This design comes from an exercise in tuning for small area on the open sky130 flow, not from production work. At most, simulation tests tie the RTL to the original design; equivalence was not proved. Some runs may be left out. An edit can pass the tests and still lose a function that they never use. Function not checked in runs 2, 4 and 5: the RTL went through the layout flow alone. Power and IR drop assume default switching activity.

**Run 1: finished layout with every layer on**

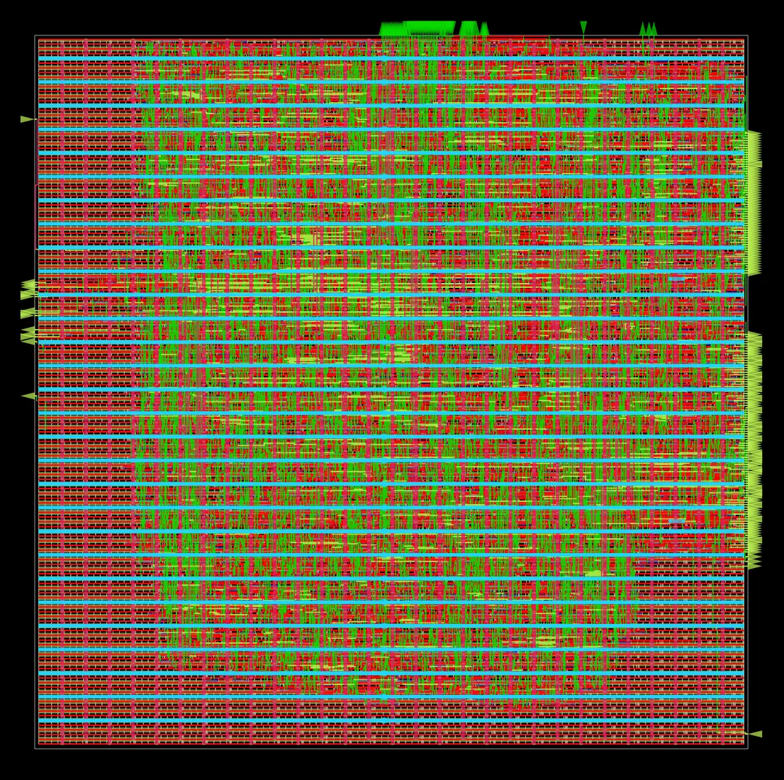
**Run 1: I/O pins on the die edge**

Pins as bars across the die edge, other pins in gray.
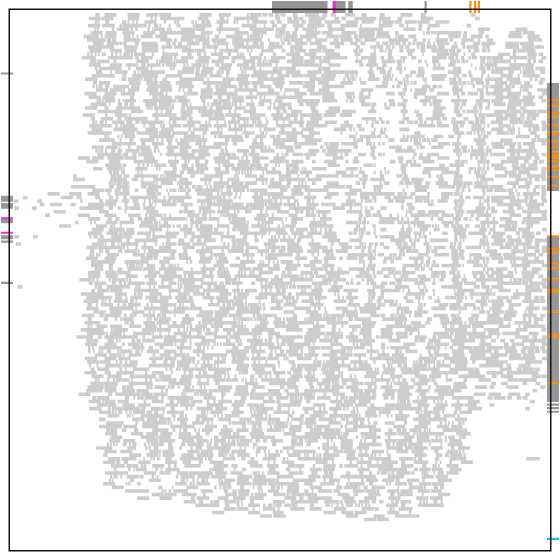
**Run 1: close-up of the layout**

Region (180, 180) to (230, 230) um. Cells in gray, sequential cells in the stronger gray; small squares are vias.
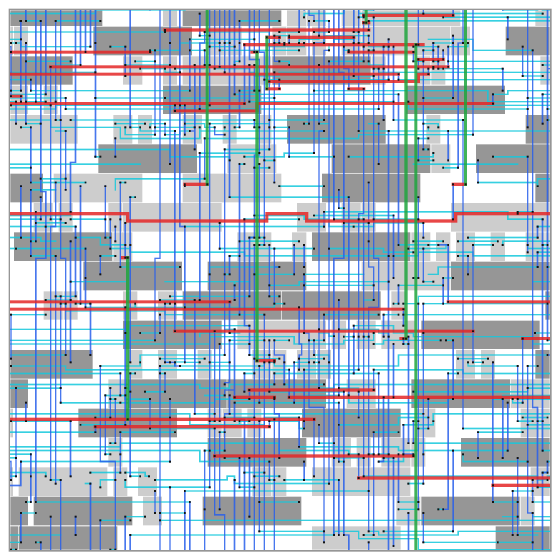
--- flow/config.mk ---
export PLATFORM = sky130hd
export DESIGN_NAME = RISC
export DESIGN_NICKNAME = RISC
export VERILOG_FILES = /design/flow/design.v
export SDC_FILE = /design/flow/constraint.sdc
export NUM_CORES = 4
export LEC_CHECK = 0
export CAP_MARGIN = 20
export CORE_MARGIN = 2
export CORE_UTILIZATION = 40
export SLEW_MARGIN = 20
--- flow/constraint.sdc ---
create_clock -name core_clock -period 8.0 [get_ports {clk}]
set_input_delay 1.6000 -clock core_clock [delete_from_list [all_inputs] [get_ports {clk}]]
set_output_delay 1.6000 -clock core_clock [all_outputs]
set_load 0.01 [all_outputs]
--- flow/design.v ---
module register (r, rst, data, clk);
	output reg r;
	input rst,clk;
	input data;
    always @(posedge clk or negedge rst)
    begin
      if (rst==0)
	       begin
 	        r<=0;
         end
      else
        begin
          r<=data;
        end
    end
endmodule
module register3b (r, rst, data, clk);
	output reg [2:0] r;
	input rst,clk;
	input [2:0] data;
    always @(posedge clk or negedge rst)
    begin
      if (rst==0)
	       begin
 	        r[2:0]<= 3'b0;
         end
      else
        begin
          r[2:0]<=data[2:0];
        end
    end
endmodule
module register4b (r, rst, data, clk);
	output reg [3:0] r;
	input rst,clk;
	input [3:0] data;
   always @(posedge clk or negedge rst)
    begin
      if (rst==0)
	       begin
 	        r[3:0]<= 4'b0;
         end
      else
        begin
          r[3:0]<=data[3:0];
        end
    end
endmodule
module register32b (r, rst, data, clk);
	output reg [31:0] r;
	input rst,clk;
	input [31:0] data;
    always @(posedge clk or negedge rst)
    begin
      if (rst==0)
	       begin
 	        r[31:0]<= 32'b0;
         end
      else
        begin
          r[31:0]<=data[31:0];
        end
    end
endmodule
module ALU (alu_out, zero, funct, data1, data2);
	output zero;
	output reg [31:0] alu_out;
	input [31:0] data1,data2;
	input [2:0] funct;
assign zero=~(|alu_out);
always @(funct,data1,data2)
begin
  case (funct)
    3'b001: alu_out=data1+data2;
    3'B010: alu_out=data1-data2;
    3'b011: alu_out=data1&data2;
    3'b100:  alu_out=data1|data2;
    3'b101: alu_out=~data1;
    3'b110: alu_out=data1^data2;
    default:alu_out=32'b0;
  endcase
end
endmodule
module signextend (entrada,salida,tipo);
  input [27:0] entrada;
  input [1:0] tipo;
  output reg [31:0] salida;
  always @(entrada,tipo)   
  begin                    
    case (tipo)
      2'b00:   
			salida=entrada[16]?{15'b111111111111111,entrada[16:0]}:{15'b0,entrada[16:0]};
      2'b01:   
			salida=entrada[19]?{12'b111111111111,entrada[19:0]}:{12'b0,entrada[19:0]};
      2'b10:   
			salida=entrada[23]?{8'b11111111,entrada[23:0]}:{8'b0,entrada[23:0]};
      2'b11:   
			salida=entrada[27]?{4'b1111,entrada[27:0]}:{4'b0,entrada[27:0]};
    endcase
  end
endmodule
module decoder (mbs,negar,functout,RegWrite,MemtoReg,MemWrite,Branch,tipo,ALUsrc,opcode,functin);
input [2:0] functin;
input [3:0] opcode;
output reg RegWrite,MemtoReg,MemWrite,Branch,ALUsrc,mbs,negar;
output reg [2:0] functout;
output reg [1:0] tipo;
always @(opcode,functin)
begin
  case (opcode)
    4'b0000: begin
            RegWrite<=0;MemtoReg<=0;MemWrite<=0;Branch<=1;functout<=3'b010;tipo<=2'b00;ALUsrc<=0;mbs<=1;negar<=1;
          end
    4'b0001: begin
            RegWrite<=0;MemtoReg<=0;MemWrite<=0;Branch<=1;functout<=3'b010;tipo<=2'b00;ALUsrc<=0;mbs<=1;negar<=1;  
          end
    4'b0010: begin
            RegWrite<=0;MemtoReg<=0;MemWrite<=0;Branch<=1;functout<=3'b010;tipo<=2'b00;ALUsrc<=0;mbs<=1;negar<=0;  
          end
    4'b0011: begin
            RegWrite<=0;MemtoReg<=0;MemWrite<=0;Branch<=1;functout<=3'b010;tipo<=2'b00;ALUsrc<=0;mbs<=1;negar<=0;  
          end
    4'b0100: begin
            RegWrite<=0;MemtoReg<=0;MemWrite<=0;Branch<=1;functout<=3'b010;tipo<=2'b00;ALUsrc<=0;mbs<=0;negar<=1;
          end
    4'b0101: begin
            RegWrite<=0;MemtoReg<=0;MemWrite<=0;Branch<=1;functout<=3'b010;tipo<=2'b00;ALUsrc<=0;mbs<=0;negar<=1;
          end
    4'b0110: begin
            RegWrite<=0;MemtoReg<=0;MemWrite<=0;Branch<=1;functout<=3'b010;tipo<=2'b00;ALUsrc<=0;mbs<=0;negar<=0;
          end
    4'b0111: begin
            RegWrite<=0;MemtoReg<=0;MemWrite<=0;Branch<=1;functout<=3'b010;tipo<=2'b00;ALUsrc<=0;mbs<=0;negar<=0;
          end
    4'b1000: begin
            RegWrite<=1;MemtoReg<=0;MemWrite<=0;Branch<=0;functout<=functin;tipo<=2'b00;ALUsrc<=0;mbs<=0;negar<=0;
          end 
    4'b1001: begin
            RegWrite<=1;MemtoReg<=0;MemWrite<=0;Branch<=0;functout<=functin;tipo<=2'b00;ALUsrc<=1;mbs<=0;negar<=0;
          end
    4'b1010: begin
            RegWrite<=1;MemtoReg<=1;MemWrite<=0;Branch<=0;functout<=3'b001;tipo<=2'b00;ALUsrc<=1;mbs<=0;negar<=0;
          end
    4'b1011: begin
            RegWrite<=0;MemtoReg<=0;MemWrite<=1;Branch<=0;functout<=3'b001;tipo<=2'b00;ALUsrc<=1;mbs<=0;negar<=0;
          end
    4'b1100: begin
            RegWrite<=0;MemtoReg<=0;MemWrite<=0;Branch<=0;functout<=3'b000;tipo<=2'b00;ALUsrc<=1;mbs<=0;negar<=0;
          end
    4'b1101: begin
            RegWrite<=0;MemtoReg<=0;MemWrite<=0;Branch<=0;functout<=3'b000;tipo<=2'b00;ALUsrc<=1;mbs<=0;negar<=0;
          end
    4'b1110: begin
            RegWrite<=0;MemtoReg<=0;MemWrite<=0;Branch<=1;functout<=3'b001;tipo<=2'b01;ALUsrc<=1;mbs<=0;negar<=0;  
          end
    4'b1111: begin
            RegWrite<=0;MemtoReg<=0;MemWrite<=0;Branch<=1;functout<=3'b001;tipo<=2'b10;ALUsrc<=0;mbs<=0;negar<=0;  
          end
  endcase    
end
endmodule
module bancoreg (addrr, addrw, write, datain, dataout,rst,clk);    
	input [3:0] addrr,addrw;
	input write,rst,clk;
	input [31:0] datain;
	output reg [31:0] dataout;
	reg [511:0] memo;
	 always @(posedge clk or negedge rst)
	   begin
	     if (rst==0)
	       memo <= 512'b0;
	     else if (write==1)
	       memo[addrw*32 +: 32] <= datain[31:0];
	   end
	 always @(posedge clk)
	   begin
	     if (rst==1)
	       dataout[31:0] <= (write==1 && addrw==addrr) ? datain[31:0] : memo[addrr*32 +: 32];
	   end
endmodule
module IF (PCout,PCin);  
  input [31:0] PCin;
  output reg [31:0] PCout; 
  always @(PCin)
  begin
    PCout=PCin+1;
  end
endmodule
module ID (mbs,negar,jump,dato1,dato2,destinoWrOut,inm_ext,RegWriteout,MemtoReg,MemWrite,Branch,ALUsrc,funct,PCout,Instruccion,PCin,RegWritein,dataWr,destinoWrIn,rst,clk);
  input RegWritein,rst,clk;
  input [3:0] destinoWrIn;
  input [31:0] Instruccion,PCin,dataWr;
  output [31:0] dato1,dato2,inm_ext,PCout;
  output [3:0] destinoWrOut;
  output RegWriteout,MemtoReg,MemWrite,Branch,ALUsrc,mbs,negar;
  output jump;  
  output [2:0] funct;
  wire [1:0] tipo;
  decoder decodificador (
  .mbs(mbs),
  .negar(negar),
  .functout(funct),
  .RegWrite(RegWriteout),
  .MemtoReg(MemtoReg),
  .MemWrite(MemWrite),
  .Branch(Branch),
  .tipo(tipo),
  .ALUsrc(ALUsrc),
  .opcode(Instruccion[31:28]),
  .functin(Instruccion[19:17]));
  bancoreg rs (
  .addrr((Instruccion[31:28]==4'b1110)?Instruccion[27:24]:Instruccion[23:20]), 
  .addrw(destinoWrIn), 
  .write(RegWritein), 
  .datain(dataWr), 
  .dataout(dato1),
  .rst(rst),
  .clk(clk));
  bancoreg rt (
  .addrr(((Instruccion[31:28]==4'b1011)||(~Instruccion[31]))?Instruccion[27:24]:Instruccion[16:13]),
  .addrw(destinoWrIn), 
  .write(RegWritein), 
  .datain(dataWr), 
  .dataout(dato2),
  .rst(rst),
  .clk(clk));
  signextend extensor (
  .entrada(Instruccion[27:0]),
  .salida(inm_ext),
  .tipo(tipo));
  assign jump=Instruccion[31];  
  assign destinoWrOut=Instruccion[27:24];
  assign PCout=PCin;
endmodule
module EX (PCout,dataWrMem,destinoWrOut,zeroOut,alu_out,RegWriteOut,MemtoRegOut,MemWriteOut,BranchOut,RegWriteIn,MemtoRegIn,MemWriteIn,BranchIn,funct,ALUsrc,dato1,dato2,destinoWrIn,inm_ext,jump,negar,mbs,PCin);
input [31:0] dato1,dato2,inm_ext,PCin;
input [3:0] destinoWrIn;
output [3:0] destinoWrOut; 
input negar,mbs,jump,RegWriteIn,MemtoRegIn,MemWriteIn,BranchIn,ALUsrc;
input [2:0] funct;
output RegWriteOut,MemtoRegOut,MemWriteOut,BranchOut;
output zeroOut;
output [31:0] alu_out,dataWrMem,PCout;
wire zero;
ALU alu (
.alu_out(alu_out), 
.zero(zero), 
.funct(funct), 
.data1(MemWriteIn?dato2:dato1), 
.data2(ALUsrc?inm_ext:dato2));
assign PCout=jump?(ALUsrc?(dato1+inm_ext):inm_ext):(PCin+inm_ext);  
assign dataWrMem=dato1;  
assign RegWriteOut=RegWriteIn;
assign MemtoRegOut=MemtoRegIn;
assign MemWriteOut=MemWriteIn;
assign BranchOut=BranchIn;
assign destinoWrOut=destinoWrIn;
assign zeroOut=mbs?(zero?~zero:(negar?~mbs:mbs)):(negar?~zero:zero);
endmodule
module MEM (PCout,alu_outWB,PCsrc,RegWriteOut,MemtoRegOut,destinoWrOut,zero,alu_outMEM,destinoWrIn,RegWriteIn,MemtoRegIn,BranchIn,PCin,jump);
  input jump,zero,RegWriteIn,MemtoRegIn,BranchIn;
  input [31:0] alu_outMEM,PCin;
  input [3:0] destinoWrIn;
  output RegWriteOut,MemtoRegOut,PCsrc;
  output [3:0] destinoWrOut;
  output [31:0] PCout,alu_outWB;
  assign alu_outWB=alu_outMEM;
  assign PCout=jump?alu_outMEM:PCin;
  assign PCsrc=jump?BranchIn:(BranchIn&zero);
  assign RegWriteOut=RegWriteIn;
  assign MemtoRegOut=MemtoRegIn;
  assign destinoWrOut=destinoWrIn;
endmodule
module WB (RegWriteOut,destinoWrOut,res,data_mem,alu_out,destinoWrIn,RegWriteIn,MemtoRegIn);
  input [31:0] alu_out,data_mem;
  input RegWriteIn,MemtoRegIn;
  input [3:0] destinoWrIn;
  output RegWriteOut;
  output [31:0] res;
  output [3:0] destinoWrOut;
  assign RegWriteOut=RegWriteIn;
  assign destinoWrOut=destinoWrIn;
  assign res=MemtoRegIn?data_mem:alu_out;
endmodule
module RISC (destinoWrWB,escribir,PCsrc,result,PCoutMEM,NReset,clk,alu_outMEM,WriteDataInMEM,datoMemOut,InstruccionIn,PCinIF,MemWriteInMEM);
  input [31:0] datoMemOut,InstruccionIn;
  input NReset,clk;
  output escribir,PCsrc,MemWriteInMEM;
  output [3:0] destinoWrWB;
  output [31:0] result,PCoutMEM,alu_outMEM,PCinIF,WriteDataInMEM;
  wire [31:0] InstruccionIn,PCoutIF,PCinIF;
  wire [31:0] InstruccionOut,inm_extID,PCinID,PCoutID;
  wire [3:0] destinoWrOutID;
  wire mbsID,negarID,jumpID,RegWriteoutID,MemtoRegID,MemWriteID,BranchID,ALUsrcID;
  wire [2:0] functID;
  wire [31:0] dato1EX,dato2EX,inm_extEX,PCinEX,PCoutEX,dataWrMemEX,alu_outEX;
  wire [3:0] destinoWrInEX,destinoWrOutEX;
  wire [2:0] functEX;
  wire RegWriteOutEX,RegWriteInEX,MemtoRegOutEX,MemtoRegInEX,MemWriteOutEX,MemWriteInEX,BranchOutEX,BranchInEX,ALUsrcEX,zeroEX,jumpEX,negarEX,mbsEX;
  wire BranchInMEM,jumpMEM,zeroMEM,MemWriteInMEM,MemWriteOutMEM,RegWriteInMEM,RegWriteOutMEM,MemtoRegInMEM,MemtoRegOutMEM;
  wire [3:0] destinoWrInMEM,destinoWrOutMEM;
  wire [31:0] datoMemOut,PCinMEM,WriteDataInMEM,alu_outWB1;
  wire [31:0] data_mem,alu_outWB2;
  wire [3:0] destinoWrInWB;
  wire RegWriteInWB,MemtoRegInWB;
  IF IF (
  .PCout(PCoutIF),
  .PCin(PCinIF));
  ID ID (
  .mbs(mbsID),
  .negar(negarID),
  .jump(jumpID),
  .dato1(dato1EX),
  .dato2(dato2EX),
  .destinoWrOut(destinoWrOutID),
  .inm_ext(inm_extID),
  .RegWriteout(RegWriteoutID),
  .MemtoReg(MemtoRegID),
  .MemWrite(MemWriteID),
  .Branch(BranchID),
  .ALUsrc(ALUsrcID),
  .funct(functID),
  .PCout(PCoutID),
  .Instruccion(InstruccionOut),
  .PCin(PCinID),
  .RegWritein(escribir),
  .dataWr(result),
  .destinoWrIn(destinoWrWB),
  .rst(NReset),
  .clk(clk));
  EX EX (
  .PCout(PCoutEX),
  .dataWrMem(dataWrMemEX),
  .destinoWrOut(destinoWrOutEX),
  .zeroOut(zeroEX),
  .alu_out(alu_outEX),
  .RegWriteOut(RegWriteOutEX),
  .MemtoRegOut(MemtoRegOutEX),
  .MemWriteOut(MemWriteOutEX),
  .BranchOut(BranchOutEX),
  .RegWriteIn(RegWriteInEX),
  .MemtoRegIn(MemtoRegInEX),
  .MemWriteIn(MemWriteInEX),
  .BranchIn(BranchInEX),
  .funct(functEX),
  .ALUsrc(ALUsrcEX),
  .dato1(dato1EX),
  .dato2(dato2EX),
  .destinoWrIn(destinoWrInEX),
  .inm_ext(inm_extEX),
  .jump(jumpEX),
  .negar(negarEX),
  .mbs(mbsEX),
  .PCin(PCinEX));
  MEM MEM(
  .PCout(PCoutMEM),
  .alu_outWB(alu_outWB1),
  .PCsrc(PCsrc),
  .RegWriteOut(RegWriteOutMEM),
  .MemtoRegOut(MemtoRegOutMEM),
  .destinoWrOut(destinoWrOutMEM),
  .zero(zeroMEM),
  .alu_outMEM(alu_outMEM),
  .destinoWrIn(destinoWrInMEM),
  .RegWriteIn(RegWriteInMEM),
  .MemtoRegIn(MemtoRegInMEM),
  .BranchIn(BranchInMEM),
  .PCin(PCinMEM),
  .jump(jumpMEM));
  WB WB(
  .RegWriteOut(escribir),
  .destinoWrOut(destinoWrWB),
  .res(result),
  .data_mem(data_mem),
  .alu_out(alu_outWB2),
  .destinoWrIn(destinoWrInWB),
  .RegWriteIn(RegWriteInWB),
  .MemtoRegIn(MemtoRegInWB));
  register32b regPC_IFtoIF(
  .r(PCinIF), 
  .rst(NReset),
  .data(PCsrc?PCoutMEM:PCoutIF), 
  .clk(clk));
  register32b regPC_IFtoID(
  .r(PCinID), 
  .rst(NReset),
  .data(PCoutIF), 
  .clk(clk));
  register32b regInstr_IFtoID(
  .r(InstruccionOut), 
  .rst(NReset),
  .data(InstruccionIn), 
  .clk(clk));
  register4b regdestinoWr_IDtoEX(
  .r(destinoWrInEX), 
  .rst(NReset),
  .data(destinoWrOutID), 
  .clk(clk));
  register32b regInmediato_IDtoEX(
  .r(inm_extEX), 
  .rst(NReset),
  .data(inm_extID), 
  .clk(clk));
  register32b regPC_IDtoEX(
  .r(PCinEX), 
  .rst(NReset),
  .data(PCoutID), 
  .clk(clk));
  register regmbs_IDtoEX(
  .r(mbsEX), 
  .rst(NReset),
  .data(mbsID), 
  .clk(clk));
  register regnegar_IDtoEX(
  .r(negarEX), 
  .rst(NReset),
  .data(negarID), 
  .clk(clk));
  register regjump_IDtoEX(
  .r(jumpEX), 
  .rst(NReset),
  .data(jumpID), 
  .clk(clk));
  register regRegWrite_IDtoEX(
  .r(RegWriteInEX), 
  .rst(NReset),
  .data(RegWriteoutID), 
  .clk(clk));
  register regMemtoReg_IDtoEX(
  .r(MemtoRegInEX), 
  .rst(NReset),
  .data(MemtoRegID), 
  .clk(clk));
  register regMemWrite_IDtoEX(
  .r(MemWriteInEX), 
  .rst(NReset),
  .data(MemWriteID), 
  .clk(clk));
  register regBranch_IDtoEX(
  .r(BranchInEX), 
  .rst(NReset),
  .data(BranchID), 
  .clk(clk));
  register regALUsrc_IDtoEX(
  .r(ALUsrcEX), 
  .rst(NReset),
  .data(ALUsrcID), 
  .clk(clk));
  register3b regfunct_IDtoEX(
  .r(functEX), 
  .rst(NReset),
  .data(functID), 
  .clk(clk));
  register32b regPC_EXtoMEM(
  .r(PCinMEM), 
  .rst(NReset),
  .data(PCoutEX), 
  .clk(clk));
  register32b regdataWrMem_EXtoMEM(
  .r(WriteDataInMEM), 
  .rst(NReset),
  .data(dataWrMemEX), 
  .clk(clk));
  register4b regdestinoWr_EXtoMEM(
  .r(destinoWrInMEM), 
  .rst(NReset),
  .data(destinoWrOutEX), 
  .clk(clk));
  register regJump_EXtoMEM(
  .r(jumpMEM), 
  .rst(NReset),
  .data(jumpEX), 
  .clk(clk));
  register regzero_EXtoMEM(
  .r(zeroMEM), 
  .rst(NReset),
  .data(zeroEX), 
  .clk(clk));
  register regRegWrite_EXtoMEM(
  .r(RegWriteInMEM), 
  .rst(NReset),
  .data(RegWriteOutEX), 
  .clk(clk));
  register regMemtoReg_EXtoMEM(
  .r(MemtoRegInMEM), 
  .rst(NReset),
  .data(MemtoRegOutEX), 
  .clk(clk));
  register regMemWrite_EXtoMEM(
  .r(MemWriteInMEM), 
  .rst(NReset),
  .data(MemWriteOutEX), 
  .clk(clk));
  register regBranch_EXtoMEM(
  .r(BranchInMEM), 
  .rst(NReset),
  .data(BranchOutEX), 
  .clk(clk));
  register32b regalu_out_EXtoMEM(
  .r(alu_outMEM), 
  .rst(NReset),
  .data(alu_outEX), 
  .clk(clk));
  register32b regALU_out_MEMtoWB(
  .r(alu_outWB2), 
  .rst(NReset),
  .data(alu_outWB1), 
  .clk(clk));
  register32b regData_mem_out_MEMtoWB(
  .r(data_mem), 
  .rst(NReset),
  .data(datoMemOut), 
  .clk(clk));
  register regRegWrite_MEMtoWB(
  .r(RegWriteInWB), 
  .rst(NReset),
  .data(RegWriteOutMEM), 
  .clk(clk));
  register regMemtoReg_MEMtoWB(
  .r(MemtoRegInWB), 
  .rst(NReset),
  .data(MemtoRegOutMEM), 
  .clk(clk));
  register4b regdestinoWr_MEMtoWB(
  .r(destinoWrInWB), 
  .rst(NReset),
  .data(destinoWrOutMEM), 
  .clk(clk));
endmodule
--- flow/run.sh ---
#!/bin/bash
# synth_recipe.tcl (not shown) runs the flow's synth.tcl, then flattens the netlist and writes it again
# the make line also repeats each setting of config.mk as NAME=value (left out here)
make -C /OpenROAD-flow-scripts/flow DESIGN_CONFIG=/design/flow/config.mk WORK_HOME=/design/flow/orfs CLKGATE_MAP_FILE= SYNTH_SCRIPT=/design/flow/synth_recipe.tcl finish
==> results.py, run 1 <==
metrics = {
    "clock_tree": {
        "postCtsSetupRepairBufs": 0,
        "cts.sinks": 1435,
        "root_buffer": "clkbuf_16",
        "cts_tree": "built",
        "ctsHtreeMaxLevel": 4,
        "cts_buffer_depth": 3,
    },
    "grt": {
        "grt_overflow": 0,
        "grt_max_degree": 180,
        "grt_antenna_before_repair": 9,
    },
    "synth": {
        "synth_top_area_cell": "dfrtp_1",
        "synth.top_cells.by_count": "dfrtp_1 (1,371), nor2_1 (1,233), a21oi_1 (1,153)",
        "syn_area_um2": 66000,
        "synthTopCellsByArea": "dfrtp_1 (52%), a21oi_1 (8.7%), mux4_2 (8.7%)",
        "synth-seq-area-share_pct": 54.9,
        "ys_types": 81,
        "synth_fa_ha_area_share_pct": 3.14,
        "synthMuxAreaShare_pct": 11.0,
        "synth_top_family_by_area": "compound AO/OA/AOI/OAI gates",
        "synth_most_common_cell": "dfrtp_1",
    },
    "layout": {
        "antennaDiodeCount": 6,
        "multi_input_area_um2": 27900,
        "clk_share_pct": 6.95,
        "mostFrequentLayoutCells": "dfrtp_1 (1,368), nor2_1 (1,221), a21oi_1 (1,153)",
        "nClkBuffers": 230,
        "design.seq.count": 1435,
        "multi_input_gates": 4192,
        "area_growth_pct": 15.6,
        "n_all_inverters": 155,
        "multi_input_area_share_pct": 36.6,
        "non_clock_buffer_area_share_pct": 4.62,
        "stdcell_area_um2": 76300,
        "nNonClkBuffers": 359,
    },
    "route": {
        "routed-wl-met2_um": 92800,
        "ant_nets": 0,
        "via_per_inst": 5.56,
        "drtIter0Drc": 4436,
        "vias": 48000,
        "top_layer": "met5",
    },
    "setup_path": {
        "crit_buf_inv": 1,
        "critPathSlowestCell": "dfrtp_2",
        "worstPathCellList": "mux2i_1, inv_2, nor2_1, nand3_1, nor3_1, nand2_1, o21ai_0, xnor2_1, ha_1, and4_1, nand2_1, o211ai_1, o31ai_1, o211ai_1, a221oi_1, xor2_1, o211ai_1, or3_1, nor3_2, mux2i_1, nor3_2",
        "worst-setup-path-type": "reg2reg",
    },
    "timing": {
        "worst_pin_slew_ns": 1.15,
        "setup_tns_ns": 0,
        "rsz0062_at_grt": "no",
        "holdWs_ns": 0.337,
        "min_period_ns": 6.51,
    },
    "placed_design": {
        "gp_congestion": 0.962,
        "place_ws_ns": 1.52,
    },
    "floorplanning": {
        "core_area_um2": 164000,
        "num_rows": 149,
        "start_util_pct": 40.2,
        "io_pins": 233,
    },
    "pwr": {
        "clkPwrFrac_pct": 29.5,
        "p_leak_nw": 33.3,
    },
    "run": {
        "maxCapViolations": 0,
    },
    "hold_path": {
        "hold_path_class": "reg2reg",
    },
    "run_status": {
        "status": "no timing/DRC/antenna violations",
    },
}
Notes on 'finished layout with every layer on' above:
Die Ht: 410 um
DRT Wirelength: 205,000 um
area of the die: 168,000 um2
Finished Core Util: 46.4%

Notes on 'I/O pins on the die edge' above:
magenta -> destinoWrWB  # pins 4, direction output, edge 2 top, 2 left
orange -> alu_outMEM  # pins 32, direction output, edge 29 right, 3 top
cyan -> NReset  # pins 1, direction input, edge right
all pins by edge = 157 right, 61 top, 15 left

Notes on 'close-up of the layout' above:
cyan -> met1
green -> met4
red -> met3
blue -> met2
cells with their middle in the window = 129
sequential cells in the window = 34
netlist names of flops here include = ID.rs.memo (19), ID.rt.memo (14)
most frequent = dfrtp_1 (33), a21oi_1 (30), nor2_1 (29)

## run 1: final timing paths
check                                                end  cells after the start          startpoint  slack, ns
max                                    regzero_EXtoMEM.r                     21  regALUsrc_IDtoEX.r       1.49
min reg2reg                           regPC_IDtoEX.r[19]                      0  regPC_IFtoID.r[19]       0.34
min                                   regPC_IDtoEX.r[19]                      0  regPC_IFtoID.r[19]       0.34
max reg2reg                            regzero_EXtoMEM.r                     21  regALUsrc_IDtoEX.r       1.49
max in group asynchronous                ID.rt.memo[155]                      3              NReset       5.29
min in group asynchronous  regData_mem_out_MEMtoWB.r[10]                      1              NReset       0.72
## run 1: metal layers
layer	GRT usage [%]	vias up
met5	0	-
met4	8.05	4
met3	4.26	345
met2	37.4	1566
met1	34.7	24100
li1	-	21900
## run 1: power groups by stage
| stage | sequential, W | clock (W) | combinational, W |
|---|---|---|---|
| after floorplan | 0.0103 | 0 | 0.00472 |
| after global placement | 0.0107 | 0 | 0.00687 |
| after detailed placement | 0.0108 | 0 | 0.00702 |
| after CTS | 0.0107 | 0.00758 | 0.00706 |
| after global routing | 0.0109 | 0.00788 | 0.00783 |
| final | 0.0107 | 0.00745 | 0.00711 |
--- run 2 (changed files replaced; the others as in run 1) ---
==> flow/design.v <==
module RISC (destinoWrWB,escribir,PCsrc,result,PCoutMEM,NReset,clk,alu_outMEM,WriteDataInMEM,datoMemOut,InstruccionIn,PCinIF,MemWriteInMEM);
  input  [31:0] datoMemOut,InstruccionIn;
  input         NReset,clk;
  output        escribir,PCsrc,MemWriteInMEM;
  output [3:0]  destinoWrWB;
  output [31:0] result,PCoutMEM,alu_outMEM,PCinIF,WriteDataInMEM;
  reg [31:0] pc;                  
  reg [3:0]  opD;                 
  reg [27:0] insD;                
  reg [31:0] pcD;                 
  reg [3:0]  opE;                 
  reg [27:0] insE;
  reg [31:0] pcE;
  reg [31:0] aluM;                
  reg [31:0] xM;                  
  reg        jumpM,pcsrcM,memwM,regwM,ldM;
  reg [3:0]  dstM;
  reg [31:0] resW;                
  reg        wrW;
  reg [3:0]  dstW;
  reg [31:0]  rf [0:15];          
  reg [15:0]  rfv;                
  reg [15:0]  selA, selB;         
  wire [31:0] pc1 = pc + 32'd1;
  assign PCinIF   = pc;
  assign PCsrc    = pcsrcM;
  assign PCoutMEM = jumpM ? aluM : xM;
  always @(posedge clk or negedge NReset)
    if (!NReset) pc <= 32'd0;
    else         pc <= pcsrcM ? PCoutMEM : pc1;
  always @(posedge clk or negedge NReset)
    if (!NReset) begin
      opD <= 4'b1100;
      opE <= 4'b1100;
    end else begin
      opD <= InstruccionIn[31:28];
      opE <= opD;
    end
  wire       isStD = (opD == 4'b1011);
  wire       isJiD = (opD == 4'b1110);
  wire [3:0] aA = (isStD | isJiD) ? insD[27:24] : insD[23:20];
  wire [3:0] aB = isStD ? insD[23:20] : (opD[3] ? insD[16:13] : insD[27:24]);
  wire [15:0] rfvN = rfv | ({15'd0, wrW} << dstW);
  always @(posedge clk) begin
    insD <= InstruccionIn[27:0];
    pcD  <= pc1;
    insE <= insD;
    pcE  <= pcD;
    selA <= (16'd1 << aA) & rfvN;
    selB <= (16'd1 << aB) & rfvN;
  end
  wire [3:0] rd = insE[27:24];
  wire isSt  = (opE == 4'b1011);
  wire isJi  = (opE == 4'b1110);
  reg [31:0] A, B;
  integer i;
  always @(*) begin
    A = 32'd0; B = 32'd0;
    for (i = 0; i < 16; i = i + 1) begin
      A = A | ({32{selA[i]}} & rf[i]);
      B = B | ({32{selB[i]}} & rf[i]);
    end
  end
  wire [31:0] imm17 = {{15{insE[16]}}, insE[16:0]};
  wire [31:0] imm   = isJi ? {{12{insE[19]}}, insE[19:0]} : imm17;
  wire useImm = opE[3] & ~(opE[2:0] == 3'b000) & ~(opE[2:0] == 3'b111);
  wire [31:0] d2 = useImm ? imm : B;
  reg [2:0] funct;
  always @(*)
    case (opE[3:1])
      3'b100:        funct = insE[19:17];
      3'b101, 3'b111: funct = 3'b001;
      3'b110:        funct = 3'b000;
      default:       funct = 3'b010;
    endcase
  wire        sub = (funct == 3'b010);
  wire [32:0] sum = {A, 1'b1} + {d2 ^ {32{sub}}, sub};
  reg [31:0] alu;
  always @(*)
    case (funct)
      3'b001,
      3'b010:  alu = sum[32:1];
      3'b011:  alu = A & d2;
      3'b100:  alu = A | d2;
      3'b101:  alu = ~A;
      3'b110:  alu = A ^ d2;
      default: alu = 32'd0;
    endcase
  wire zero = ~|alu;
  wire taken = opE[3] ? (opE[2:1] == 2'b11)
                      : ((opE[2:1] == 2'b11) ? zero : ((opE[2:1] != 2'b00) & ~zero));
  wire [31:0] target = pcE + imm17;
  always @(posedge clk or negedge NReset)
    if (!NReset) begin
      pcsrcM <= 1'b0;
      memwM  <= 1'b0;
      regwM  <= 1'b0;
    end else begin
      pcsrcM <= taken;
      memwM  <= isSt;
      regwM  <= (opE[3:2] == 2'b10) & (opE[1:0] != 2'b11);
    end
  always @(posedge clk) begin
    aluM  <= alu;
    xM    <= opE[3] ? B : target;
    jumpM <= opE[3];
    ldM   <= (opE == 4'b1010);
    dstM  <= rd;
  end
  assign alu_outMEM     = aluM;
  assign MemWriteInMEM  = memwM;
  assign WriteDataInMEM = xM;
  always @(posedge clk or negedge NReset)
    if (!NReset) wrW <= 1'b0;
    else         wrW <= regwM;
  always @(posedge clk) begin
    resW <= ldM ? datoMemOut : aluM;
    dstW <= dstM;
  end
  assign escribir    = wrW;
  assign destinoWrWB = dstW;
  assign result      = resW;
  genvar g;
  generate
    for (g = 0; g < 16; g = g + 1) begin : RF
      always @(posedge clk)
        if (wrW && dstW == g) rf[g] <= resW;
    end
  endgenerate
  always @(posedge clk or negedge NReset)
    if (!NReset) rfv <= 16'd0;
    else         rfv <= rfvN;
endmodule
==> flow/config.mk <==
export PLATFORM = sky130hd
export DESIGN_NAME = RISC
export DESIGN_NICKNAME = RISC
export VERILOG_FILES = /design/flow/design.v
export SDC_FILE = /design/flow/constraint.sdc
export NUM_CORES = 4
export LEC_CHECK = 0
export CAP_MARGIN = 20
export CORE_MARGIN = 2
export CORE_UTILIZATION = 60
export CTS_BUF_LIST = sky130_fd_sc_hd__clkbuf_4 sky130_fd_sc_hd__clkbuf_8
export SLEW_MARGIN = 20
==> run 2 against run 1 <==
Critical path type unchanged. Wire length down 35%. Cell count down 52%. Clock skew up 0.019 ns. Die area down 63%. Sequential power down 42%. Sequential cell count down 609. Clock-buffer cell count down 32. Still clean on timing, DRC and antenna. Largest cell class unchanged. Critical path depth down 1.
==> results.py, run 2 <==
metrics = {
    "setup_path": {
        "worstPathCellList": "buf_4, a22oi_1, nand3_1, nor2_1, nand2_1, o21ai_0, xnor2_1, ha_1, or2_1, a31oi_2, a21oi_1, a32o_1, o31ai_2, a211oi_1, nand3b_1, or4_1, or4_1, or4_4, o31ai_2, nor3b_2",
        "r2r-end": "pcsrcM",
        "rr_startpoint": "selB[9]",
        "critical_path.endpoint": "pcsrcM",
        "crit_buf_inv": 1,
        "worst-setup-path-type": "reg2reg",
        "crit_path_start": "selB[9]",
    },
    "hold_path": {
        "hold_path_class": "reg2reg",
    },
    "synth": {
        "ys_types": 80,
        "synthMuxAreaShare_pct": 3.58,
        "synth_top_area_cell": "edfxtp_1",
        "synth_top_family_by_area": "compound AO/OA/AOI/OAI gates",
        "syn_area_um2": 36400,
    },
    "timing": {
        "rsz0062_at_grt": "no",
        "worst_pin_slew_ns": 1.11,
        "min_period_ns": 6.63,
    },
    "route": {
        "ant_nets": 0,
        "drtIter0Drc": 4914,
    },
    "layout": {
        "area_growth_pct": 17.2,
    },
    "placed_design": {
        "gp_congestion": 0.957,
    },
    "clock_tree": {
        "cts_tree": "built",
        "cts.sinks": 826,
        "postCtsSetupRepairBufs": 0,
    },
    "pwr": {
        "maxPowerGroup": "sequential cells",
        "powerComb_w": 0.00358,
        "p_leak_nw": 15.9,
    },
    "grt": {
        "grt_antenna_before_repair": 5,
        "grt_overflow": 0,
    },
    "run_status": {
        "status": "no timing/DRC/antenna violations",
    },
    "floorplanning": {
        "num_rows": 90,
        "design.die.area_um2": 62700,
    },
    "run": {
        "maxCapViolations": 0,
    },
}
run 2: layout make-up:
cell class	instances	area, um2	share of cell area (%)
Antenna cell	2	5.00	0.0117
Clock buffer	198	2400	5.62
Clock inverter	46	504	1.18
Inverter	113	424	0.994
Multi-Input combinational cell	1841	13500	31.7
Sequential cell	826	22000	51.5
Tap cell	782	978	2.29
Timing Repair Buffer	305	2870	6.71
run 2: worst min-delay path by stage:
stage | start | to | cells after the start
6_report | pcD[13] | pcE[13] | 0
5_1_grt | pcD[21] | pcE[21] | 0
4_1_cts | pcD[21] | pcE[21] | 0
3_5_place_dp | pcD[8] | pcE[8] | 0
3_3_place_gp | insE[26] | dstM[2] | 0
2_1_floorplan | insE[24] | dstM[0] | 0
run 2: per-layer routing:
layer	track usage, %	share of wire, %
met1	53.2	35
met2	61.3	43
met3	13.4	14
met4	28.2	7.7
met5	0	0.020
run 2: through the flow:
stage               setup WS (ns)  instances  hold WS, ns
floorplan                    2.47       2951        0.310
finish                       1.37       4113        0.320
detailed placement           1.72       3867        0.312
global route                 1.21       4112        0.317
CTS                          1.68       4111        0.318
global placement             1.82       3867        0.310
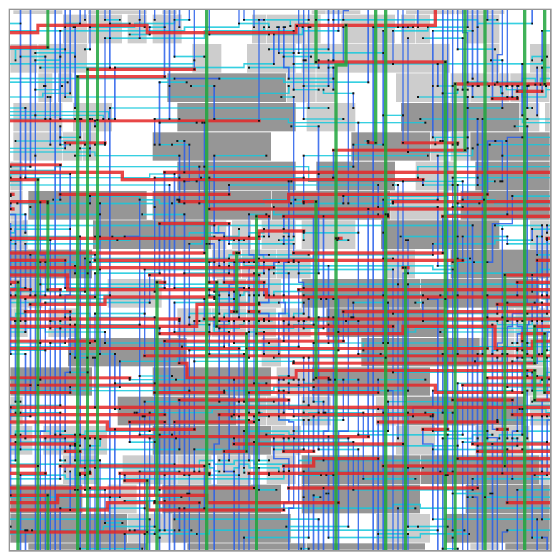
**Above:** run 2 (close-up of the layout).
Region (100, 100) to (150, 150) um. Cells in gray, sequential cells in the stronger gray; small squares are vias.
green -> met4
red -> met3
blue -> met2
cyan -> met1
netlist names of flops here include = rf (35), resW (2)
most frequent = edfxtp_1 (35), a22oi_1 (16), a221oi_1 (8)
cells with their middle in the window = 127
sequential cells in the window = 37

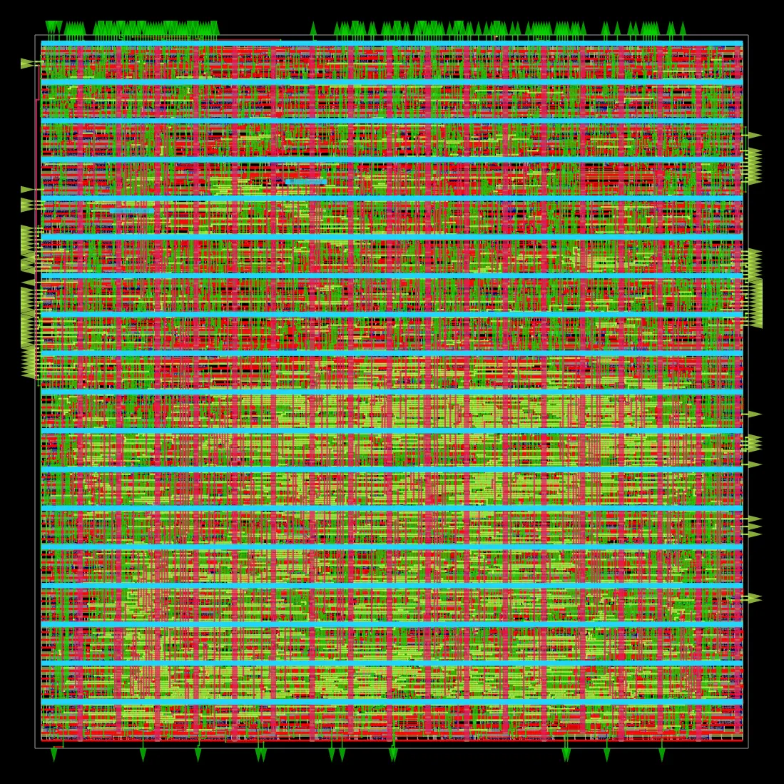
**Above:** run 2 (finished layout with every layer on).
I/O Pins: 233
Die Ht: 250 um
Finished Core Util: 70.9%

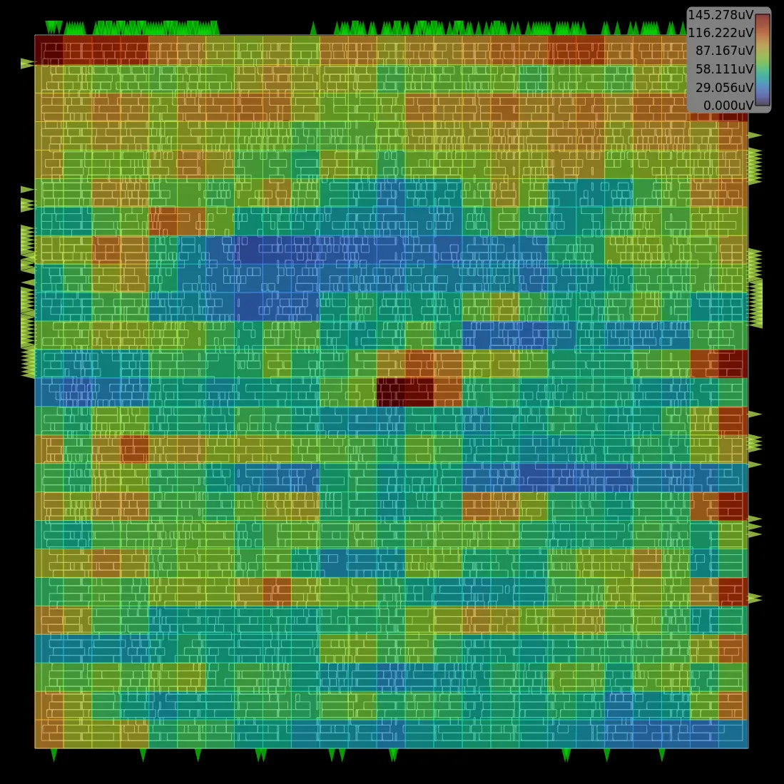
**Above:** run 2 (IR drop over the die).
PwrDens: 320 nW/um2
Net Switching: 0.00441 W
Power Total: 0.0136 W
internal power: 0.00923 W

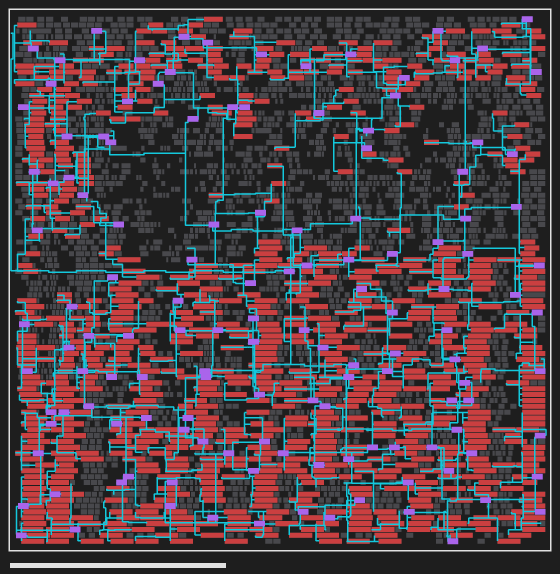
**Above:** run 2 (clock distribution).
Scale bar: 100 um.
purple -> cells driving clock nets  # count 133
red -> flip-flops  # count 826
cyan -> clock wires  # length 9,600 um
routed clock nets = 134
flops lie = all over the die
Clock Power: 0.00391 W
clock group share of total power: 28.6%
skew final: 0.0447 ns

--- run 3 (diff from run 2) ---
--- a/flow/design.v
+++ b/flow/design.v
@@ -73,13 +73,11 @@
       3'b110:        funct = 3'b000;
       default:       funct = 3'b010;
     endcase
-  wire        sub = (funct == 3'b010);
-  wire [32:0] sum = {A, 1'b1} + {d2 ^ {32{sub}}, sub};
   reg [31:0] alu;
   always @(*)
     case (funct)
-      3'b001,
-      3'b010:  alu = sum[32:1];
+      3'b001:  alu = A + d2;
+      3'b010:  alu = A - d2;
       3'b011:  alu = A & d2;
       3'b100:  alu = A | d2;
       3'b101:  alu = ~A;
--- a/flow/config.mk
+++ b/flow/config.mk
@@ -7,6 +7,5 @@
 export LEC_CHECK = 0
 export CAP_MARGIN = 20
 export CORE_MARGIN = 2
-export CORE_UTILIZATION = 60
-export CTS_BUF_LIST = sky130_fd_sc_hd__clkbuf_4 sky130_fd_sc_hd__clkbuf_8
+export CORE_UTILIZATION = 40
 export SLEW_MARGIN = 20
==> run 3 against run 2 <==
Still clean on timing, DRC and antenna. Cell area increased by 2.6%. Power is 4.9% higher. Die area increased by 49%. Synthesized cell count down 0.88%. Wire length rose by 5.7%. First-iteration DRC count down 16%. Sequential power increased by 0.6%. Largest power group unchanged. Highest routed layer unchanged.
==> results.py, run 3 <==
metrics = {
    "layout": {
        "clk_share_pct": 7.13,
        "nNonClkBuffers": 332,
        "nClkBuffers": 111,
        "multi_input_area_um2": 13700,
        "seq_area_um2": 22000,
        "area_growth_pct": 19.9,
        "design.seq.count": 826,
        "multi_input_area_share_pct": 31.3,
        "seq_area_share_pct": 50.2,
        "antennaDiodeCount": 2,
        "n_all_inverters": 106,
    },
    "clock_tree": {
        "postCtsSetupRepairBufs": 0,
        "cts.sinks": 826,
    },
    "setup_path": {
        "r2r-end": "pcsrcM",
        "critical_path.endpoint": "pcsrcM",
        "crit_buf_inv": 4,
        "worstPathCellList": "buf_4, a22o_1, a221oi_1, and4_1, a21oi_1, nor4_1, buf_4, nand2_1, buf_4, o41ai_1, xnor2_1, ha_1, nand2_1, or4_1, o22ai_1, buf_4, xnor2_1, o21ai_0, nand4bb_1, nor4_1, nand4_1, or4_1, a211o_1, a211oi_1",
        "worst-setup-path-type": "reg2reg",
        "rr_startpoint": "selB[5]",
    },
    "hold_path": {
        "hold_path_class": "reg2reg",
        "min_delay_worst_endpoint": "pcE[1]",
    },
    "pwr": {
        "p_switching_w": 0.00453,
        "p_leak_nw": 16.0,
    },
    "run": {
        "maxCapViolations": 0,
    },
    "synth": {
        "syn_area_um2": 36500,
        "synth_top_area_cell": "edfxtp_1",
        "ys_types": 80,
    },
    "timing": {
        "worst_pin_slew_ns": 1.25,
        "holdWs_ns": 0.321,
    },
    "run_status": {
        "status": "no timing/DRC/antenna violations",
    },
    "floorplanning": {
        "design.die.area_um2": 93800,
        "io_pins": 233,
        "nWellTaps": 1176,
    },
    "route": {
        "drtIter0Drc": 4122,
        "met1_length_um": 53800,
        "ant_nets": 0,
    },
    "placed_design": {
        "place_inst": 4278,
    },
    "grt": {
        "grtUsageMet3_pct": 7.52,
        "grt_antenna_before_repair": 3,
    },
}
[run 3: kinds of logic after synthesis]
| logic type | count (synthesis) | share of synthesized area, % |
|---|---|---|
| buf+inv | 260 | 2.72 |
| compound gates | 885 | 18.3 |
| simple gates | 600 | 8.21 |
| xor+xnor | 100 | 2.40 |
| fa+ha+maj | 136 | 4.70 |
| mux | 118 | 3.58 |
| flops | 826 | 60.1 |
[run 3: power by group through the flow]
stage | Sequential, W | Clock [W] | Combinational [W]
2_1_floorplan | 0.00606 | 0 | 0.00186
3_3_place_gp | 0.00625 | 0 | 0.00363
3_5_place_dp | 0.00628 | 0 | 0.00365
4_1_cts | 0.00620 | 0.00443 | 0.00368
5_1_grt | 0.00629 | 0.00462 | 0.00398
6_report | 0.00620 | 0.00438 | 0.00372
[run 3: through the flow]
step           instance area (um2)  util [%]  power (W)  setup slack (ns)
3_5_place_dp                 40700      45.0    0.00992             0.577
3_3_place_gp                 40700      45.0    0.00989             0.625
2_1_floorplan                36500         -    0.00792              1.93
5_1_grt                      43800      48.5     0.0149             0.309
6_report                     43800      48.5     0.0143             0.291
4_1_cts                      43800      48.5     0.0143             0.507
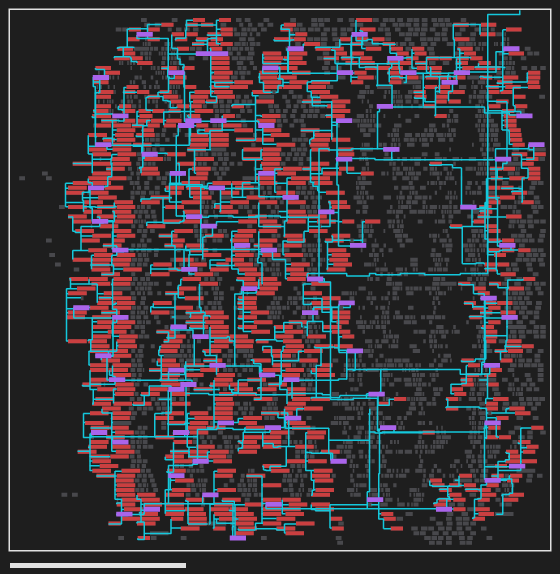
**Above:** run 3 (clock distribution).
Scale bar: 100 um.
skew final: 0.0219 ns
Skew-Pair Late Insertion Delay: 0.66 ns
Clock Power: 0.00438 W
clock group share of total power: 30.6%

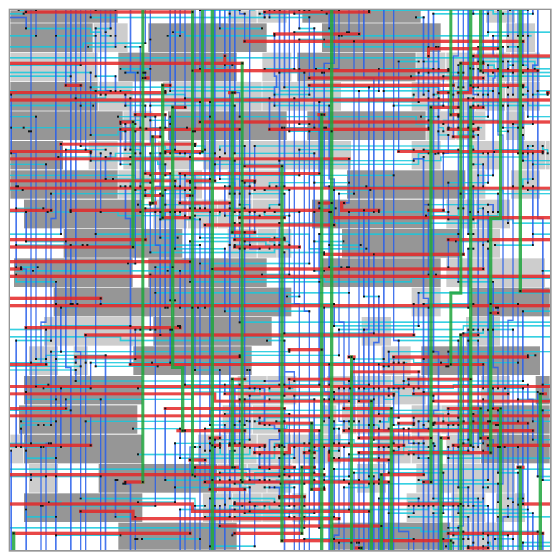
**Above:** run 3 (close-up of the layout).
Region (128, 128) to (178, 178) um. Cells in gray, sequential cells in the stronger gray; small squares are vias.
green -> met4
blue -> met2
cyan -> met1
red -> met3
cells with their middle in the window = 123
sequential cells in the window = 33
netlist names of flops here include = rf (33)
most frequent = a22oi_1 (40), edfxtp_1 (33)

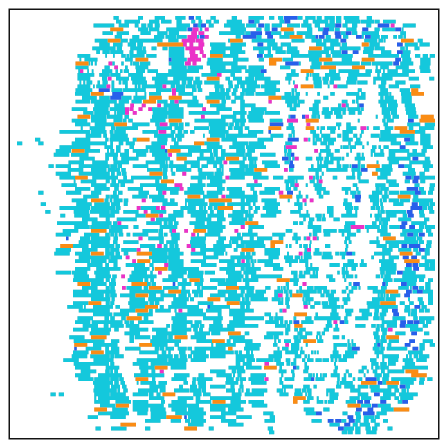
**Above:** run 3 (drive-strength map).
orange -> drive 6 and up  # cells 122, share 3.7%, most used clkbuf_16
cyan -> drive 1 or less  # cells 2,873, share 88%, most used edfxtp_1
magenta -> drive 3 to 4  # cells 125, share 3.8%, most used buf_4
blue -> drive 2  # cells 141, share 4.3%, most used mux2_2

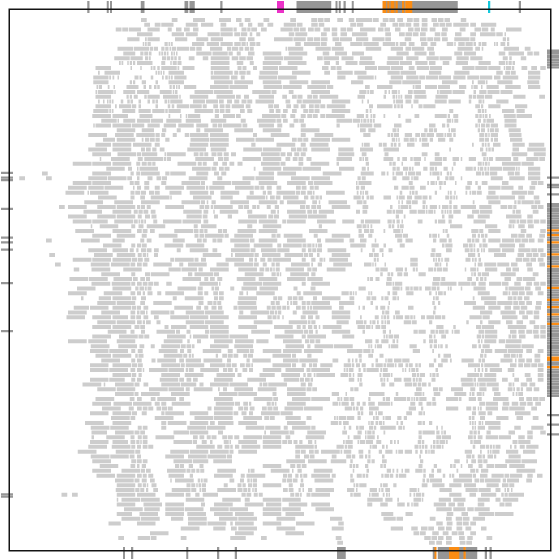
**Above:** run 3 (I/O pins on the die edge).
Pins as bars across the die edge, other pins in gray.
Buffers on Ports: 232
Die Ht: 306 um
chip width: 306 um

**Run 3: IR drop over the die**

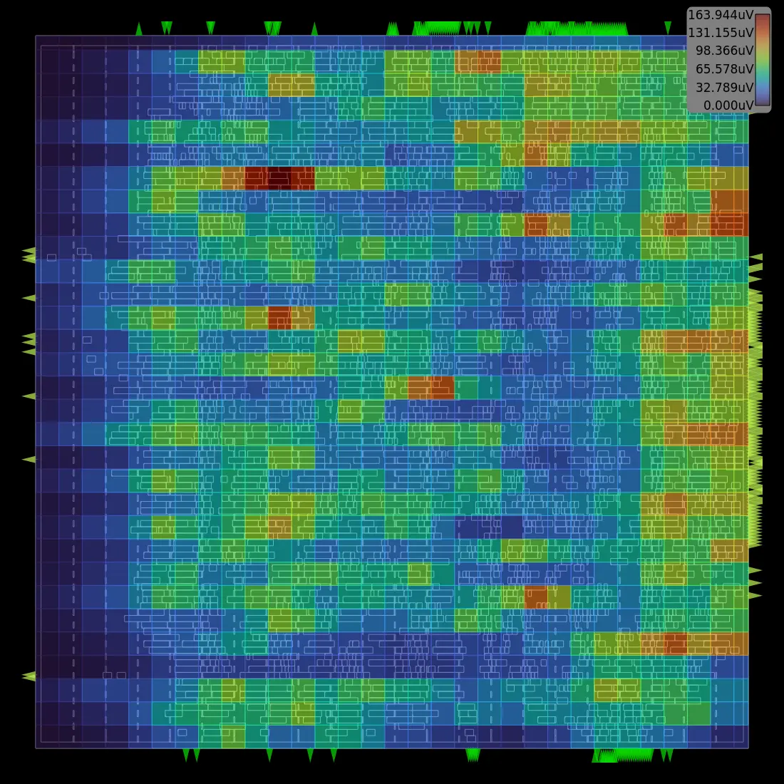

--- run 4 (diff from run 3) ---
--- a/flow/design.v
+++ b/flow/design.v
@@ -7,13 +7,13 @@
   reg [31:0] pc;                  
   reg [3:0]  opD;                 
   reg [27:0] insD;                
-  reg [31:0] pcD;                 
+  reg [11:0] extD;                
   reg [3:0]  opE;                 
   reg [27:0] insE;
-  reg [31:0] pcE;
+  reg [11:0] extE;
   reg [31:0] aluM;                
   reg [31:0] xM;                  
-  reg        jumpM,pcsrcM,memwM,regwM,ldM;
+  reg        jumpM,brJM,brEqM,brNeM,memwM,regwM,ldM;
   reg [3:0]  dstM;
   reg [31:0] resW;                
   reg        wrW;
@@ -21,7 +21,11 @@
   reg [31:0]  rf [0:15];          
   reg [15:0]  rfv;                
   reg [15:0]  selA, selB;         
+  wire zeroM  = ~|aluM;
+  wire pcsrcM = brJM | (brEqM & zeroM) | (brNeM & ~zeroM);
   wire [31:0] pc1 = pc + 32'd1;
+  wire [31:0] tgtF = pc1 + {{15{InstruccionIn[16]}}, InstruccionIn[16:0]};
+  wire        brF  = ~InstruccionIn[31];
   assign PCinIF   = pc;
   assign PCsrc    = pcsrcM;
   assign PCoutMEM = jumpM ? aluM : xM;
@@ -42,10 +46,10 @@
   wire [3:0] aB = isStD ? insD[23:20] : (opD[3] ? insD[16:13] : insD[27:24]);
   wire [15:0] rfvN = rfv | ({15'd0, wrW} << dstW);
   always @(posedge clk) begin
-    insD <= InstruccionIn[27:0];
-    pcD  <= pc1;
+    insD <= {InstruccionIn[27:20], brF ? tgtF[19:0] : InstruccionIn[19:0]};
+    extD <= tgtF[31:20];
     insE <= insD;
-    pcE  <= pcD;
+    extE <= extD;
     selA <= (16'd1 << aA) & rfvN;
     selB <= (16'd1 << aB) & rfvN;
   end
@@ -73,28 +77,34 @@
       3'b110:        funct = 3'b000;
       default:       funct = 3'b010;
     endcase
+  wire        sub = (funct == 3'b010);
+  wire [32:0] sum = {A, 1'b1} + {d2 ^ {32{sub}}, sub};
   reg [31:0] alu;
   always @(*)
     case (funct)
-      3'b001:  alu = A + d2;
-      3'b010:  alu = A - d2;
+      3'b001,
+      3'b010:  alu = sum[32:1];
       3'b011:  alu = A & d2;
       3'b100:  alu = A | d2;
       3'b101:  alu = ~A;
       3'b110:  alu = A ^ d2;
       default: alu = 32'd0;
     endcase
-  wire zero = ~|alu;
-  wire taken = opE[3] ? (opE[2:1] == 2'b11)
-                      : ((opE[2:1] == 2'b11) ? zero : ((opE[2:1] != 2'b00) & ~zero));
-  wire [31:0] target = pcE + imm17;
+  wire brJ  = opE[3] & (opE[2:1] == 2'b11);
+  wire brEq = ~opE[3] & (opE[2:1] == 2'b11);
+  wire brNe = ~opE[3] & (opE[2:1] != 2'b11) & (opE[2:1] != 2'b00);
+  wire [31:0] target = {extE, insE[19:0]};
   always @(posedge clk or negedge NReset)
     if (!NReset) begin
-      pcsrcM <= 1'b0;
+      brJM   <= 1'b0;
+      brEqM  <= 1'b0;
+      brNeM  <= 1'b0;
       memwM  <= 1'b0;
       regwM  <= 1'b0;
     end else begin
-      pcsrcM <= taken;
+      brJM   <= brJ;
+      brEqM  <= brEq;
+      brNeM  <= brNe;
       memwM  <= isSt;
       regwM  <= (opE[3:2] == 2'b10) & (opE[1:0] != 2'b11);
     end
==> flow/flow/run.sh (new file) <==
#!/bin/bash
# Own flow: the standard layout, with its output logged here.
set -e
bash standard.sh > standard.log 2>&1
==> flow/standard.sh (new file) <==
#!/bin/bash
# synth_recipe.tcl (not shown) runs the flow's synth.tcl, then flattens the netlist and writes it again
# the make line also repeats each setting of config.mk as NAME=value (left out here)
make -C /OpenROAD-flow-scripts/flow DESIGN_CONFIG=/design/flow/config.mk WORK_HOME=/design/flow/orfs CLKGATE_MAP_FILE= SYNTH_SCRIPT=/design/flow/synth_recipe.tcl "${@:-finish}"
--- a/flow/config.mk
+++ b/flow/config.mk
@@ -7,5 +7,5 @@
 export LEC_CHECK = 0
 export CAP_MARGIN = 20
 export CORE_MARGIN = 2
-export CORE_UTILIZATION = 40
+export CORE_UTILIZATION = 60
 export SLEW_MARGIN = 20
removed: flow/run.sh
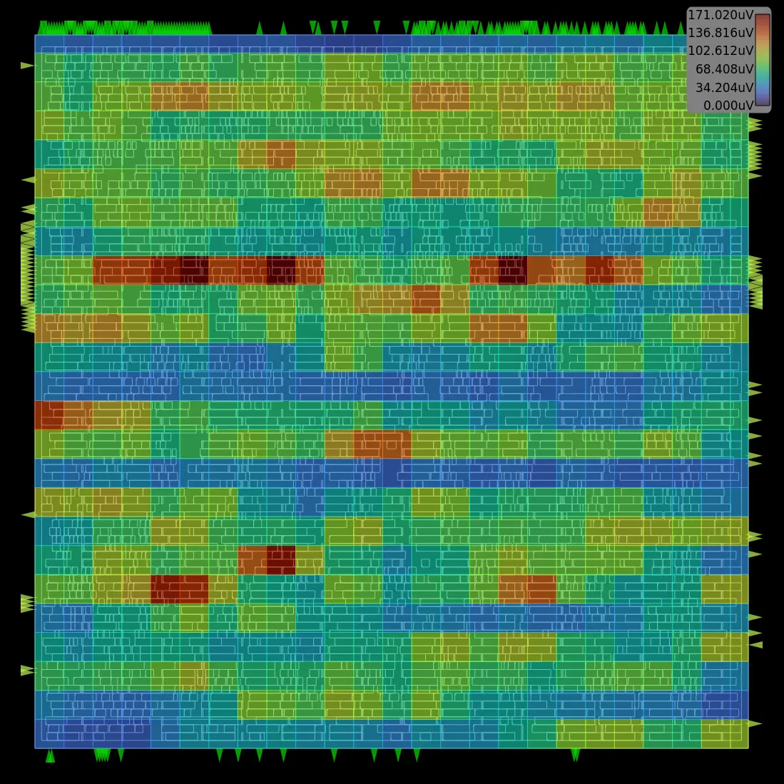
**Above:** run 4 (IR drop over the die).
PwrDens: 345 nW/um2
Power Total: 0.0142 W
Net Switching: 0.00491 W
internal power: 0.00929 W

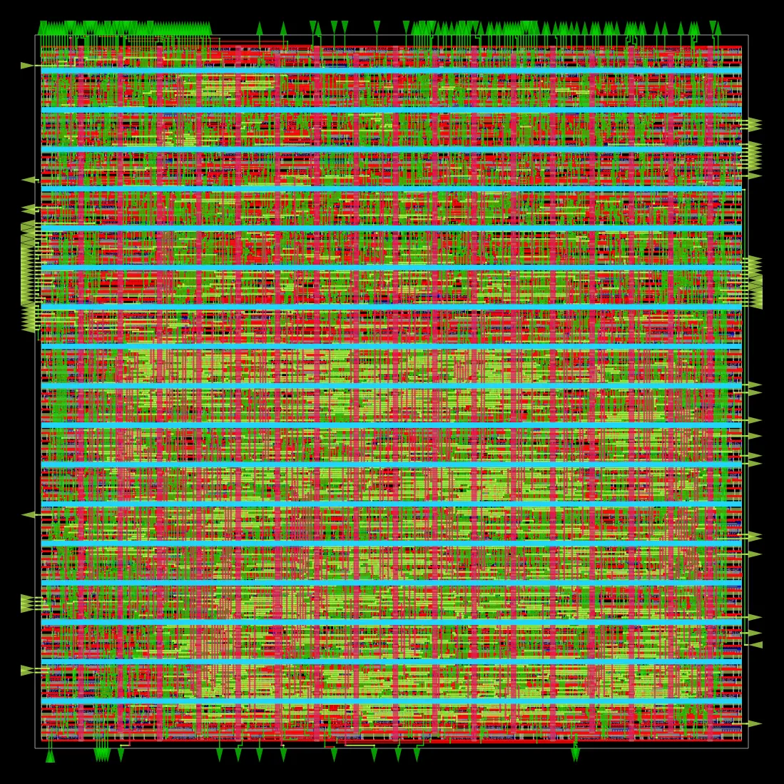
**Above:** run 4 (finished layout with every layer on).
Finished Core Util: 71.3%
DRT Wirelength: 128,000 um
post-route cell area: 41,200 um2
fin cells: 3,921

==> run 4 against run 3 <==
Critical path depth decreased by 6. Power is 0.69% lower. Cell area decreased by 6.0%. Register-to-register slack improved by 2.2 ns. Global-route usage grew 12 points. Die area down 35%. Highest routed layer is now met4.
==> results.py, run 4 <==
metrics = {
    "setup_path": {
        "critical_path.endpoint": "aluM[30]",
        "critPathSlowestCell": "dfxtp_1",
        "crit_path_start": "selB[2]",
        "crit_buf_inv": 1,
        "worstPathCellList": "buf_4, a221oi_1, nand3_1, nor2_1, nand2_1, o21ai_0, xnor2_1, ha_1, a211o_1, a21o_1, a41oi_1, a31oi_1, a21oi_1, o21ai_1, a21o_1, a221oi_1, mux2i_1, nand3_1",
        "path_max_fanout": 19,
        "cp.required_ns": 8.52,
        "worst-setup-path-type": "reg2reg",
        "r2r-end": "aluM[30]",
        "rr_startpoint": "selB[2]",
        "cp.depth": 18,
    },
    "synth": {
        "syn_inst": 2871,
        "syn_area_um2": 35200,
        "synth_edf_count": 512,
        "synth_top_area_cell": "edfxtp_1",
        "ys_types": 71,
    },
    "grt": {
        "grt_antenna_before_repair": 2,
    },
    "clock_tree": {
        "cts_resized": 0,
        "cts.sinks": 788,
        "cts_buffer_depth": 3,
        "postCtsSetupRepairBufs": 0,
        "insertion_delay_ns": 0.65,
        "clk_pin_slew_worst_paths_ns": 0.07,
        "numCtsBuffers": 79,
    },
    "hold_path": {
        "min_from": "insD[18]",
        "hold_path_class": "reg2reg",
        "min_delay_worst_endpoint": "insE[18]",
    },
    "route": {
        "drtIter0Drc": 4707,
        "wl_per_cell_um": 32.7,
        "via_per_inst": 7.21,
        "ant_nets": 0,
    },
    "floorplanning": {
        "io_pins": 233,
        "die_x_um": 246,
        "num_rows": 88,
        "die_y_um": 246,
        "design.die.area_um2": 60600,
    },
    "timing": {
        "finalClockSkew_ns": 0.0258,
        "fmax_mhz": 181,
        "finalHoldViolCount": 0,
        "worst_pin_slew_ns": 1.17,
        "holdWs_ns": 0.314,
        "min_period_ns": 5.54,
        "maxSlewHeadroom_pct": 21.8,
    },
    "pwr": {
        "p_leak_nw": 15.1,
    },
    "placed_design": {
        "dp_hpwl_um": 77300,
        "place_area_um2": 38500,
        "place_ws_ns": 2.58,
        "portBuffers": 232,
        "place_inst": 3773,
    },
    "run": {
        "maxCapViolations": 0,
    },
    "layout": {
        "mostFrequentLayoutCells": "edfxtp_1 (512), a22oi_1 (369), clkdlybuf4s50_1 (231)",
        "largest_register_ffs": 512,
        "antennaDiodeCount": 0,
    },
    "run_status": {
        "status": "no timing/DRC/antenna violations",
    },
}
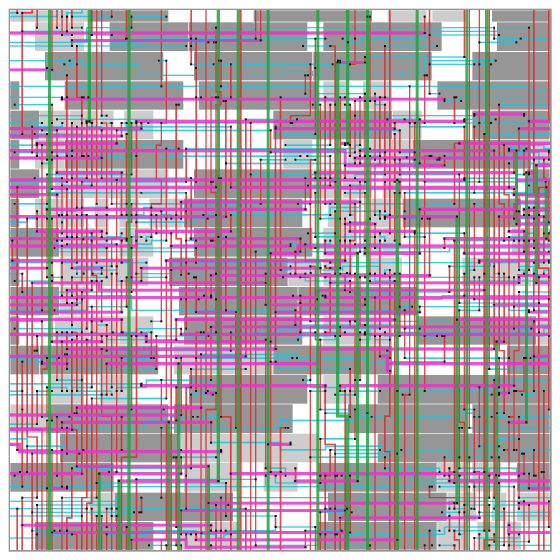
**Above:** run 4 (close-up of the layout).
Region (98, 98) to (148, 148) um. Cells in gray, sequential cells in the stronger gray; small squares are vias.

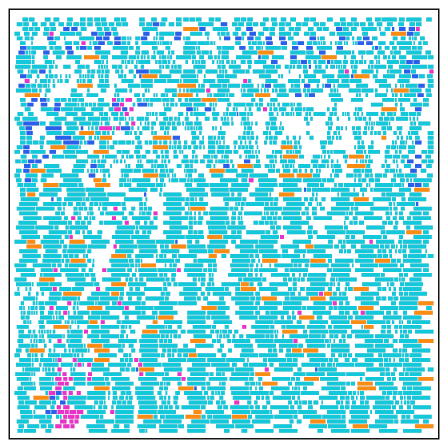
**Above:** run 4 (drive-strength map).
orange -> drive 6 and up  # cells 105, share 3.3%, most used clkbuf_16
blue -> drive 2  # cells 129, share 4.1%, most used mux2_2
magenta -> drive 3 to 4  # cells 89, share 2.8%, most used buf_4
cyan -> drive 1 or less  # cells 2,833, share 90%, most used edfxtp_1
setup ws final: 2.46 ns
area delta synth->final: 17.0%
bufs w/o clock: 297

run 4: changes by cell type after synthesis, sizes merged, moves of 25 or more:
cell and change:
a221oi -82, a22o -68, a22oi +155, dfxtp -40, nand4 +25, o21ai +28
nand3 +35
run 4: report_power, final:
part / switching (W) / total (W) / internal (W)
clock network: 0.00163 / 0.00379 / 0.00216
logic: 0.00238 / 0.00425 / 0.00186
registers: 0.000896 / 0.00617 / 0.00527
total: 0.00491 / 0.0142 / 0.00929
run 4: layout make-up:
class	instances	area, um2	share of cell area [%]
multi-input combinational	1819	13100	31.9
timing repair buffer	297	2810	6.82
sequential	788	21200	51.5
inverter	104	390	0.948
clock buffer	109	2240	5.44
clock inverter	39	445	1.08
tap	765	957	2.32
run 4: logic make-up after synthesis:
group | Yosys count | synth area share [%]
adder cells (fa/ha/maj) | 128 | 4.57
AO/OA/AOI/OAI | 891 | 18.1
AND/OR/NAND/NOR | 577 | 7.91
flip-flops | 788 | 60.3
buffers and inverters | 264 | 2.83
XOR/XNOR | 116 | 2.89
multiplexers | 107 | 3.38
run 4: metal layers:
layer	wire (um)	global-route usage [%]
met5	0	0.245
met3	18100	11.1
met1	44900	54.6
met4	9950	26.4
met2	55000	61.0
--- run 5 (diff from run 4) ---
==> flow/flow/run.sh (replaced) <==
#!/bin/bash
# Own flow: the standard layout (standard.sh), with two changes:
#  - the port buffers use the smallest buffer cell (buf_1) instead of the one
#    buffer_ports picks by default;
#  - clock tree synthesis does not add dummy loads.
# Each tool's output goes to the ORFS logs; standard.sh's output to standard.log.
set -e
export BUFFER_PORTS_ARGS="-buffer_cell sky130_fd_sc_hd__buf_1"
export CTS_ARGS="-sink_clustering_enable -repair_clock_nets -dont_use_dummy_load"
bash standard.sh > standard.log 2>&1
==> run 5 against run 4 <==
Sequential share of layout area rose by 2.8 points. Non-clock buffer count fell by 3. Maximum frequency fell by 3.0%. Synthesized cell count did not move. Area after synthesis did not move. Critical path depth did not move. Via count fell by 0.85%. Critical path type unchanged. Critical endpoint unchanged. Highest routed layer is now met5.
==> results.py, run 5 <==
metrics = {
    "route": {
        "wl_per_cell_um": 33.0,
        "top_layer": "met5",
        "dr_wl_met3_um": 18000,
        "routed-wl-met2_um": 54400,
        "met1_length_um": 46000,
    },
    "layout": {
        "area_growth_pct": 11.0,
        "mostFrequentLayoutCells": "edfxtp_1 (512), a22oi_1 (369), buf_1 (230)",
        "multi_input_area_share_pct": 33.6,
        "largest_register_ffs": 512,
        "non_clock_buffer_area_share_pct": 3.43,
        "clk_share_pct": 5.13,
        "nClkBuffers": 80,
        "antennaDiodeCount": 1,
        "seq_area_um2": 21200,
        "nNonClkBuffers": 294,
    },
    "setup_path": {
        "cp.required_ns": 8.46,
        "cp.depth": 18,
        "rr_startpoint": "selB[14]",
        "path_max_fanout": 17,
        "worst-setup-path-type": "reg2reg",
        "crit_buf_inv": 1,
    },
    "pwr": {
        "comb_power_share_pct": 28.7,
        "seq-power_w": 0.00617,
        "p_leak_nw": 14.2,
    },
    "clock_tree": {
        "cts_buffer_depth": 3,
        "postCtsSetupRepairBufs": 0,
        "numCtsBuffers": 80,
        "clk_pin_slew_worst_paths_ns": 0.06,
    },
    "timing": {
        "maxSlewHeadroom_pct": 17.5,
    },
    "placed_design": {
        "place_ws_ns": 2.70,
        "portBuffers": 232,
        "dp_hpwl_um": 76900,
    },
    "floorplanning": {
        "nWellTaps": 765,
        "io_pins": 233,
    },
    "synth": {
        "syn_inst": 2871,
        "syn_area_um2": 35200,
        "synth_top_area_cell": "edfxtp_1",
        "ys_types": 71,
    },
    "grt": {
        "grt_antenna_before_repair": 3,
    },
    "run_status": {
        "status": "no timing/DRC/antenna violations",
    },
    "hold_path": {
        "min_delay_worst_endpoint": "insE[11]",
        "hold_path_class": "reg2reg",
    },
    "run": {
        "maxCapViolations": 0,
    },
}
-- run 5: cell counts after synthesis --
Identical to the previous run, type by type.
-- run 5: per-stage QoR --
stage / utilization, % / hold WS (ns) / instance area (um2) / std cells / total power [W]
6_report: 67.6 / 0.315 / 39000 / 3851 / 0.0131
5_1_grt: 67.5 / 0.330 / 39000 / 3850 / 0.0136
4_1_cts: 67.5 / 0.320 / 39000 / 3850 / 0.0130
3_5_place_dp: 64.1 / 0.312 / 37000 / 3770 / 0.00988
3_3_place_gp: 64.1 / 0.310 / 37000 / 3770 / 0.00979
2_1_floorplan: - / 0.310 / 35200 / 2871 / 0.00823
-- run 5: per-layer routing --
layer / GRT usage [%] / vias to the layer above
li1: - / 11600
met1: 56.1 / 13500
met2: 60.4 / 2471
met3: 11.3 / 513
met4: 24.5 / 2
met5: 0 / -
-- run 5: cell families after synthesis --
logic type | after synthesis | share of synthesized area [%]
xor gates and xnor gates | 116 | 2.89
DFF | 788 | 60.3
and+or+nand+nor | 577 | 7.91
AOI/OAI and AO/OA | 891 | 18.1
buffers and inverters | 264 | 2.83
adders and majority gates | 128 | 4.57
muxes | 107 | 3.38
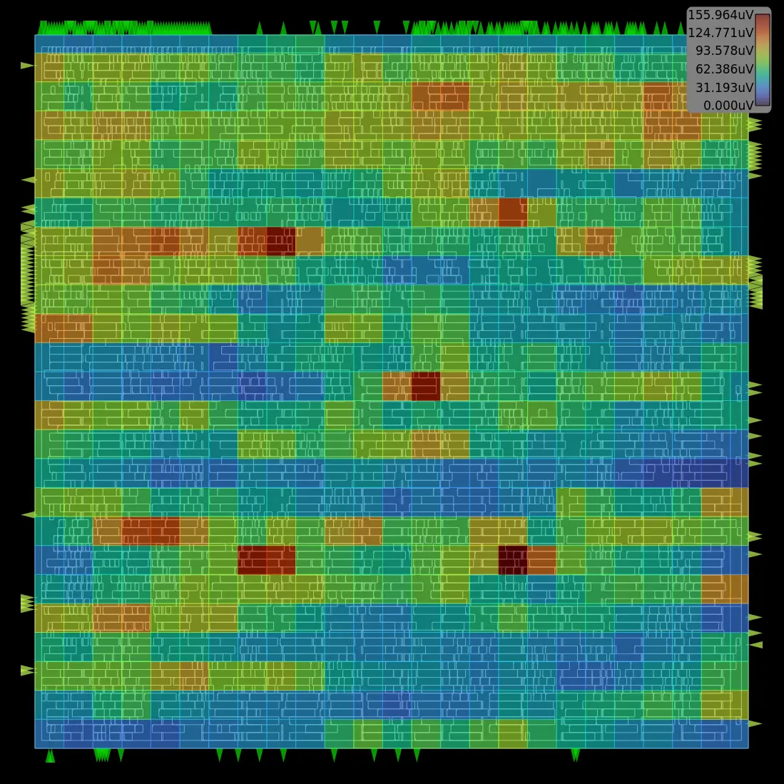
**Above:** run 5 (IR drop over the die).
Power Total: 0.0131 W
Net Switching: 0.00468 W
PwrDens: 335 nW/um2
internal power: 0.00842 W

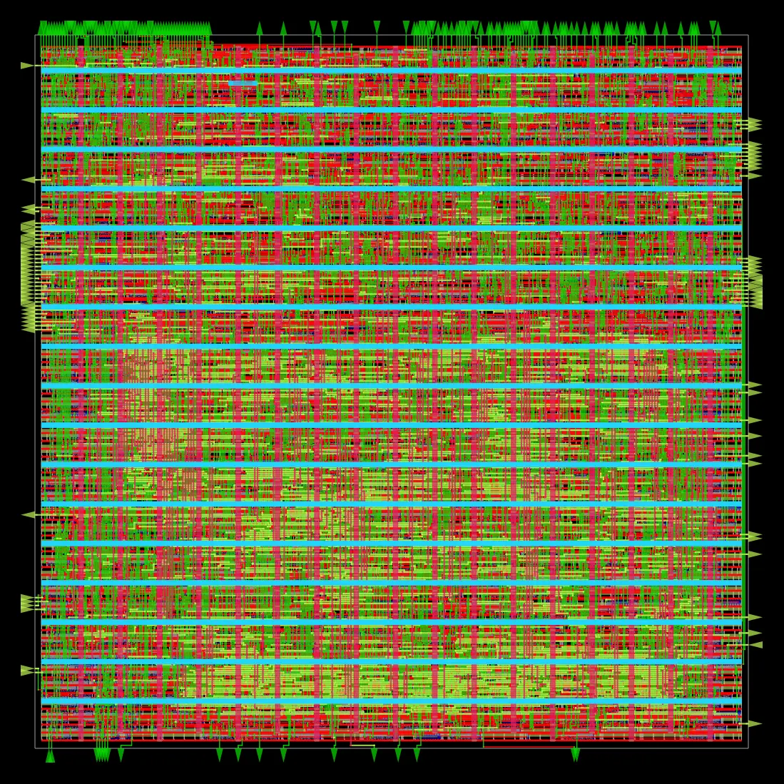
**Above:** run 5 (finished layout with every layer on).
DRT Wirelength: 127,000 um
area of the die: 60,600 um2
Row Count: 88
Die Ht: 246 um
Finished Core Util: 67.6%

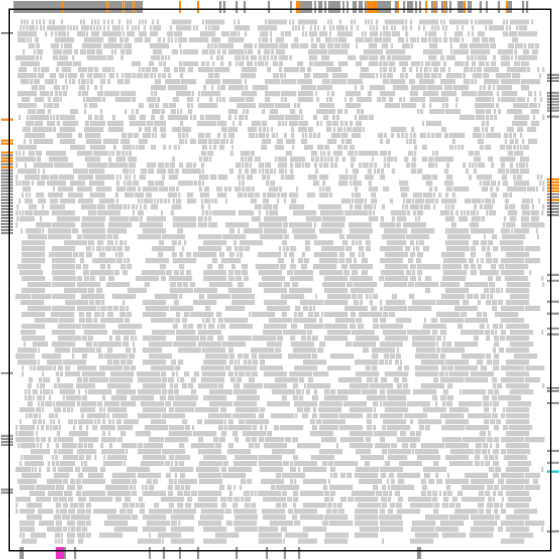
**Above:** run 5 (I/O pins on the die edge).
Pins as bars across the die edge, other pins in gray.
chip width: 246 um

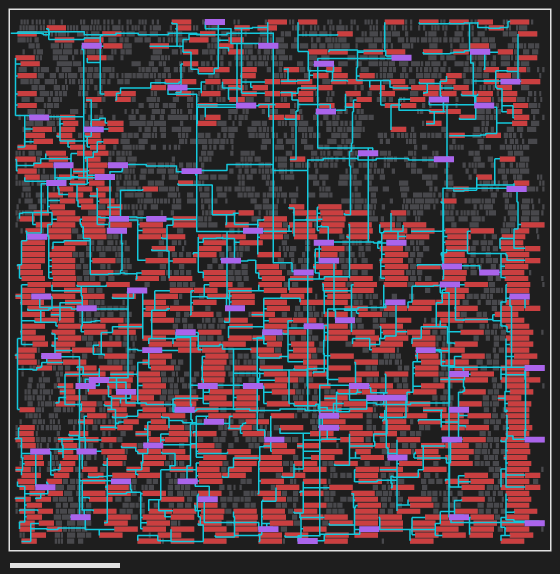
**Above:** run 5 (clock distribution).
Scale bar: 50 um.
cyan -> clock wires  # length 8,530 um
purple -> cells driving clock nets  # count 80
red -> flip-flops  # count 788
routed clock nets = 81
Skew-Pair Late Insertion Delay: 0.65 ns
clock group share of total power: 24.2%
Clock Power: 0.00317 W
skew final: 0.0726 ns

**Run 5: drive-strength map**

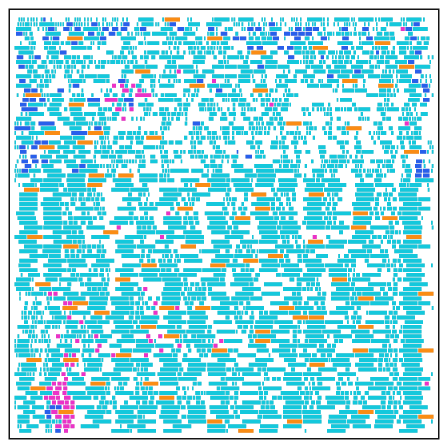

--- run 6 (diff from run 5) ---
--- a/flow/design.v
+++ b/flow/design.v
@@ -24,7 +24,46 @@
   wire zeroM  = ~|aluM;
   wire pcsrcM = brJM | (brEqM & zeroM) | (brNeM & ~zeroM);
   wire [31:0] pc1 = pc + 32'd1;
-  wire [31:0] tgtF = pc1 + {{15{InstruccionIn[16]}}, InstruccionIn[16:0]};
+  wire [16:0] im  = InstruccionIn[16:0];
+  wire [16:0] tp  = pc[16:0] ^ im;
+  wire [16:0] tg  = pc[16:0] & im;
+  wire [16:0] ts0, tsm;
+  wire [4:0]  tbc;
+  assign tbc[0] = 1'b1;
+  genvar tk, tj;
+  generate
+    for (tk = 0; tk < 4; tk = tk + 1) begin : TBLK
+      localparam integer LO = 4*tk;
+      localparam integer W  = (tk == 3) ? 5 : 4;
+      wire [W:0] cc;
+      wire [W:0] t;
+      assign cc[0] = (tk == 0) ? 1'b1 : 1'b0;
+      assign t[0]  = (tk == 0) ? 1'b0 : tbc[tk];
+      for (tj = 0; tj < W; tj = tj + 1) begin : TBIT
+        assign ts0[LO+tj] = tp[LO+tj] ^ cc[tj];
+        assign cc[tj+1]   = tg[LO+tj] | (cc[tj] & tp[LO+tj]);
+        assign tsm[LO+tj] = ts0[LO+tj] ^ t[tj];
+        assign t[tj+1]    = t[tj] & ts0[LO+tj];
+      end
+      if (tk == 0) begin : C0
+        assign tbc[tk+1] = cc[W];
+      end else begin : CK
+        assign tbc[tk+1] = cc[W] | (tbc[tk] & (&ts0[LO+W-1:LO]));
+      end
+    end
+  endgenerate
+  wire        tinc = tbc[4] & ~im[16];
+  wire        tdec = ~tbc[4] & im[16];
+  wire [15:0] pa, pb;
+  assign pa[0] = 1'b1;
+  assign pb[0] = 1'b1;
+  generate
+    for (tk = 0; tk < 15; tk = tk + 1) begin : THI
+      assign pa[tk+1] = pa[tk] & pc[17+tk];
+      assign pb[tk+1] = pb[tk] & ~pc[17+tk];
+    end
+  endgenerate
+  wire [31:0] tgtF = {pc[31:17] ^ ({15{tinc}} & pa[14:0]) ^ ({15{tdec}} & pb[14:0]), tsm};
   wire        brF  = ~InstruccionIn[31];
   assign PCinIF   = pc;
   assign PCsrc    = pcsrcM;
@@ -77,19 +116,38 @@
       3'b110:        funct = 3'b000;
       default:       funct = 3'b010;
     endcase
-  wire        sub = (funct == 3'b010);
-  wire [32:0] sum = {A, 1'b1} + {d2 ^ {32{sub}}, sub};
-  reg [31:0] alu;
-  always @(*)
-    case (funct)
-      3'b001,
-      3'b010:  alu = sum[32:1];
-      3'b011:  alu = A & d2;
-      3'b100:  alu = A | d2;
-      3'b101:  alu = ~A;
-      3'b110:  alu = A ^ d2;
-      default: alu = 32'd0;
-    endcase
+  wire sub = (funct == 3'b010);
+  wire fS  = (funct == 3'b001) | sub;                  
+  wire fP  = (funct == 3'b110) | (funct == 3'b100);    
+  wire fG  = (funct == 3'b011) | (funct == 3'b100);    
+  wire fN  = (funct == 3'b101);                        
+  wire [31:0] bx = d2 ^ {32{sub}};
+  wire [31:0] p  = A ^ bx;
+  wire [31:0] g  = A & bx;
+  wire [31:0] s0, sm;
+  wire [8:0]  bc;                 
+  assign bc[0] = sub;
+  genvar k, j;
+  generate
+    for (k = 0; k < 8; k = k + 1) begin : BLK
+      wire [4:0] cc;              
+      wire [4:0] t;               
+      assign cc[0] = (k == 0) ? sub : 1'b0;
+      assign t[0]  = (k == 0) ? 1'b0 : bc[k];
+      for (j = 0; j < 4; j = j + 1) begin : BIT
+        assign s0[4*k+j] = p[4*k+j] ^ cc[j];
+        assign cc[j+1]   = g[4*k+j] | (cc[j] & p[4*k+j]);
+        assign sm[4*k+j] = s0[4*k+j] ^ t[j];
+        assign t[j+1]    = t[j] & s0[4*k+j];
+      end
+      if (k == 0) begin : C0
+        assign bc[k+1] = cc[4];
+      end else begin : CK
+        assign bc[k+1] = cc[4] | (bc[k] & (&s0[4*k+3:4*k]));
+      end
+    end
+  endgenerate
+  wire [31:0] alu = ({32{fS}} & sm) | ({32{fP}} & p) | ({32{fG}} & g) | ({32{fN}} & ~A);
   wire brJ  = opE[3] & (opE[2:1] == 2'b11);
   wire brEq = ~opE[3] & (opE[2:1] == 2'b11);
   wire brNe = ~opE[3] & (opE[2:1] != 2'b11) & (opE[2:1] != 2'b00);
@@ -128,11 +186,11 @@
   assign escribir    = wrW;
   assign destinoWrWB = dstW;
   assign result      = resW;
-  genvar g;
+  genvar r;
   generate
-    for (g = 0; g < 16; g = g + 1) begin : RF
+    for (r = 0; r < 16; r = r + 1) begin : RF
       always @(posedge clk)
-        if (wrW && dstW == g) rf[g] <= resW;
+        if (wrW && dstW == r) rf[r] <= resW;
     end
   endgenerate
   always @(posedge clk or negedge NReset)
==> flow/flow/run.sh (replaced) <==
#!/bin/bash
# Own flow: the standard layout (standard.sh), with two changes:
#  - the port buffers use the smallest buffer cell (buf_1) instead of the one
#    buffer_ports picks by default;
#  - clock tree synthesis clusters more sinks per leaf buffer and adds no dummy loads.
# Each tool's output goes to the ORFS logs; standard.sh's output to standard.log.
set -e
export BUFFER_PORTS_ARGS="-buffer_cell sky130_fd_sc_hd__buf_1"
export CTS_ARGS="-sink_clustering_enable -repair_clock_nets -dont_use_dummy_load -buf_list sky130_fd_sc_hd__clkbuf_8 -sink_clustering_size 20 -sink_clustering_max_diameter 50"
bash standard.sh > standard.log 2>&1
--- a/flow/config.mk
+++ b/flow/config.mk
@@ -5,7 +5,7 @@
 export SDC_FILE = /design/flow/constraint.sdc
 export NUM_CORES = 4
 export LEC_CHECK = 0
-export CAP_MARGIN = 20
+export CAP_MARGIN = 0
 export CORE_MARGIN = 2
 export CORE_UTILIZATION = 60
-export SLEW_MARGIN = 20
+export SLEW_MARGIN = 0
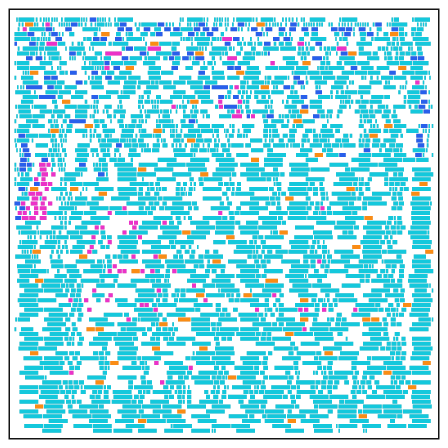
**Above:** run 6 (drive-strength map).
magenta -> drive 3 to 4  # cells 98, share 3.6%, most used buf_4
orange -> drive 6 and up  # cells 74, share 2.7%, most used clkbuf_8
cyan -> drive 1 or less  # cells 2,392, share 89%, most used edfxtp_1
blue -> drive 2  # cells 128, share 4.8%, most used mux2_2

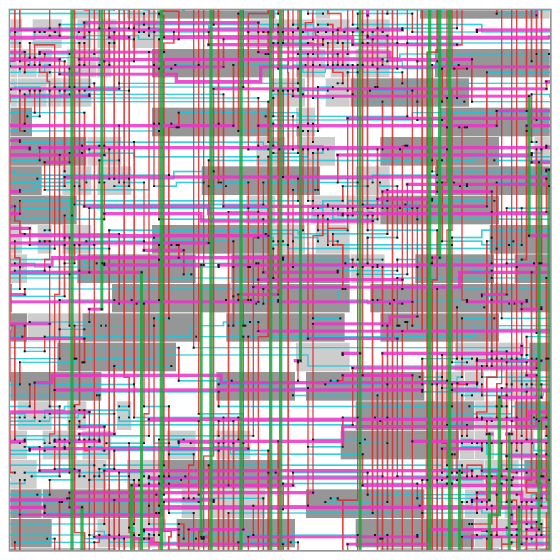
**Above:** run 6 (close-up of the layout).
Region (95, 95) to (145, 145) um. Cells in gray, sequential cells in the stronger gray; small squares are vias.
magenta -> met3
cyan -> met1
green -> met4
red -> met2
most frequent = edfxtp_1 (32), a221oi_1 (16), a22oi_1 (16)
cells with their middle in the window = 102
sequential cells in the window = 34
netlist names of flops here include = rf (32), resW (2)

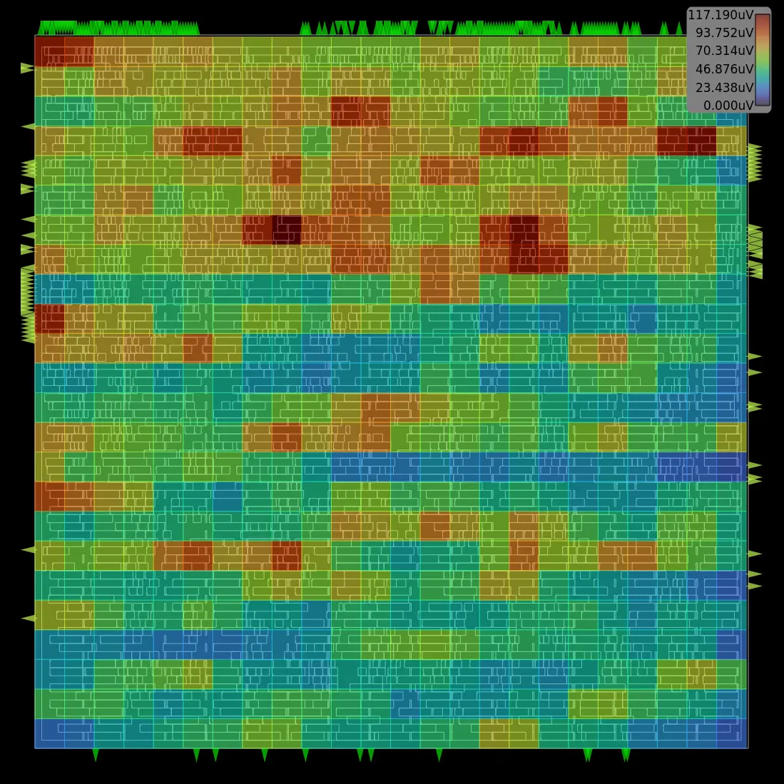
**Above:** run 6 (IR drop over the die).
PwrDens: 307 nW/um2
Net Switching: 0.00397 W

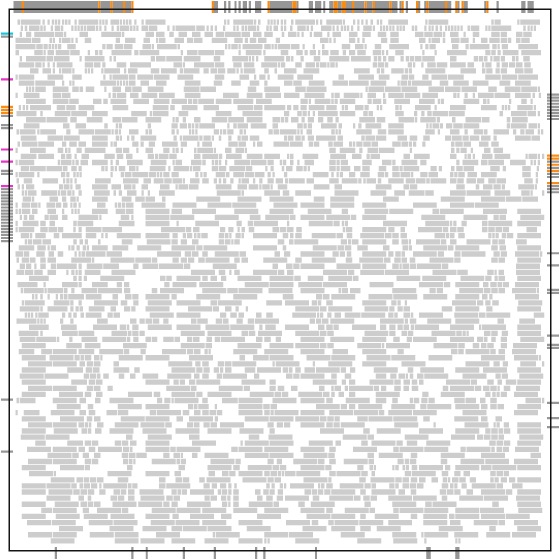
**Above:** run 6 (I/O pins on the die edge).
Pins as bars across the die edge, other pins in gray.
cyan -> NReset  # pins 1, direction input, edge left
orange -> alu_outMEM  # pins 32, direction output, edge 24 top, 5 right, 3 left
magenta -> destinoWrWB  # pins 4, direction output, edge left
all pins by edge = 156 top, 34 left, 31 right, 12 bottom
chip width: 241 um
Die Ht: 241 um

==> run 6 against run 5 <==
Still clean on timing, DRC and antenna. Critical path depth is 6 higher. Register-to-register slack worse by 0.78 ns. Sequential power is 0.6% lower. Hold slack worse by 0.0087 ns. Cell area is 6.5% lower. Sequential share of layout area is 3.8 points higher. Clock skew is 0.00084 ns higher. Non-clock buffer count is 17 higher. Via count is 9.8% lower. Clock power is 35% lower. Global-route usage is 0.48 points lower. Critical path type unchanged.
==> results.py, run 6 <==
metrics = {
    "clock_tree": {
        "clk_pin_slew_worst_paths_ns": 0.10,
        "numCtsBuffers": 72,
        "insertion_delay_ns": 0.70,
        "postCtsSetupRepairBufs": 0,
    },
    "layout": {
        "final_cells": 3442,
        "antennaDiodeCount": 2,
        "non_clock_buffer_area_share_pct": 4.08,
        "nNonClkBuffers": 311,
        "clk_share_pct": 2.71,
        "mostFrequentLayoutCells": "edfxtp_1 (512), buf_1 (231), dfxtp_1 (213)",
        "area_growth_pct": 8.62,
        "multi_input_area_share_pct": 31.6,
        "stdcell_area_um2": 36500,
    },
    "timing": {
        "holdWs_ns": 0.306,
        "maxSlewHeadroom_pct": 15.4,
    },
    "grt": {
        "met1_usage_pct": 55.8,
        "grt_busiest_layer": "met2",
        "grtUsageMet2_pct": 59.9,
        "grt_antenna_before_repair": 2,
    },
    "route": {
        "top_layer": "met4",
        "drt_wl_total_um": 119000,
        "dr_wl_met3_um": 17300,
    },
    "placed_design": {
        "place_area_um2": 35500,
        "portBuffers": 232,
        "dp_hpwl_um": 74100,
        "place_inst": 3368,
    },
    "setup_path": {
        "cp.depth": 24,
        "path_max_fanout": 14,
        "rr_startpoint": "selB[8]",
        "worst-setup-path-type": "reg2reg",
    },
    "hold_path": {
        "min_delay_worst_endpoint": "insE[1]",
        "hold_path_class": "reg2reg",
    },
    "synth": {
        "ys_types": 72,
        "synth_xor_area_share_pct": 2.66,
        "synth_fa_ha_area_share_pct": 4.71,
        "synth_top_area_cell": "edfxtp_1",
        "synthMuxAreaShare_pct": 3.80,
        "syn_inst": 2466,
    },
    "floorplanning": {
        "io_pins": 233,
        "design.die.area_um2": 57900,
        "nWellTaps": 748,
        "num_rows": 86,
    },
    "pwr": {
        "p_leak_nw": 12.9,
        "internal_power_w": 0.00722,
        "finalPower_w": 0.0112,
        "pg_clk_w": 0.00205,
    },
    "run": {
        "maxCapViolations": 0,
    },
    "run_status": {
        "status": "no timing/DRC/antenna violations",
    },
}
==> run 6: changes by cell type after synthesis, moves of 35 or more <==
| cell | previous run | this run |
|---|---|---|
| a21oi_1 | 121 | 63 |
| a22o_1 | 85 | 182 |
| buf_2 | 1 | 51 |
| nand2_1 | 101 | 52 |
| nor2_1 | 166 | 125 |
| fa_1 | 1 | 36 |
| a22oi_1 | 369 | 150 |
| o21ai_0 | 109 | 36 |
| ha_1 | 127 | 69 |
| clkbuf_1 | 128 | 86 |
| a221oi_1 | 90 | 183 |
==> run 6: through the flow <==
step                      util [%]  setup slack, ns
after floorplan                  -             2.52
after global placement        64.3             1.81
after detailed placement      64.3             1.75
after CTS                     66.1             1.67
after global routing          66.1             1.13
final                         66.1             1.51
==> run 6: worst max-delay path by stage <==
stage	endpoint	slack, ns
after detailed placement	aluM[31]	1.75
after global placement	aluM[31]	1.81
after CTS	aluM[26]	1.67
after floorplan	aluM[31]	2.52
after global routing	aluM[26]	1.13
final	aluM[31]	1.51
==> run 6: logic make-up after synthesis <==
group / Yosys count
adders and majority gates: 105
muxes: 114
DFF: 788
and+or+nand+nor: 411
AOI/OAI and AO/OA: 701
buffers and inverters: 245
xor gates and xnor gates: 102
--- run 7 (diff from run 6) ---
--- a/flow/flow/run.sh
+++ b/flow/flow/run.sh
@@ -6,5 +6,5 @@
 # Each tool's output goes to the ORFS logs; standard.sh's output to standard.log.
 set -e
 export BUFFER_PORTS_ARGS="-buffer_cell sky130_fd_sc_hd__buf_1"
-export CTS_ARGS="-sink_clustering_enable -repair_clock_nets -dont_use_dummy_load -buf_list sky130_fd_sc_hd__clkbuf_8 -sink_clustering_size 20 -sink_clustering_max_diameter 50"
+export CTS_ARGS="-sink_clustering_enable -repair_clock_nets -dont_use_dummy_load -sink_clustering_size 45 -sink_clustering_max_diameter 70"
 bash standard.sh > standard.log 2>&1
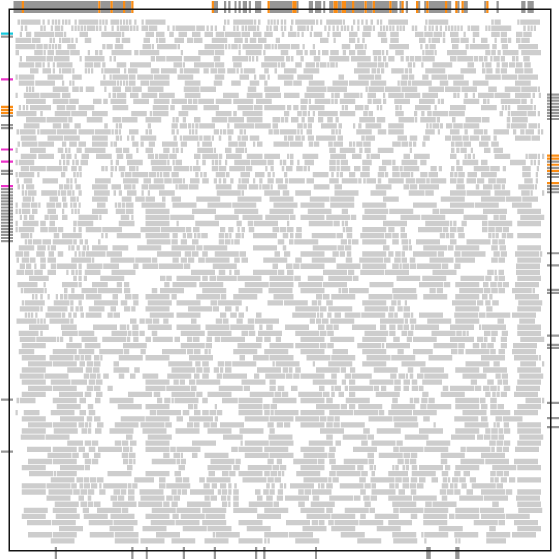
**Above:** run 7 (I/O pins on the die edge).
Pins as bars across the die edge, other pins in gray.

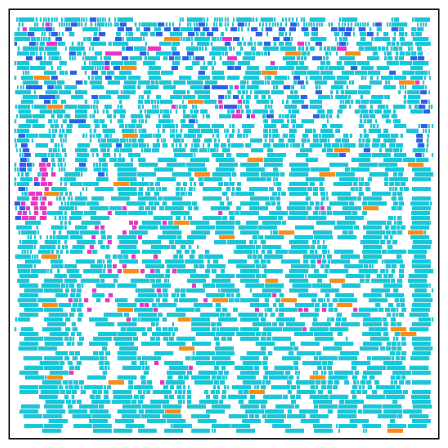
**Above:** run 7 (drive-strength map).
setup ws final: 1.54 ns
bufs w/o clock: 311
post-route cell area: 36,500 um2

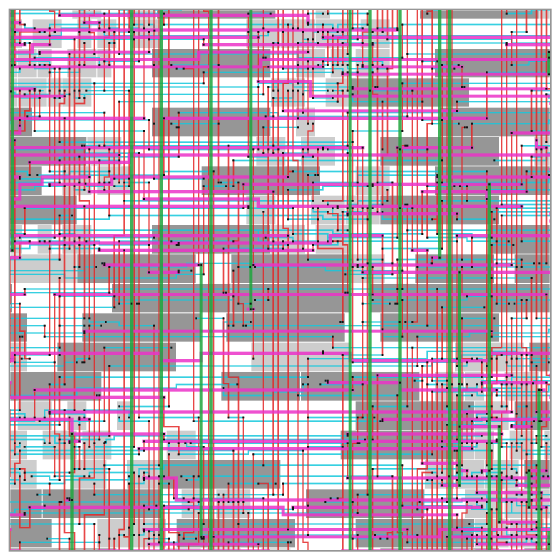
**Above:** run 7 (close-up of the layout).
Region (95, 95) to (145, 145) um. Cells in gray, sequential cells in the stronger gray; small squares are vias.

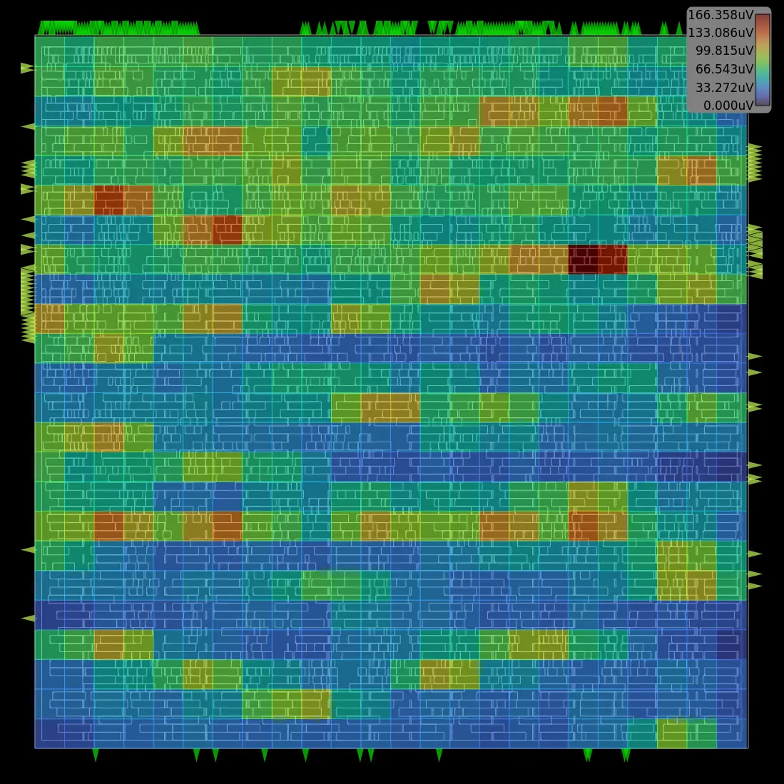
**Above:** run 7 (IR drop over the die).
Power Total: 0.0112 W
PwrDens: 308 nW/um2

==> run 7 against run 6 <==
Area after synthesis stayed put. Largest power group unchanged. Combinational power about the same. Global-route usage is 0.23 points lower. Critical path type unchanged.
==> results.py, run 7 <==
metrics = {
    "synth": {
        "synth_xor_area_share_pct": 2.66,
        "synth_top_area_cell": "edfxtp_1",
        "synth_fa_ha_area_share_pct": 4.71,
        "synthMuxAreaShare_pct": 3.80,
        "ys_types": 72,
        "syn_inst": 2466,
    },
    "floorplanning": {
        "die_x_um": 241,
        "io_pins": 233,
        "die_y_um": 241,
        "num_rows": 86,
        "design.die.area_um2": 57900,
    },
    "pwr": {
        "p_leak_nw": 12.8,
    },
    "layout": {
        "final_cells": 3407,
        "mostFrequentLayoutCells": "edfxtp_1 (512), buf_1 (231), dfxtp_1 (213)",
        "antennaDiodeCount": 0,
        "area_growth_pct": 8.56,
    },
    "clock_tree": {
        "postCtsSetupRepairBufs": 0,
        "numCtsBuffers": 39,
        "insertion_delay_ns": 0.61,
        "clk_pin_slew_worst_paths_ns": 0.12,
    },
    "grt": {
        "grt_antenna_before_repair": 0,
    },
    "run_status": {
        "status": "no timing/DRC/antenna violations",
    },
    "timing": {
        "holdWs_ns": 0.328,
    },
    "route": {
        "top_layer": "met4",
        "dr_wl_met3_um": 16400,
    },
    "placed_design": {
        "place_area_um2": 35500,
        "dp_hpwl_um": 74100,
    },
    "setup_path": {
        "rr_startpoint": "selB[8]",
        "worst-setup-path-type": "reg2reg",
    },
    "run": {
        "maxCapViolations": 0,
    },
    "hold_path": {
        "min_delay_worst_endpoint": "extE[0]",
        "hold_path_class": "reg2reg",
    },
}
[run 7: how the worst max path moves through the flow]
| stage | startpoint | to | slack (ns) | cells after the start |
|---|---|---|---|---|
| 2_1_floorplan | opE[2] | aluM[31] | 2.52 | 25 |
| 3_3_place_gp | opE[3] | aluM[31] | 1.81 | 22 |
| 3_5_place_dp | opE[3] | aluM[31] | 1.75 | 22 |
| 4_1_cts | opE[3] | aluM[31] | 1.67 | 22 |
| 5_1_grt | opE[3] | aluM[26] | 1.17 | 20 |
| 6_report | selB[8] | aluM[31] | 1.54 | 24 |
[run 7: per-layer routing]
metal / track usage (%) / up-vias
li1: - / 10100
met1: 56.3 / 12200
met2: 60.3 / 2183
met3: 9.49 / 438
met4: 22.5 / 0
met5: 0 / -
[run 7: layout make-up]
cell class                      instances  area, um2  share of cell area, %
Clock buffer                           39        976                   2.67
Inverter                               88        330                  0.905
Multi-Input combinational cell       1433      11500                   31.6
Sequential cell                       788      21200                   58.1
Tap cell                              748        936                   2.56
Timing Repair Buffer                  311       1490                   4.08
[run 7: power breakdown]
group	switching [W]	total, W	internal [W]
clock	0.00122	0.00210	0.000876
combinational	0.00180	0.00301	0.00121
sequential	0.000915	0.00612	0.00521
--- run 8 (diff from run 7) ---
--- a/flow/flow/run.sh
+++ b/flow/flow/run.sh
@@ -6,5 +6,5 @@
 # Each tool's output goes to the ORFS logs; standard.sh's output to standard.log.
 set -e
 export BUFFER_PORTS_ARGS="-buffer_cell sky130_fd_sc_hd__buf_1"
-export CTS_ARGS="-sink_clustering_enable -repair_clock_nets -dont_use_dummy_load -sink_clustering_size 45 -sink_clustering_max_diameter 70"
+export CTS_ARGS="-sink_clustering_enable -repair_clock_nets -dont_use_dummy_load -sink_clustering_size 35 -sink_clustering_max_diameter 70"
 bash standard.sh > standard.log 2>&1
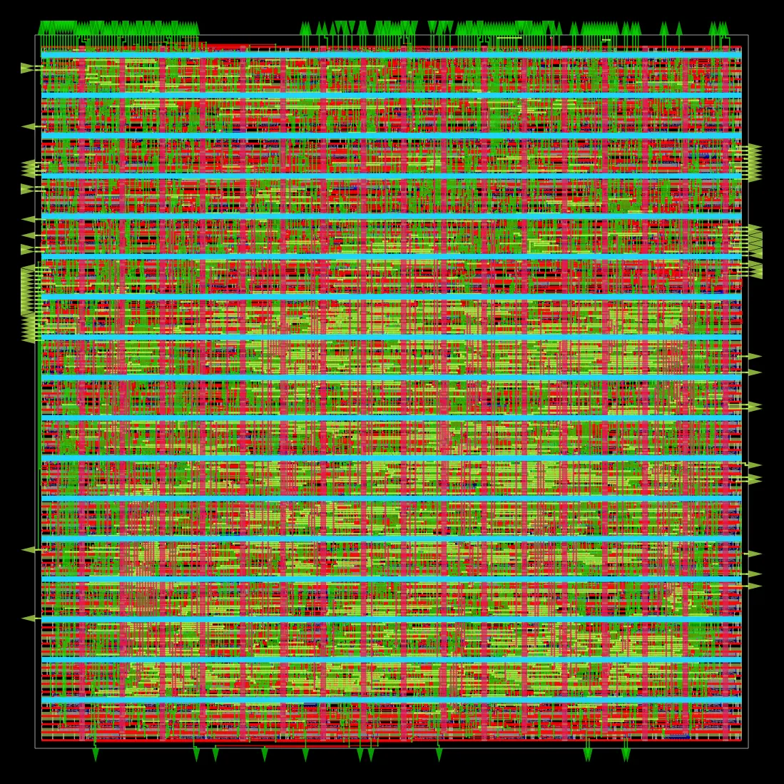
**Above:** run 8 (finished layout with every layer on).
DRT Wirelength: 119,000 um
fin cells: 3,407
Row Count: 86
area of the die: 57,900 um2

==> run 8 against run 7 <==
Cell count unchanged. Synthesized cell count unchanged. Hold slack unchanged. Sequential power about the same. Still clean. Critical endpoint unchanged. Clock skew unchanged. Cell area unchanged. Largest power group unchanged. Power unchanged. Register-to-register slack about the same.
==> results.py, run 8 <==
metrics = {
    "run_status": {
        "status": "no timing/DRC/antenna violations",
    },
    "pwr": {
        "internal_power_w": 0.00729,
        "clkPwrFrac_pct": 18.7,
        "power_density_nw_per_um2": 308,
        "p_seq_share_pct": 54.5,
        "finalPower_w": 0.0112,
        "swShare_pct": 35.1,
        "p_leak_nw": 12.8,
        "p_switching_w": 0.00394,
        "comb_power_share_pct": 26.8,
    },
    "layout": {
        "non_clock_buffer_area_share_pct": 4.08,
        "nClkBuffers": 39,
        "multi_input_gates": 1433,
        "multi_input_area_share_pct": 31.6,
        "biggestCellCategory": "sequential cells",
        "seq_area_um2": 21200,
        "nNonClkBuffers": 311,
        "clk_share_pct": 2.67,
        "stdcell_area_um2": 36500,
        "n_all_inverters": 88,
        "design.seq.count": 788,
        "multi_input_area_um2": 11500,
        "mostFrequentLayoutCells": "edfxtp_1 (512), buf_1 (231), dfxtp_1 (213)",
    },
    "placed_design": {
        "dp_hpwl_um": 74100,
        "place_area_um2": 35500,
    },
    "floorplanning": {
        "die_x_um": 241,
        "io_pins": 233,
        "die_y_um": 241,
    },
    "setup_path": {
        "cp.required_ns": 8.49,
        "worst-setup-path-type": "reg2reg",
    },
    "route": {
        "dr_wl_met3_um": 16400,
        "vias": 24900,
        "top_layer": "met4",
        "first_pass_iters": 8,
    },
    "clock_tree": {
        "postCtsSetupRepairBufs": 0,
        "numCtsBuffers": 39,
        "insertion_delay_ns": 0.61,
        "clk_pin_slew_worst_paths_ns": 0.12,
    },
    "synth": {
        "synth_xor_area_share_pct": 2.66,
        "syn_inst": 2466,
        "ys_types": 72,
        "synth_top_area_cell": "edfxtp_1",
        "synth_top_family_by_area": "compound AO/OA/AOI/OAI gates",
    },
    "timing": {
        "holdWs_ns": 0.328,
    },
    "run": {
        "maxCapViolations": 0,
    },
    "grt": {
        "grt_antenna_before_repair": 0,
        "grtUsageMet3_pct": 9.49,
        "grtUsageMet2_pct": 60.3,
        "grt_busiest_layer": "met2",
    },
    "hold_path": {
        "min_delay_worst_endpoint": "extE[0]",
        "hold_path_class": "reg2reg",
    },
}
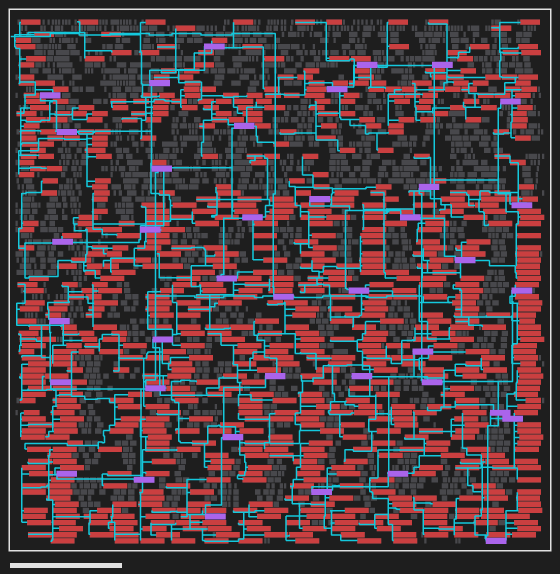
**Above:** run 8 (clock distribution).
Scale bar: 50 um.
red -> flip-flops  # count 788
cyan -> clock wires  # length 7,770 um
purple -> cells driving clock nets  # count 39
routed clock nets = 40
flops lie = all over the die
Clock Power: 0.00210 W
skew final: 0.0444 ns

## run 8: cell counts after synthesis
Identical to the previous run, type by type.
## run 8: logic make-up (layout without fill, tap and decap cells)
group / count (synthesis) / in the layout
compound gates: 701 / 701
xor+xnor: 102 / 102
fa+ha+maj: 105 / 105
buf+inv: 245 / 438
flops: 788 / 788
mux: 114 / 114
simple gates: 411 / 411
## run 8: worst max-delay path by stage
stage | from | end | slack (ns) | depth (start not counted)
global route | opE[3] | aluM[26] | 1.17 | 20
detailed placement | opE[3] | aluM[31] | 1.75 | 22
floorplan | opE[2] | aluM[31] | 2.52 | 25
finish | selB[8] | aluM[31] | 1.54 | 24
global placement | opE[3] | aluM[31] | 1.81 | 22
CTS | opE[3] | aluM[31] | 1.67 | 22
## run 8: power by group through the flow
stage                     clock network [W]  registers, W  logic (W)
after global routing                0.00223       0.00620    0.00327
after detailed placement                  0       0.00620    0.00295
after CTS                           0.00210       0.00611    0.00297
after global placement                    0       0.00617    0.00287
final                               0.00210       0.00612    0.00301
after floorplan                           0       0.00587    0.00184
--- run 9 (diff from run 8) ---
--- a/flow/config.mk
+++ b/flow/config.mk
@@ -5,7 +5,8 @@
 export SDC_FILE = /design/flow/constraint.sdc
 export NUM_CORES = 4
 export LEC_CHECK = 0
-export CAP_MARGIN = 0
+export CAP_MARGIN = 20
 export CORE_MARGIN = 2
 export CORE_UTILIZATION = 60
-export SLEW_MARGIN = 0
+export PLACE_DENSITY = 0.75
+export SLEW_MARGIN = 20
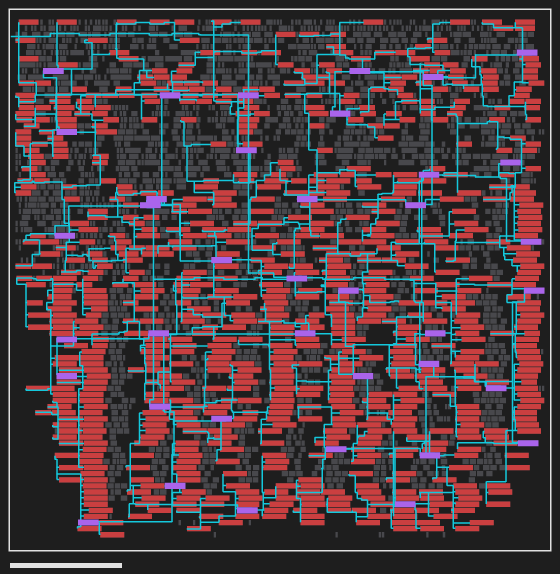
**Above:** run 9 (clock distribution).
Scale bar: 50 um.
cyan -> clock wires  # length 7,390 um
purple -> cells driving clock nets  # count 38
red -> flip-flops  # count 788
flops lie = all over the die
routed clock nets = 39
skew final: 0.0570 ns
Skew-Pair Late Insertion Delay: 0.63 ns
Clock Power: 0.00205 W
clock group share of total power: 18.3%

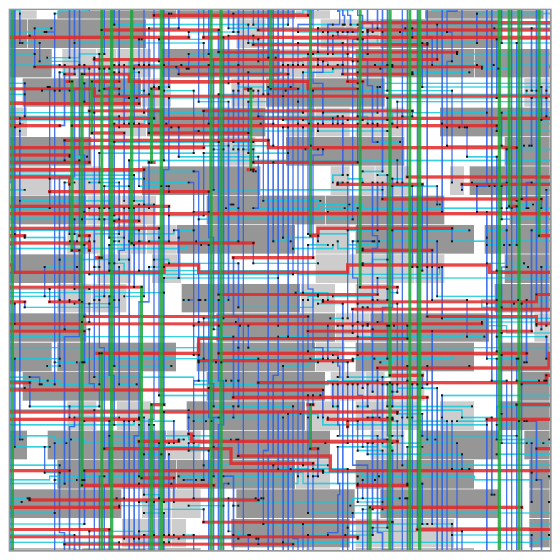
**Above:** run 9 (close-up of the layout).
Region (95, 95) to (145, 145) um. Cells in gray, sequential cells in the stronger gray; small squares are vias.
red -> met3
cyan -> met1
blue -> met2
green -> met4
cells with their middle in the window = 98
most frequent = edfxtp_1 (39), a22o_1 (16), a221oi_1 (14)
sequential cells in the window = 40
netlist names of flops here include = rf (39), resW (1)

==> run 9 against run 8 <==
Non-clock buffer count is 2 higher. Synthesized cell count stayed put. Register-to-register slack worse by 0.32 ns. Wire length is 2.2% lower. Cell count hardly changed. Clock-buffer cell count is 1 lower. Clock power is 2% lower. Die area stayed put. Sequential cell count stayed put. Sequential share of layout area is 0.052 points higher. Power is 0.15% lower. Critical endpoint unchanged.
==> results.py, run 9 <==
metrics = {
    "run_status": {
        "status": "no timing/DRC/antenna violations",
    },
    "route": {
        "dr_wl_met3_um": 17300,
        "top_layer": "met5",
        "vias": 25300,
        "first_pass_iters": 7,
        "drt_wl_total_um": 116000,
    },
    "layout": {
        "biggestCellCategory": "sequential cells",
        "nNonClkBuffers": 313,
        "multi_input_gates": 1433,
        "seq_area_um2": 21200,
        "mostFrequentLayoutCells": "edfxtp_1 (512), buf_1 (231), dfxtp_1 (213)",
        "non_clock_buffer_area_share_pct": 4.06,
        "multi_input_area_share_pct": 31.7,
        "seq_area_share_pct": 58.2,
        "design.seq.count": 788,
        "layout-drive-gt1-share_pct": 10.1,
        "clk_share_pct": 2.61,
        "n_all_inverters": 88,
        "multi_input_area_um2": 11500,
        "nClkBuffers": 38,
    },
    "floorplanning": {
        "die_x_um": 241,
        "design.die.area_um2": 57900,
        "die_y_um": 241,
        "start_util_pct": 60.9,
        "io_pins": 233,
        "num_rows": 86,
    },
    "grt": {
        "grt_busiest_layer": "met2",
        "grtUsageMet3_pct": 9.88,
        "grtUsageMet2_pct": 57.4,
    },
    "setup_path": {
        "path_max_fanout": 35,
        "cp.depth": 21,
        "worst-setup-path-type": "reg2reg",
        "crit_path_start": "opE[3]",
        "cp.required_ns": 8.45,
        "critical_path.endpoint": "aluM[31]",
    },
    "synth": {
        "ys_types": 72,
        "synth_top_area_cell": "edfxtp_1",
        "synth_fp_nets": 2637,
        "synth_ff_type": "edfxtp_1",
        "syn_inst": 2466,
    },
    "pwr": {
        "power_density_nw_per_um2": 308,
        "p_leak_nw": 12.8,
    },
    "clock_tree": {
        "cts.sinks": 788,
        "postCtsSetupRepairBufs": 0,
        "clk_pin_slew_worst_paths_ns": 0.11,
        "numCtsBuffers": 38,
    },
    "placed_design": {
        "dp_hpwl_um": 71500,
    },
    "timing": {
        "post-route-period-util_pct": 84.8,
    },
    "run": {
        "maxCapViolations": 0,
    },
    "hold_path": {
        "min_delay_worst_endpoint": "insE[9]",
        "hold_path_class": "reg2reg",
    },
}
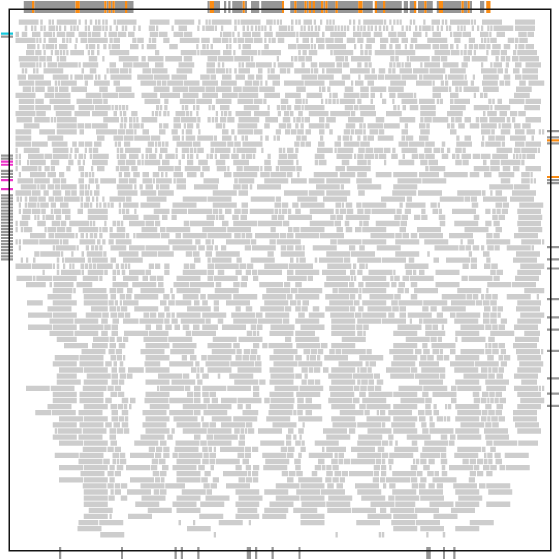
**Above:** run 9 (I/O pins on the die edge).
Pins as bars across the die edge, other pins in gray.

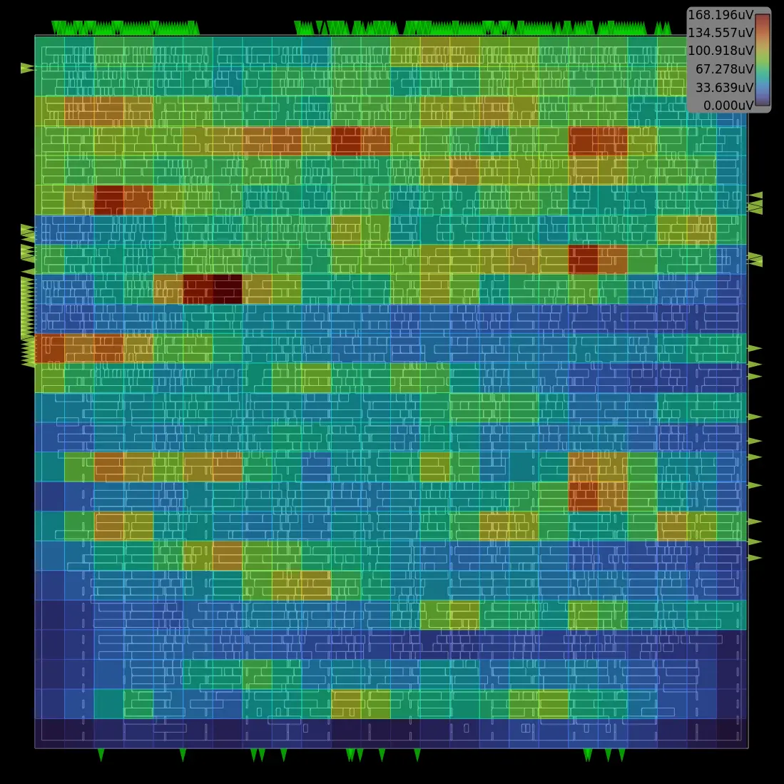
**Above:** run 9 (IR drop over the die).
internal power: 0.00727 W
Net Switching: 0.00394 W
Power Total: 0.0112 W

[run 9: cell families (layout without fill, tap and decap cells)]
| kind of cell | after synthesis | in the layout | share of synthesized area, % |
|---|---|---|---|
| flops | 788 | 788 | 63.1 |
| compound gates | 701 | 701 | 16.4 |
| simple gates | 411 | 411 | 6.33 |
| buf+inv | 245 | 439 | 2.93 |
| mux | 114 | 114 | 3.80 |
| fa+ha+maj | 105 | 105 | 4.71 |
| xor+xnor | 102 | 102 | 2.66 |
| other cells | 0 | 1 | 0 |
[run 9: stage by stage]
step,cells,util (%),instance area (um2),hold slack [ns],setup slack [ns]
6_report,3409,66.0,36500,0.291,1.22
4_1_cts,3408,66.0,36500,0.288,1.31
3_5_place_dp,3370,64.3,35500,0.312,1.36
2_1_floorplan,2466,-,33600,0.310,2.52
5_1_grt,3408,66.0,36500,0.280,0.894
3_3_place_gp,3370,64.3,35500,0.313,1.47
[run 9: power breakdown]
part           total, W  switching (W)  internal (W)
clock           0.00205        0.00120      0.000854
sequential      0.00613       0.000925       0.00521
combinational   0.00303        0.00181       0.00121
total            0.0112        0.00394       0.00727
--- run 10 (diff from run 9) ---
--- a/flow/config.mk
+++ b/flow/config.mk
@@ -8,5 +8,4 @@
 export CAP_MARGIN = 20
 export CORE_MARGIN = 2
 export CORE_UTILIZATION = 60
-export PLACE_DENSITY = 0.75
 export SLEW_MARGIN = 20
==> run 10 against run 9 <==
Non-clock buffer count down 2. Synthesized cell count stayed put. Utilization increased by 0.059 points. Critical path depth rose by 3. First-iteration DRC count down 10%. Sequential cell count is the same. Cell count about the same. Sequential power is essentially flat. Wire length increased by 2.4%. Sequential share of layout area is 0.052 points lower. Worst setup slack gained 0.27 ns.
==> results.py, run 10 <==
metrics = {
    "layout": {
        "stdcell_area_um2": 36500,
        "n_all_inverters": 88,
        "clk_share_pct": 2.67,
        "mostFrequentLayoutCells": "edfxtp_1 (512), buf_1 (231), dfxtp_1 (213)",
        "layout-drive-gt1-share_pct": 10.1,
        "multi_input_area_share_pct": 31.6,
        "multi_input_gates": 1433,
        "non_clock_buffer_area_share_pct": 4.08,
        "design.seq.count": 788,
        "seq_area_share_pct": 58.1,
        "seq_area_um2": 21200,
        "multi_input_area_um2": 11500,
        "nNonClkBuffers": 311,
        "nClkBuffers": 39,
    },
    "synth": {
        "synth_top_area_cell": "edfxtp_1",
        "synth_ff_type": "edfxtp_1",
        "ys_types": 72,
        "synth_fp_nets": 2637,
    },
    "floorplanning": {
        "start_util_pct": 60.9,
        "die_y_um": 241,
        "io_pins": 233,
        "die_x_um": 241,
    },
    "pwr": {
        "powerComb_w": 0.00300,
        "pg_clk_w": 0.00210,
        "swShare_pct": 35.1,
        "comb_power_share_pct": 26.8,
        "p_leak_nw": 12.8,
    },
    "clock_tree": {
        "clk_pin_slew_worst_paths_ns": 0.12,
        "cts.sinks": 788,
        "numCtsBuffers": 39,
        "postCtsSetupRepairBufs": 0,
        "insertion_delay_ns": 0.61,
    },
    "placed_design": {
        "dp_hpwl_um": 74100,
        "place_ws_ns": 1.75,
        "place_area_um2": 35500,
    },
    "run": {
        "maxCapViolations": 0,
    },
    "timing": {
        "post-route-period-util_pct": 81.4,
        "finalClockSkew_ns": 0.0445,
    },
    "run_status": {
        "status": "no timing/DRC/antenna violations",
    },
    "route": {
        "vias": 24900,
        "first_pass_iters": 8,
    },
    "hold_path": {
        "hold_path_class": "reg2reg",
        "min_delay_worst_endpoint": "extE[0]",
    },
    "setup_path": {
        "cp.required_ns": 8.49,
        "path_max_fanout": 14,
    },
}
==> run 10: cell types whose count changed in the layout (fill, tap and decap cells not counted), sizes merged <==
cell | before | now
diode | 1 | 0
clkbuf | 38 | 39
buf | 313 | 311
==> run 10: cell families (layout without fill, tap and decap cells) <==
| kind of cell | after synthesis | count (layout) | share of synthesized area [%] |
|---|---|---|---|
| flops | 788 | 788 | 63.1 |
| compound gates | 701 | 701 | 16.4 |
| simple gates | 411 | 411 | 6.33 |
| buf+inv | 245 | 438 | 2.93 |
| mux | 114 | 114 | 3.80 |
| fa+ha+maj | 105 | 105 | 4.71 |
| xor+xnor | 102 | 102 | 2.66 |
==> run 10: worst max-delay path by stage <==
stage                        from  endpoint  slack (ns)  cells past startpoint
after floorplan            opE[2]  aluM[31]        2.52                     25
after global placement     opE[3]  aluM[31]        1.81                     22
after detailed placement   opE[3]  aluM[31]        1.75                     22
after CTS                  opE[3]  aluM[31]        1.67                     22
after global routing       opE[3]  aluM[26]        1.19                     20
final                     selB[8]  aluM[31]        1.48                     24
==> run 10: per-layer routing <==
metal  track usage, %  share of wire [%]
met5                0                  0
met3             9.49                 14
met4             22.5                6.7
met1             56.3                 36
met2             60.3                 44
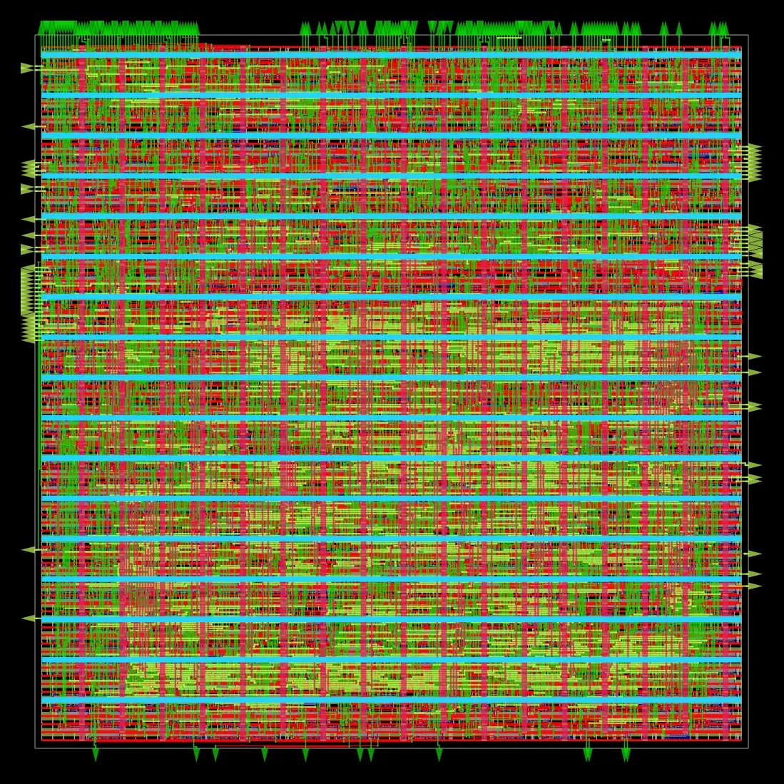
**Above:** run 10 (finished layout with every layer on).
Finished Core Util: 66.1%
DRT Wirelength: 119,000 um

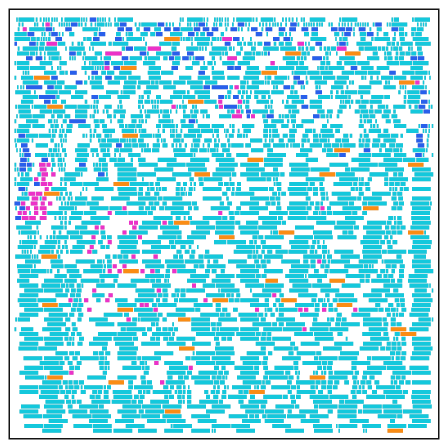
**Above:** run 10 (drive-strength map).
setup ws final: 1.48 ns
area delta synth->final: 8.56%

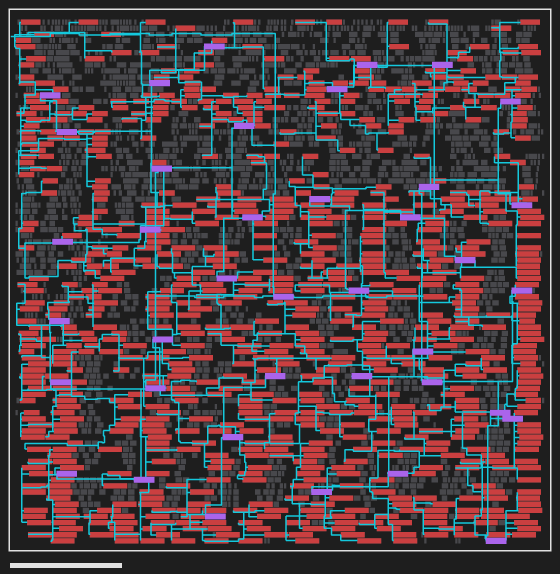
**Above:** run 10 (clock distribution).
Scale bar: 50 um.
purple -> cells driving clock nets  # count 39
red -> flip-flops  # count 788
cyan -> clock wires  # length 7,800 um
routed clock nets = 40
flops lie = all over the die

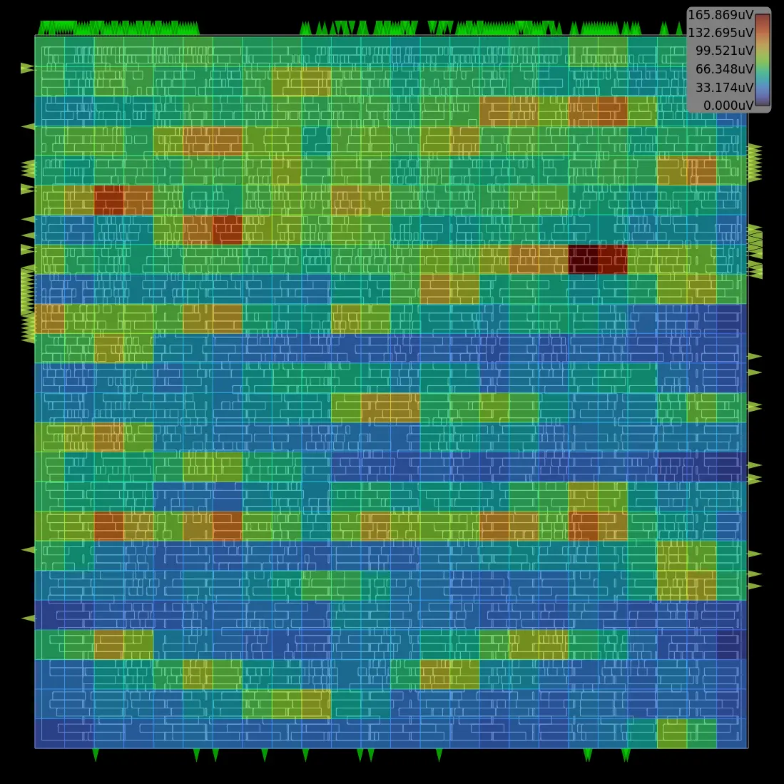
**Above:** run 10 (IR drop over the die).
Net Switching: 0.00394 W
Power Total: 0.0112 W
PwrDens: 308 nW/um2
internal power: 0.00729 W


==> notes/layouts.md <==
Pictures saved along the way, in no particular order.

Clock distribution.
(a)
Scale bar: 100 um.
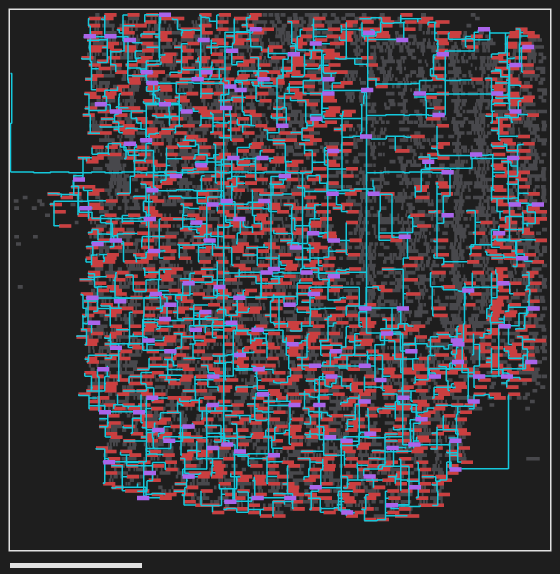
(b)
Scale bar: 50 um.
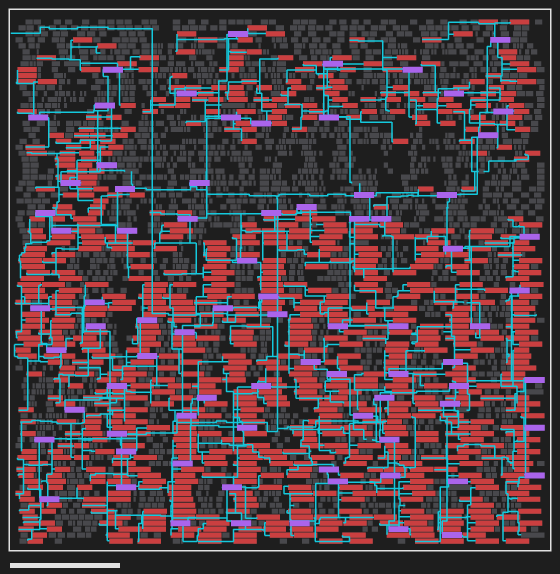
(c)
Scale bar: 50 um.
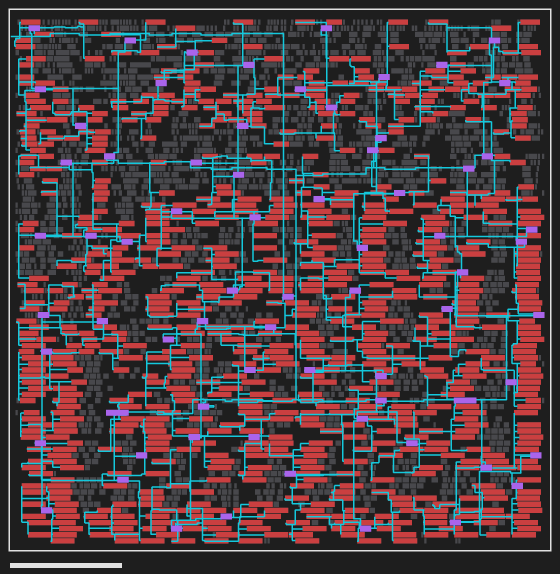
- most sequential cells: (a)
- largest die: (a)
| from | picture |
|---|---|
| run 1 | (a) |
| run 6 | (c) |
| run 4 | (b) |


==> gallery <==
Finished layout with every layer on.
picture 1
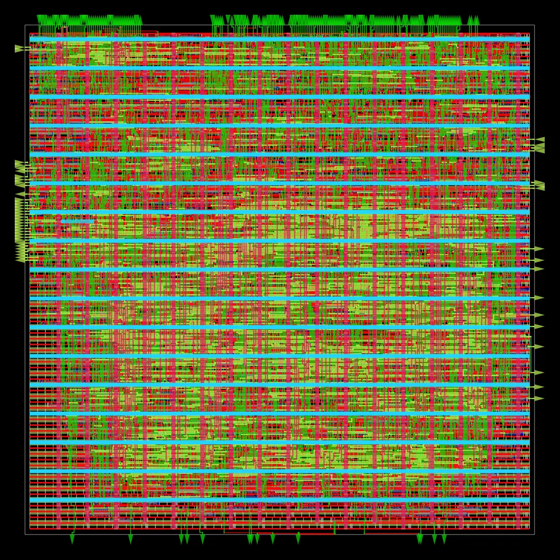
picture 2
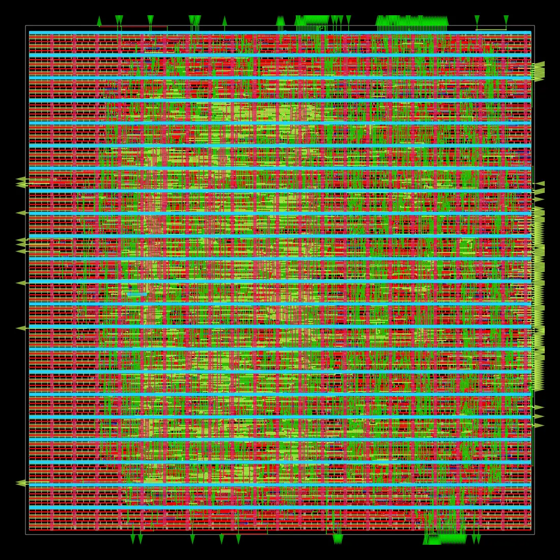
Of these, most wire: picture 2
Picture 2 comes from run 3.
Picture 1 comes from run 9.

what the ideal ports hide:
The results above use ideal ports. As a check the final layouts listed here were re-extracted and re-timed, cells and wires unchanged. Step 1, drivers: a clkbuf_16 drives clk and a buf_2 each remaining input, both assumed. Step 2 moves the port delays by t, midway between the first and last clock arrival at a register: inputs arrive t later, outputs are due t later. That takes back most of the time a late clock gives input paths. Slacks: ideal ports / drivers / drivers and shift; pairs: ideal ports / drivers.
run | t, ns | setup slack, ns | worst hold slack (ns) | worst setup path after step 2 | clock arrival spread, ns
run 1 | 0.866 | 1.491 / 1.491 / 1.491 | 0.337 / 0.337 / 0.337 | register to register | 0.027 / 0.026
run 2 | 0.845 | 1.373 / 1.373 / 1.373 | 0.320 / 0.320 / 0.320 | register to register | 0.048 / 0.047
run 3 | 0.716 | 0.291 / 0.291 / 0.291 | 0.321 / 0.321 / 0.321 | register to register | 0.022 / 0.022
run 4 | 0.710 | 2.462 / 2.462 / 2.349 | 0.314 / 0.314 / 0.314 | input to register | 0.029 / 0.029
run 5 | 0.681 | 2.292 / 2.292 / 2.292 | 0.315 / 0.315 / 0.315 | register to register | 0.072 / 0.072
run 6 | 0.727 | 1.515 / 1.515 / 1.515 | 0.306 / 0.306 / 0.306 | register to register | 0.084 / 0.084
run 7 | 0.659 | 1.535 / 1.535 / 1.535 | 0.328 / 0.328 / 0.328 | register to register | 0.045 / 0.045
run 8 | 0.659 | 1.535 / 1.535 / 1.535 | 0.328 / 0.328 / 0.328 | register to register | 0.045 / 0.045
run 9 | 0.658 | 1.218 / 1.218 / 1.218 | 0.291 / 0.291 / 0.291 | register to register | 0.066 / 0.065
run 10 | 0.660 | 1.485 / 1.485 / 1.485 | 0.328 / 0.328 / 0.328 | register to register | 0.045 / 0.044
After both steps setup and hold are still met in every run listed. The setup slack of run 4, which loses most, moves by 0.000 ns with the drivers and by -0.113 ns with both steps.
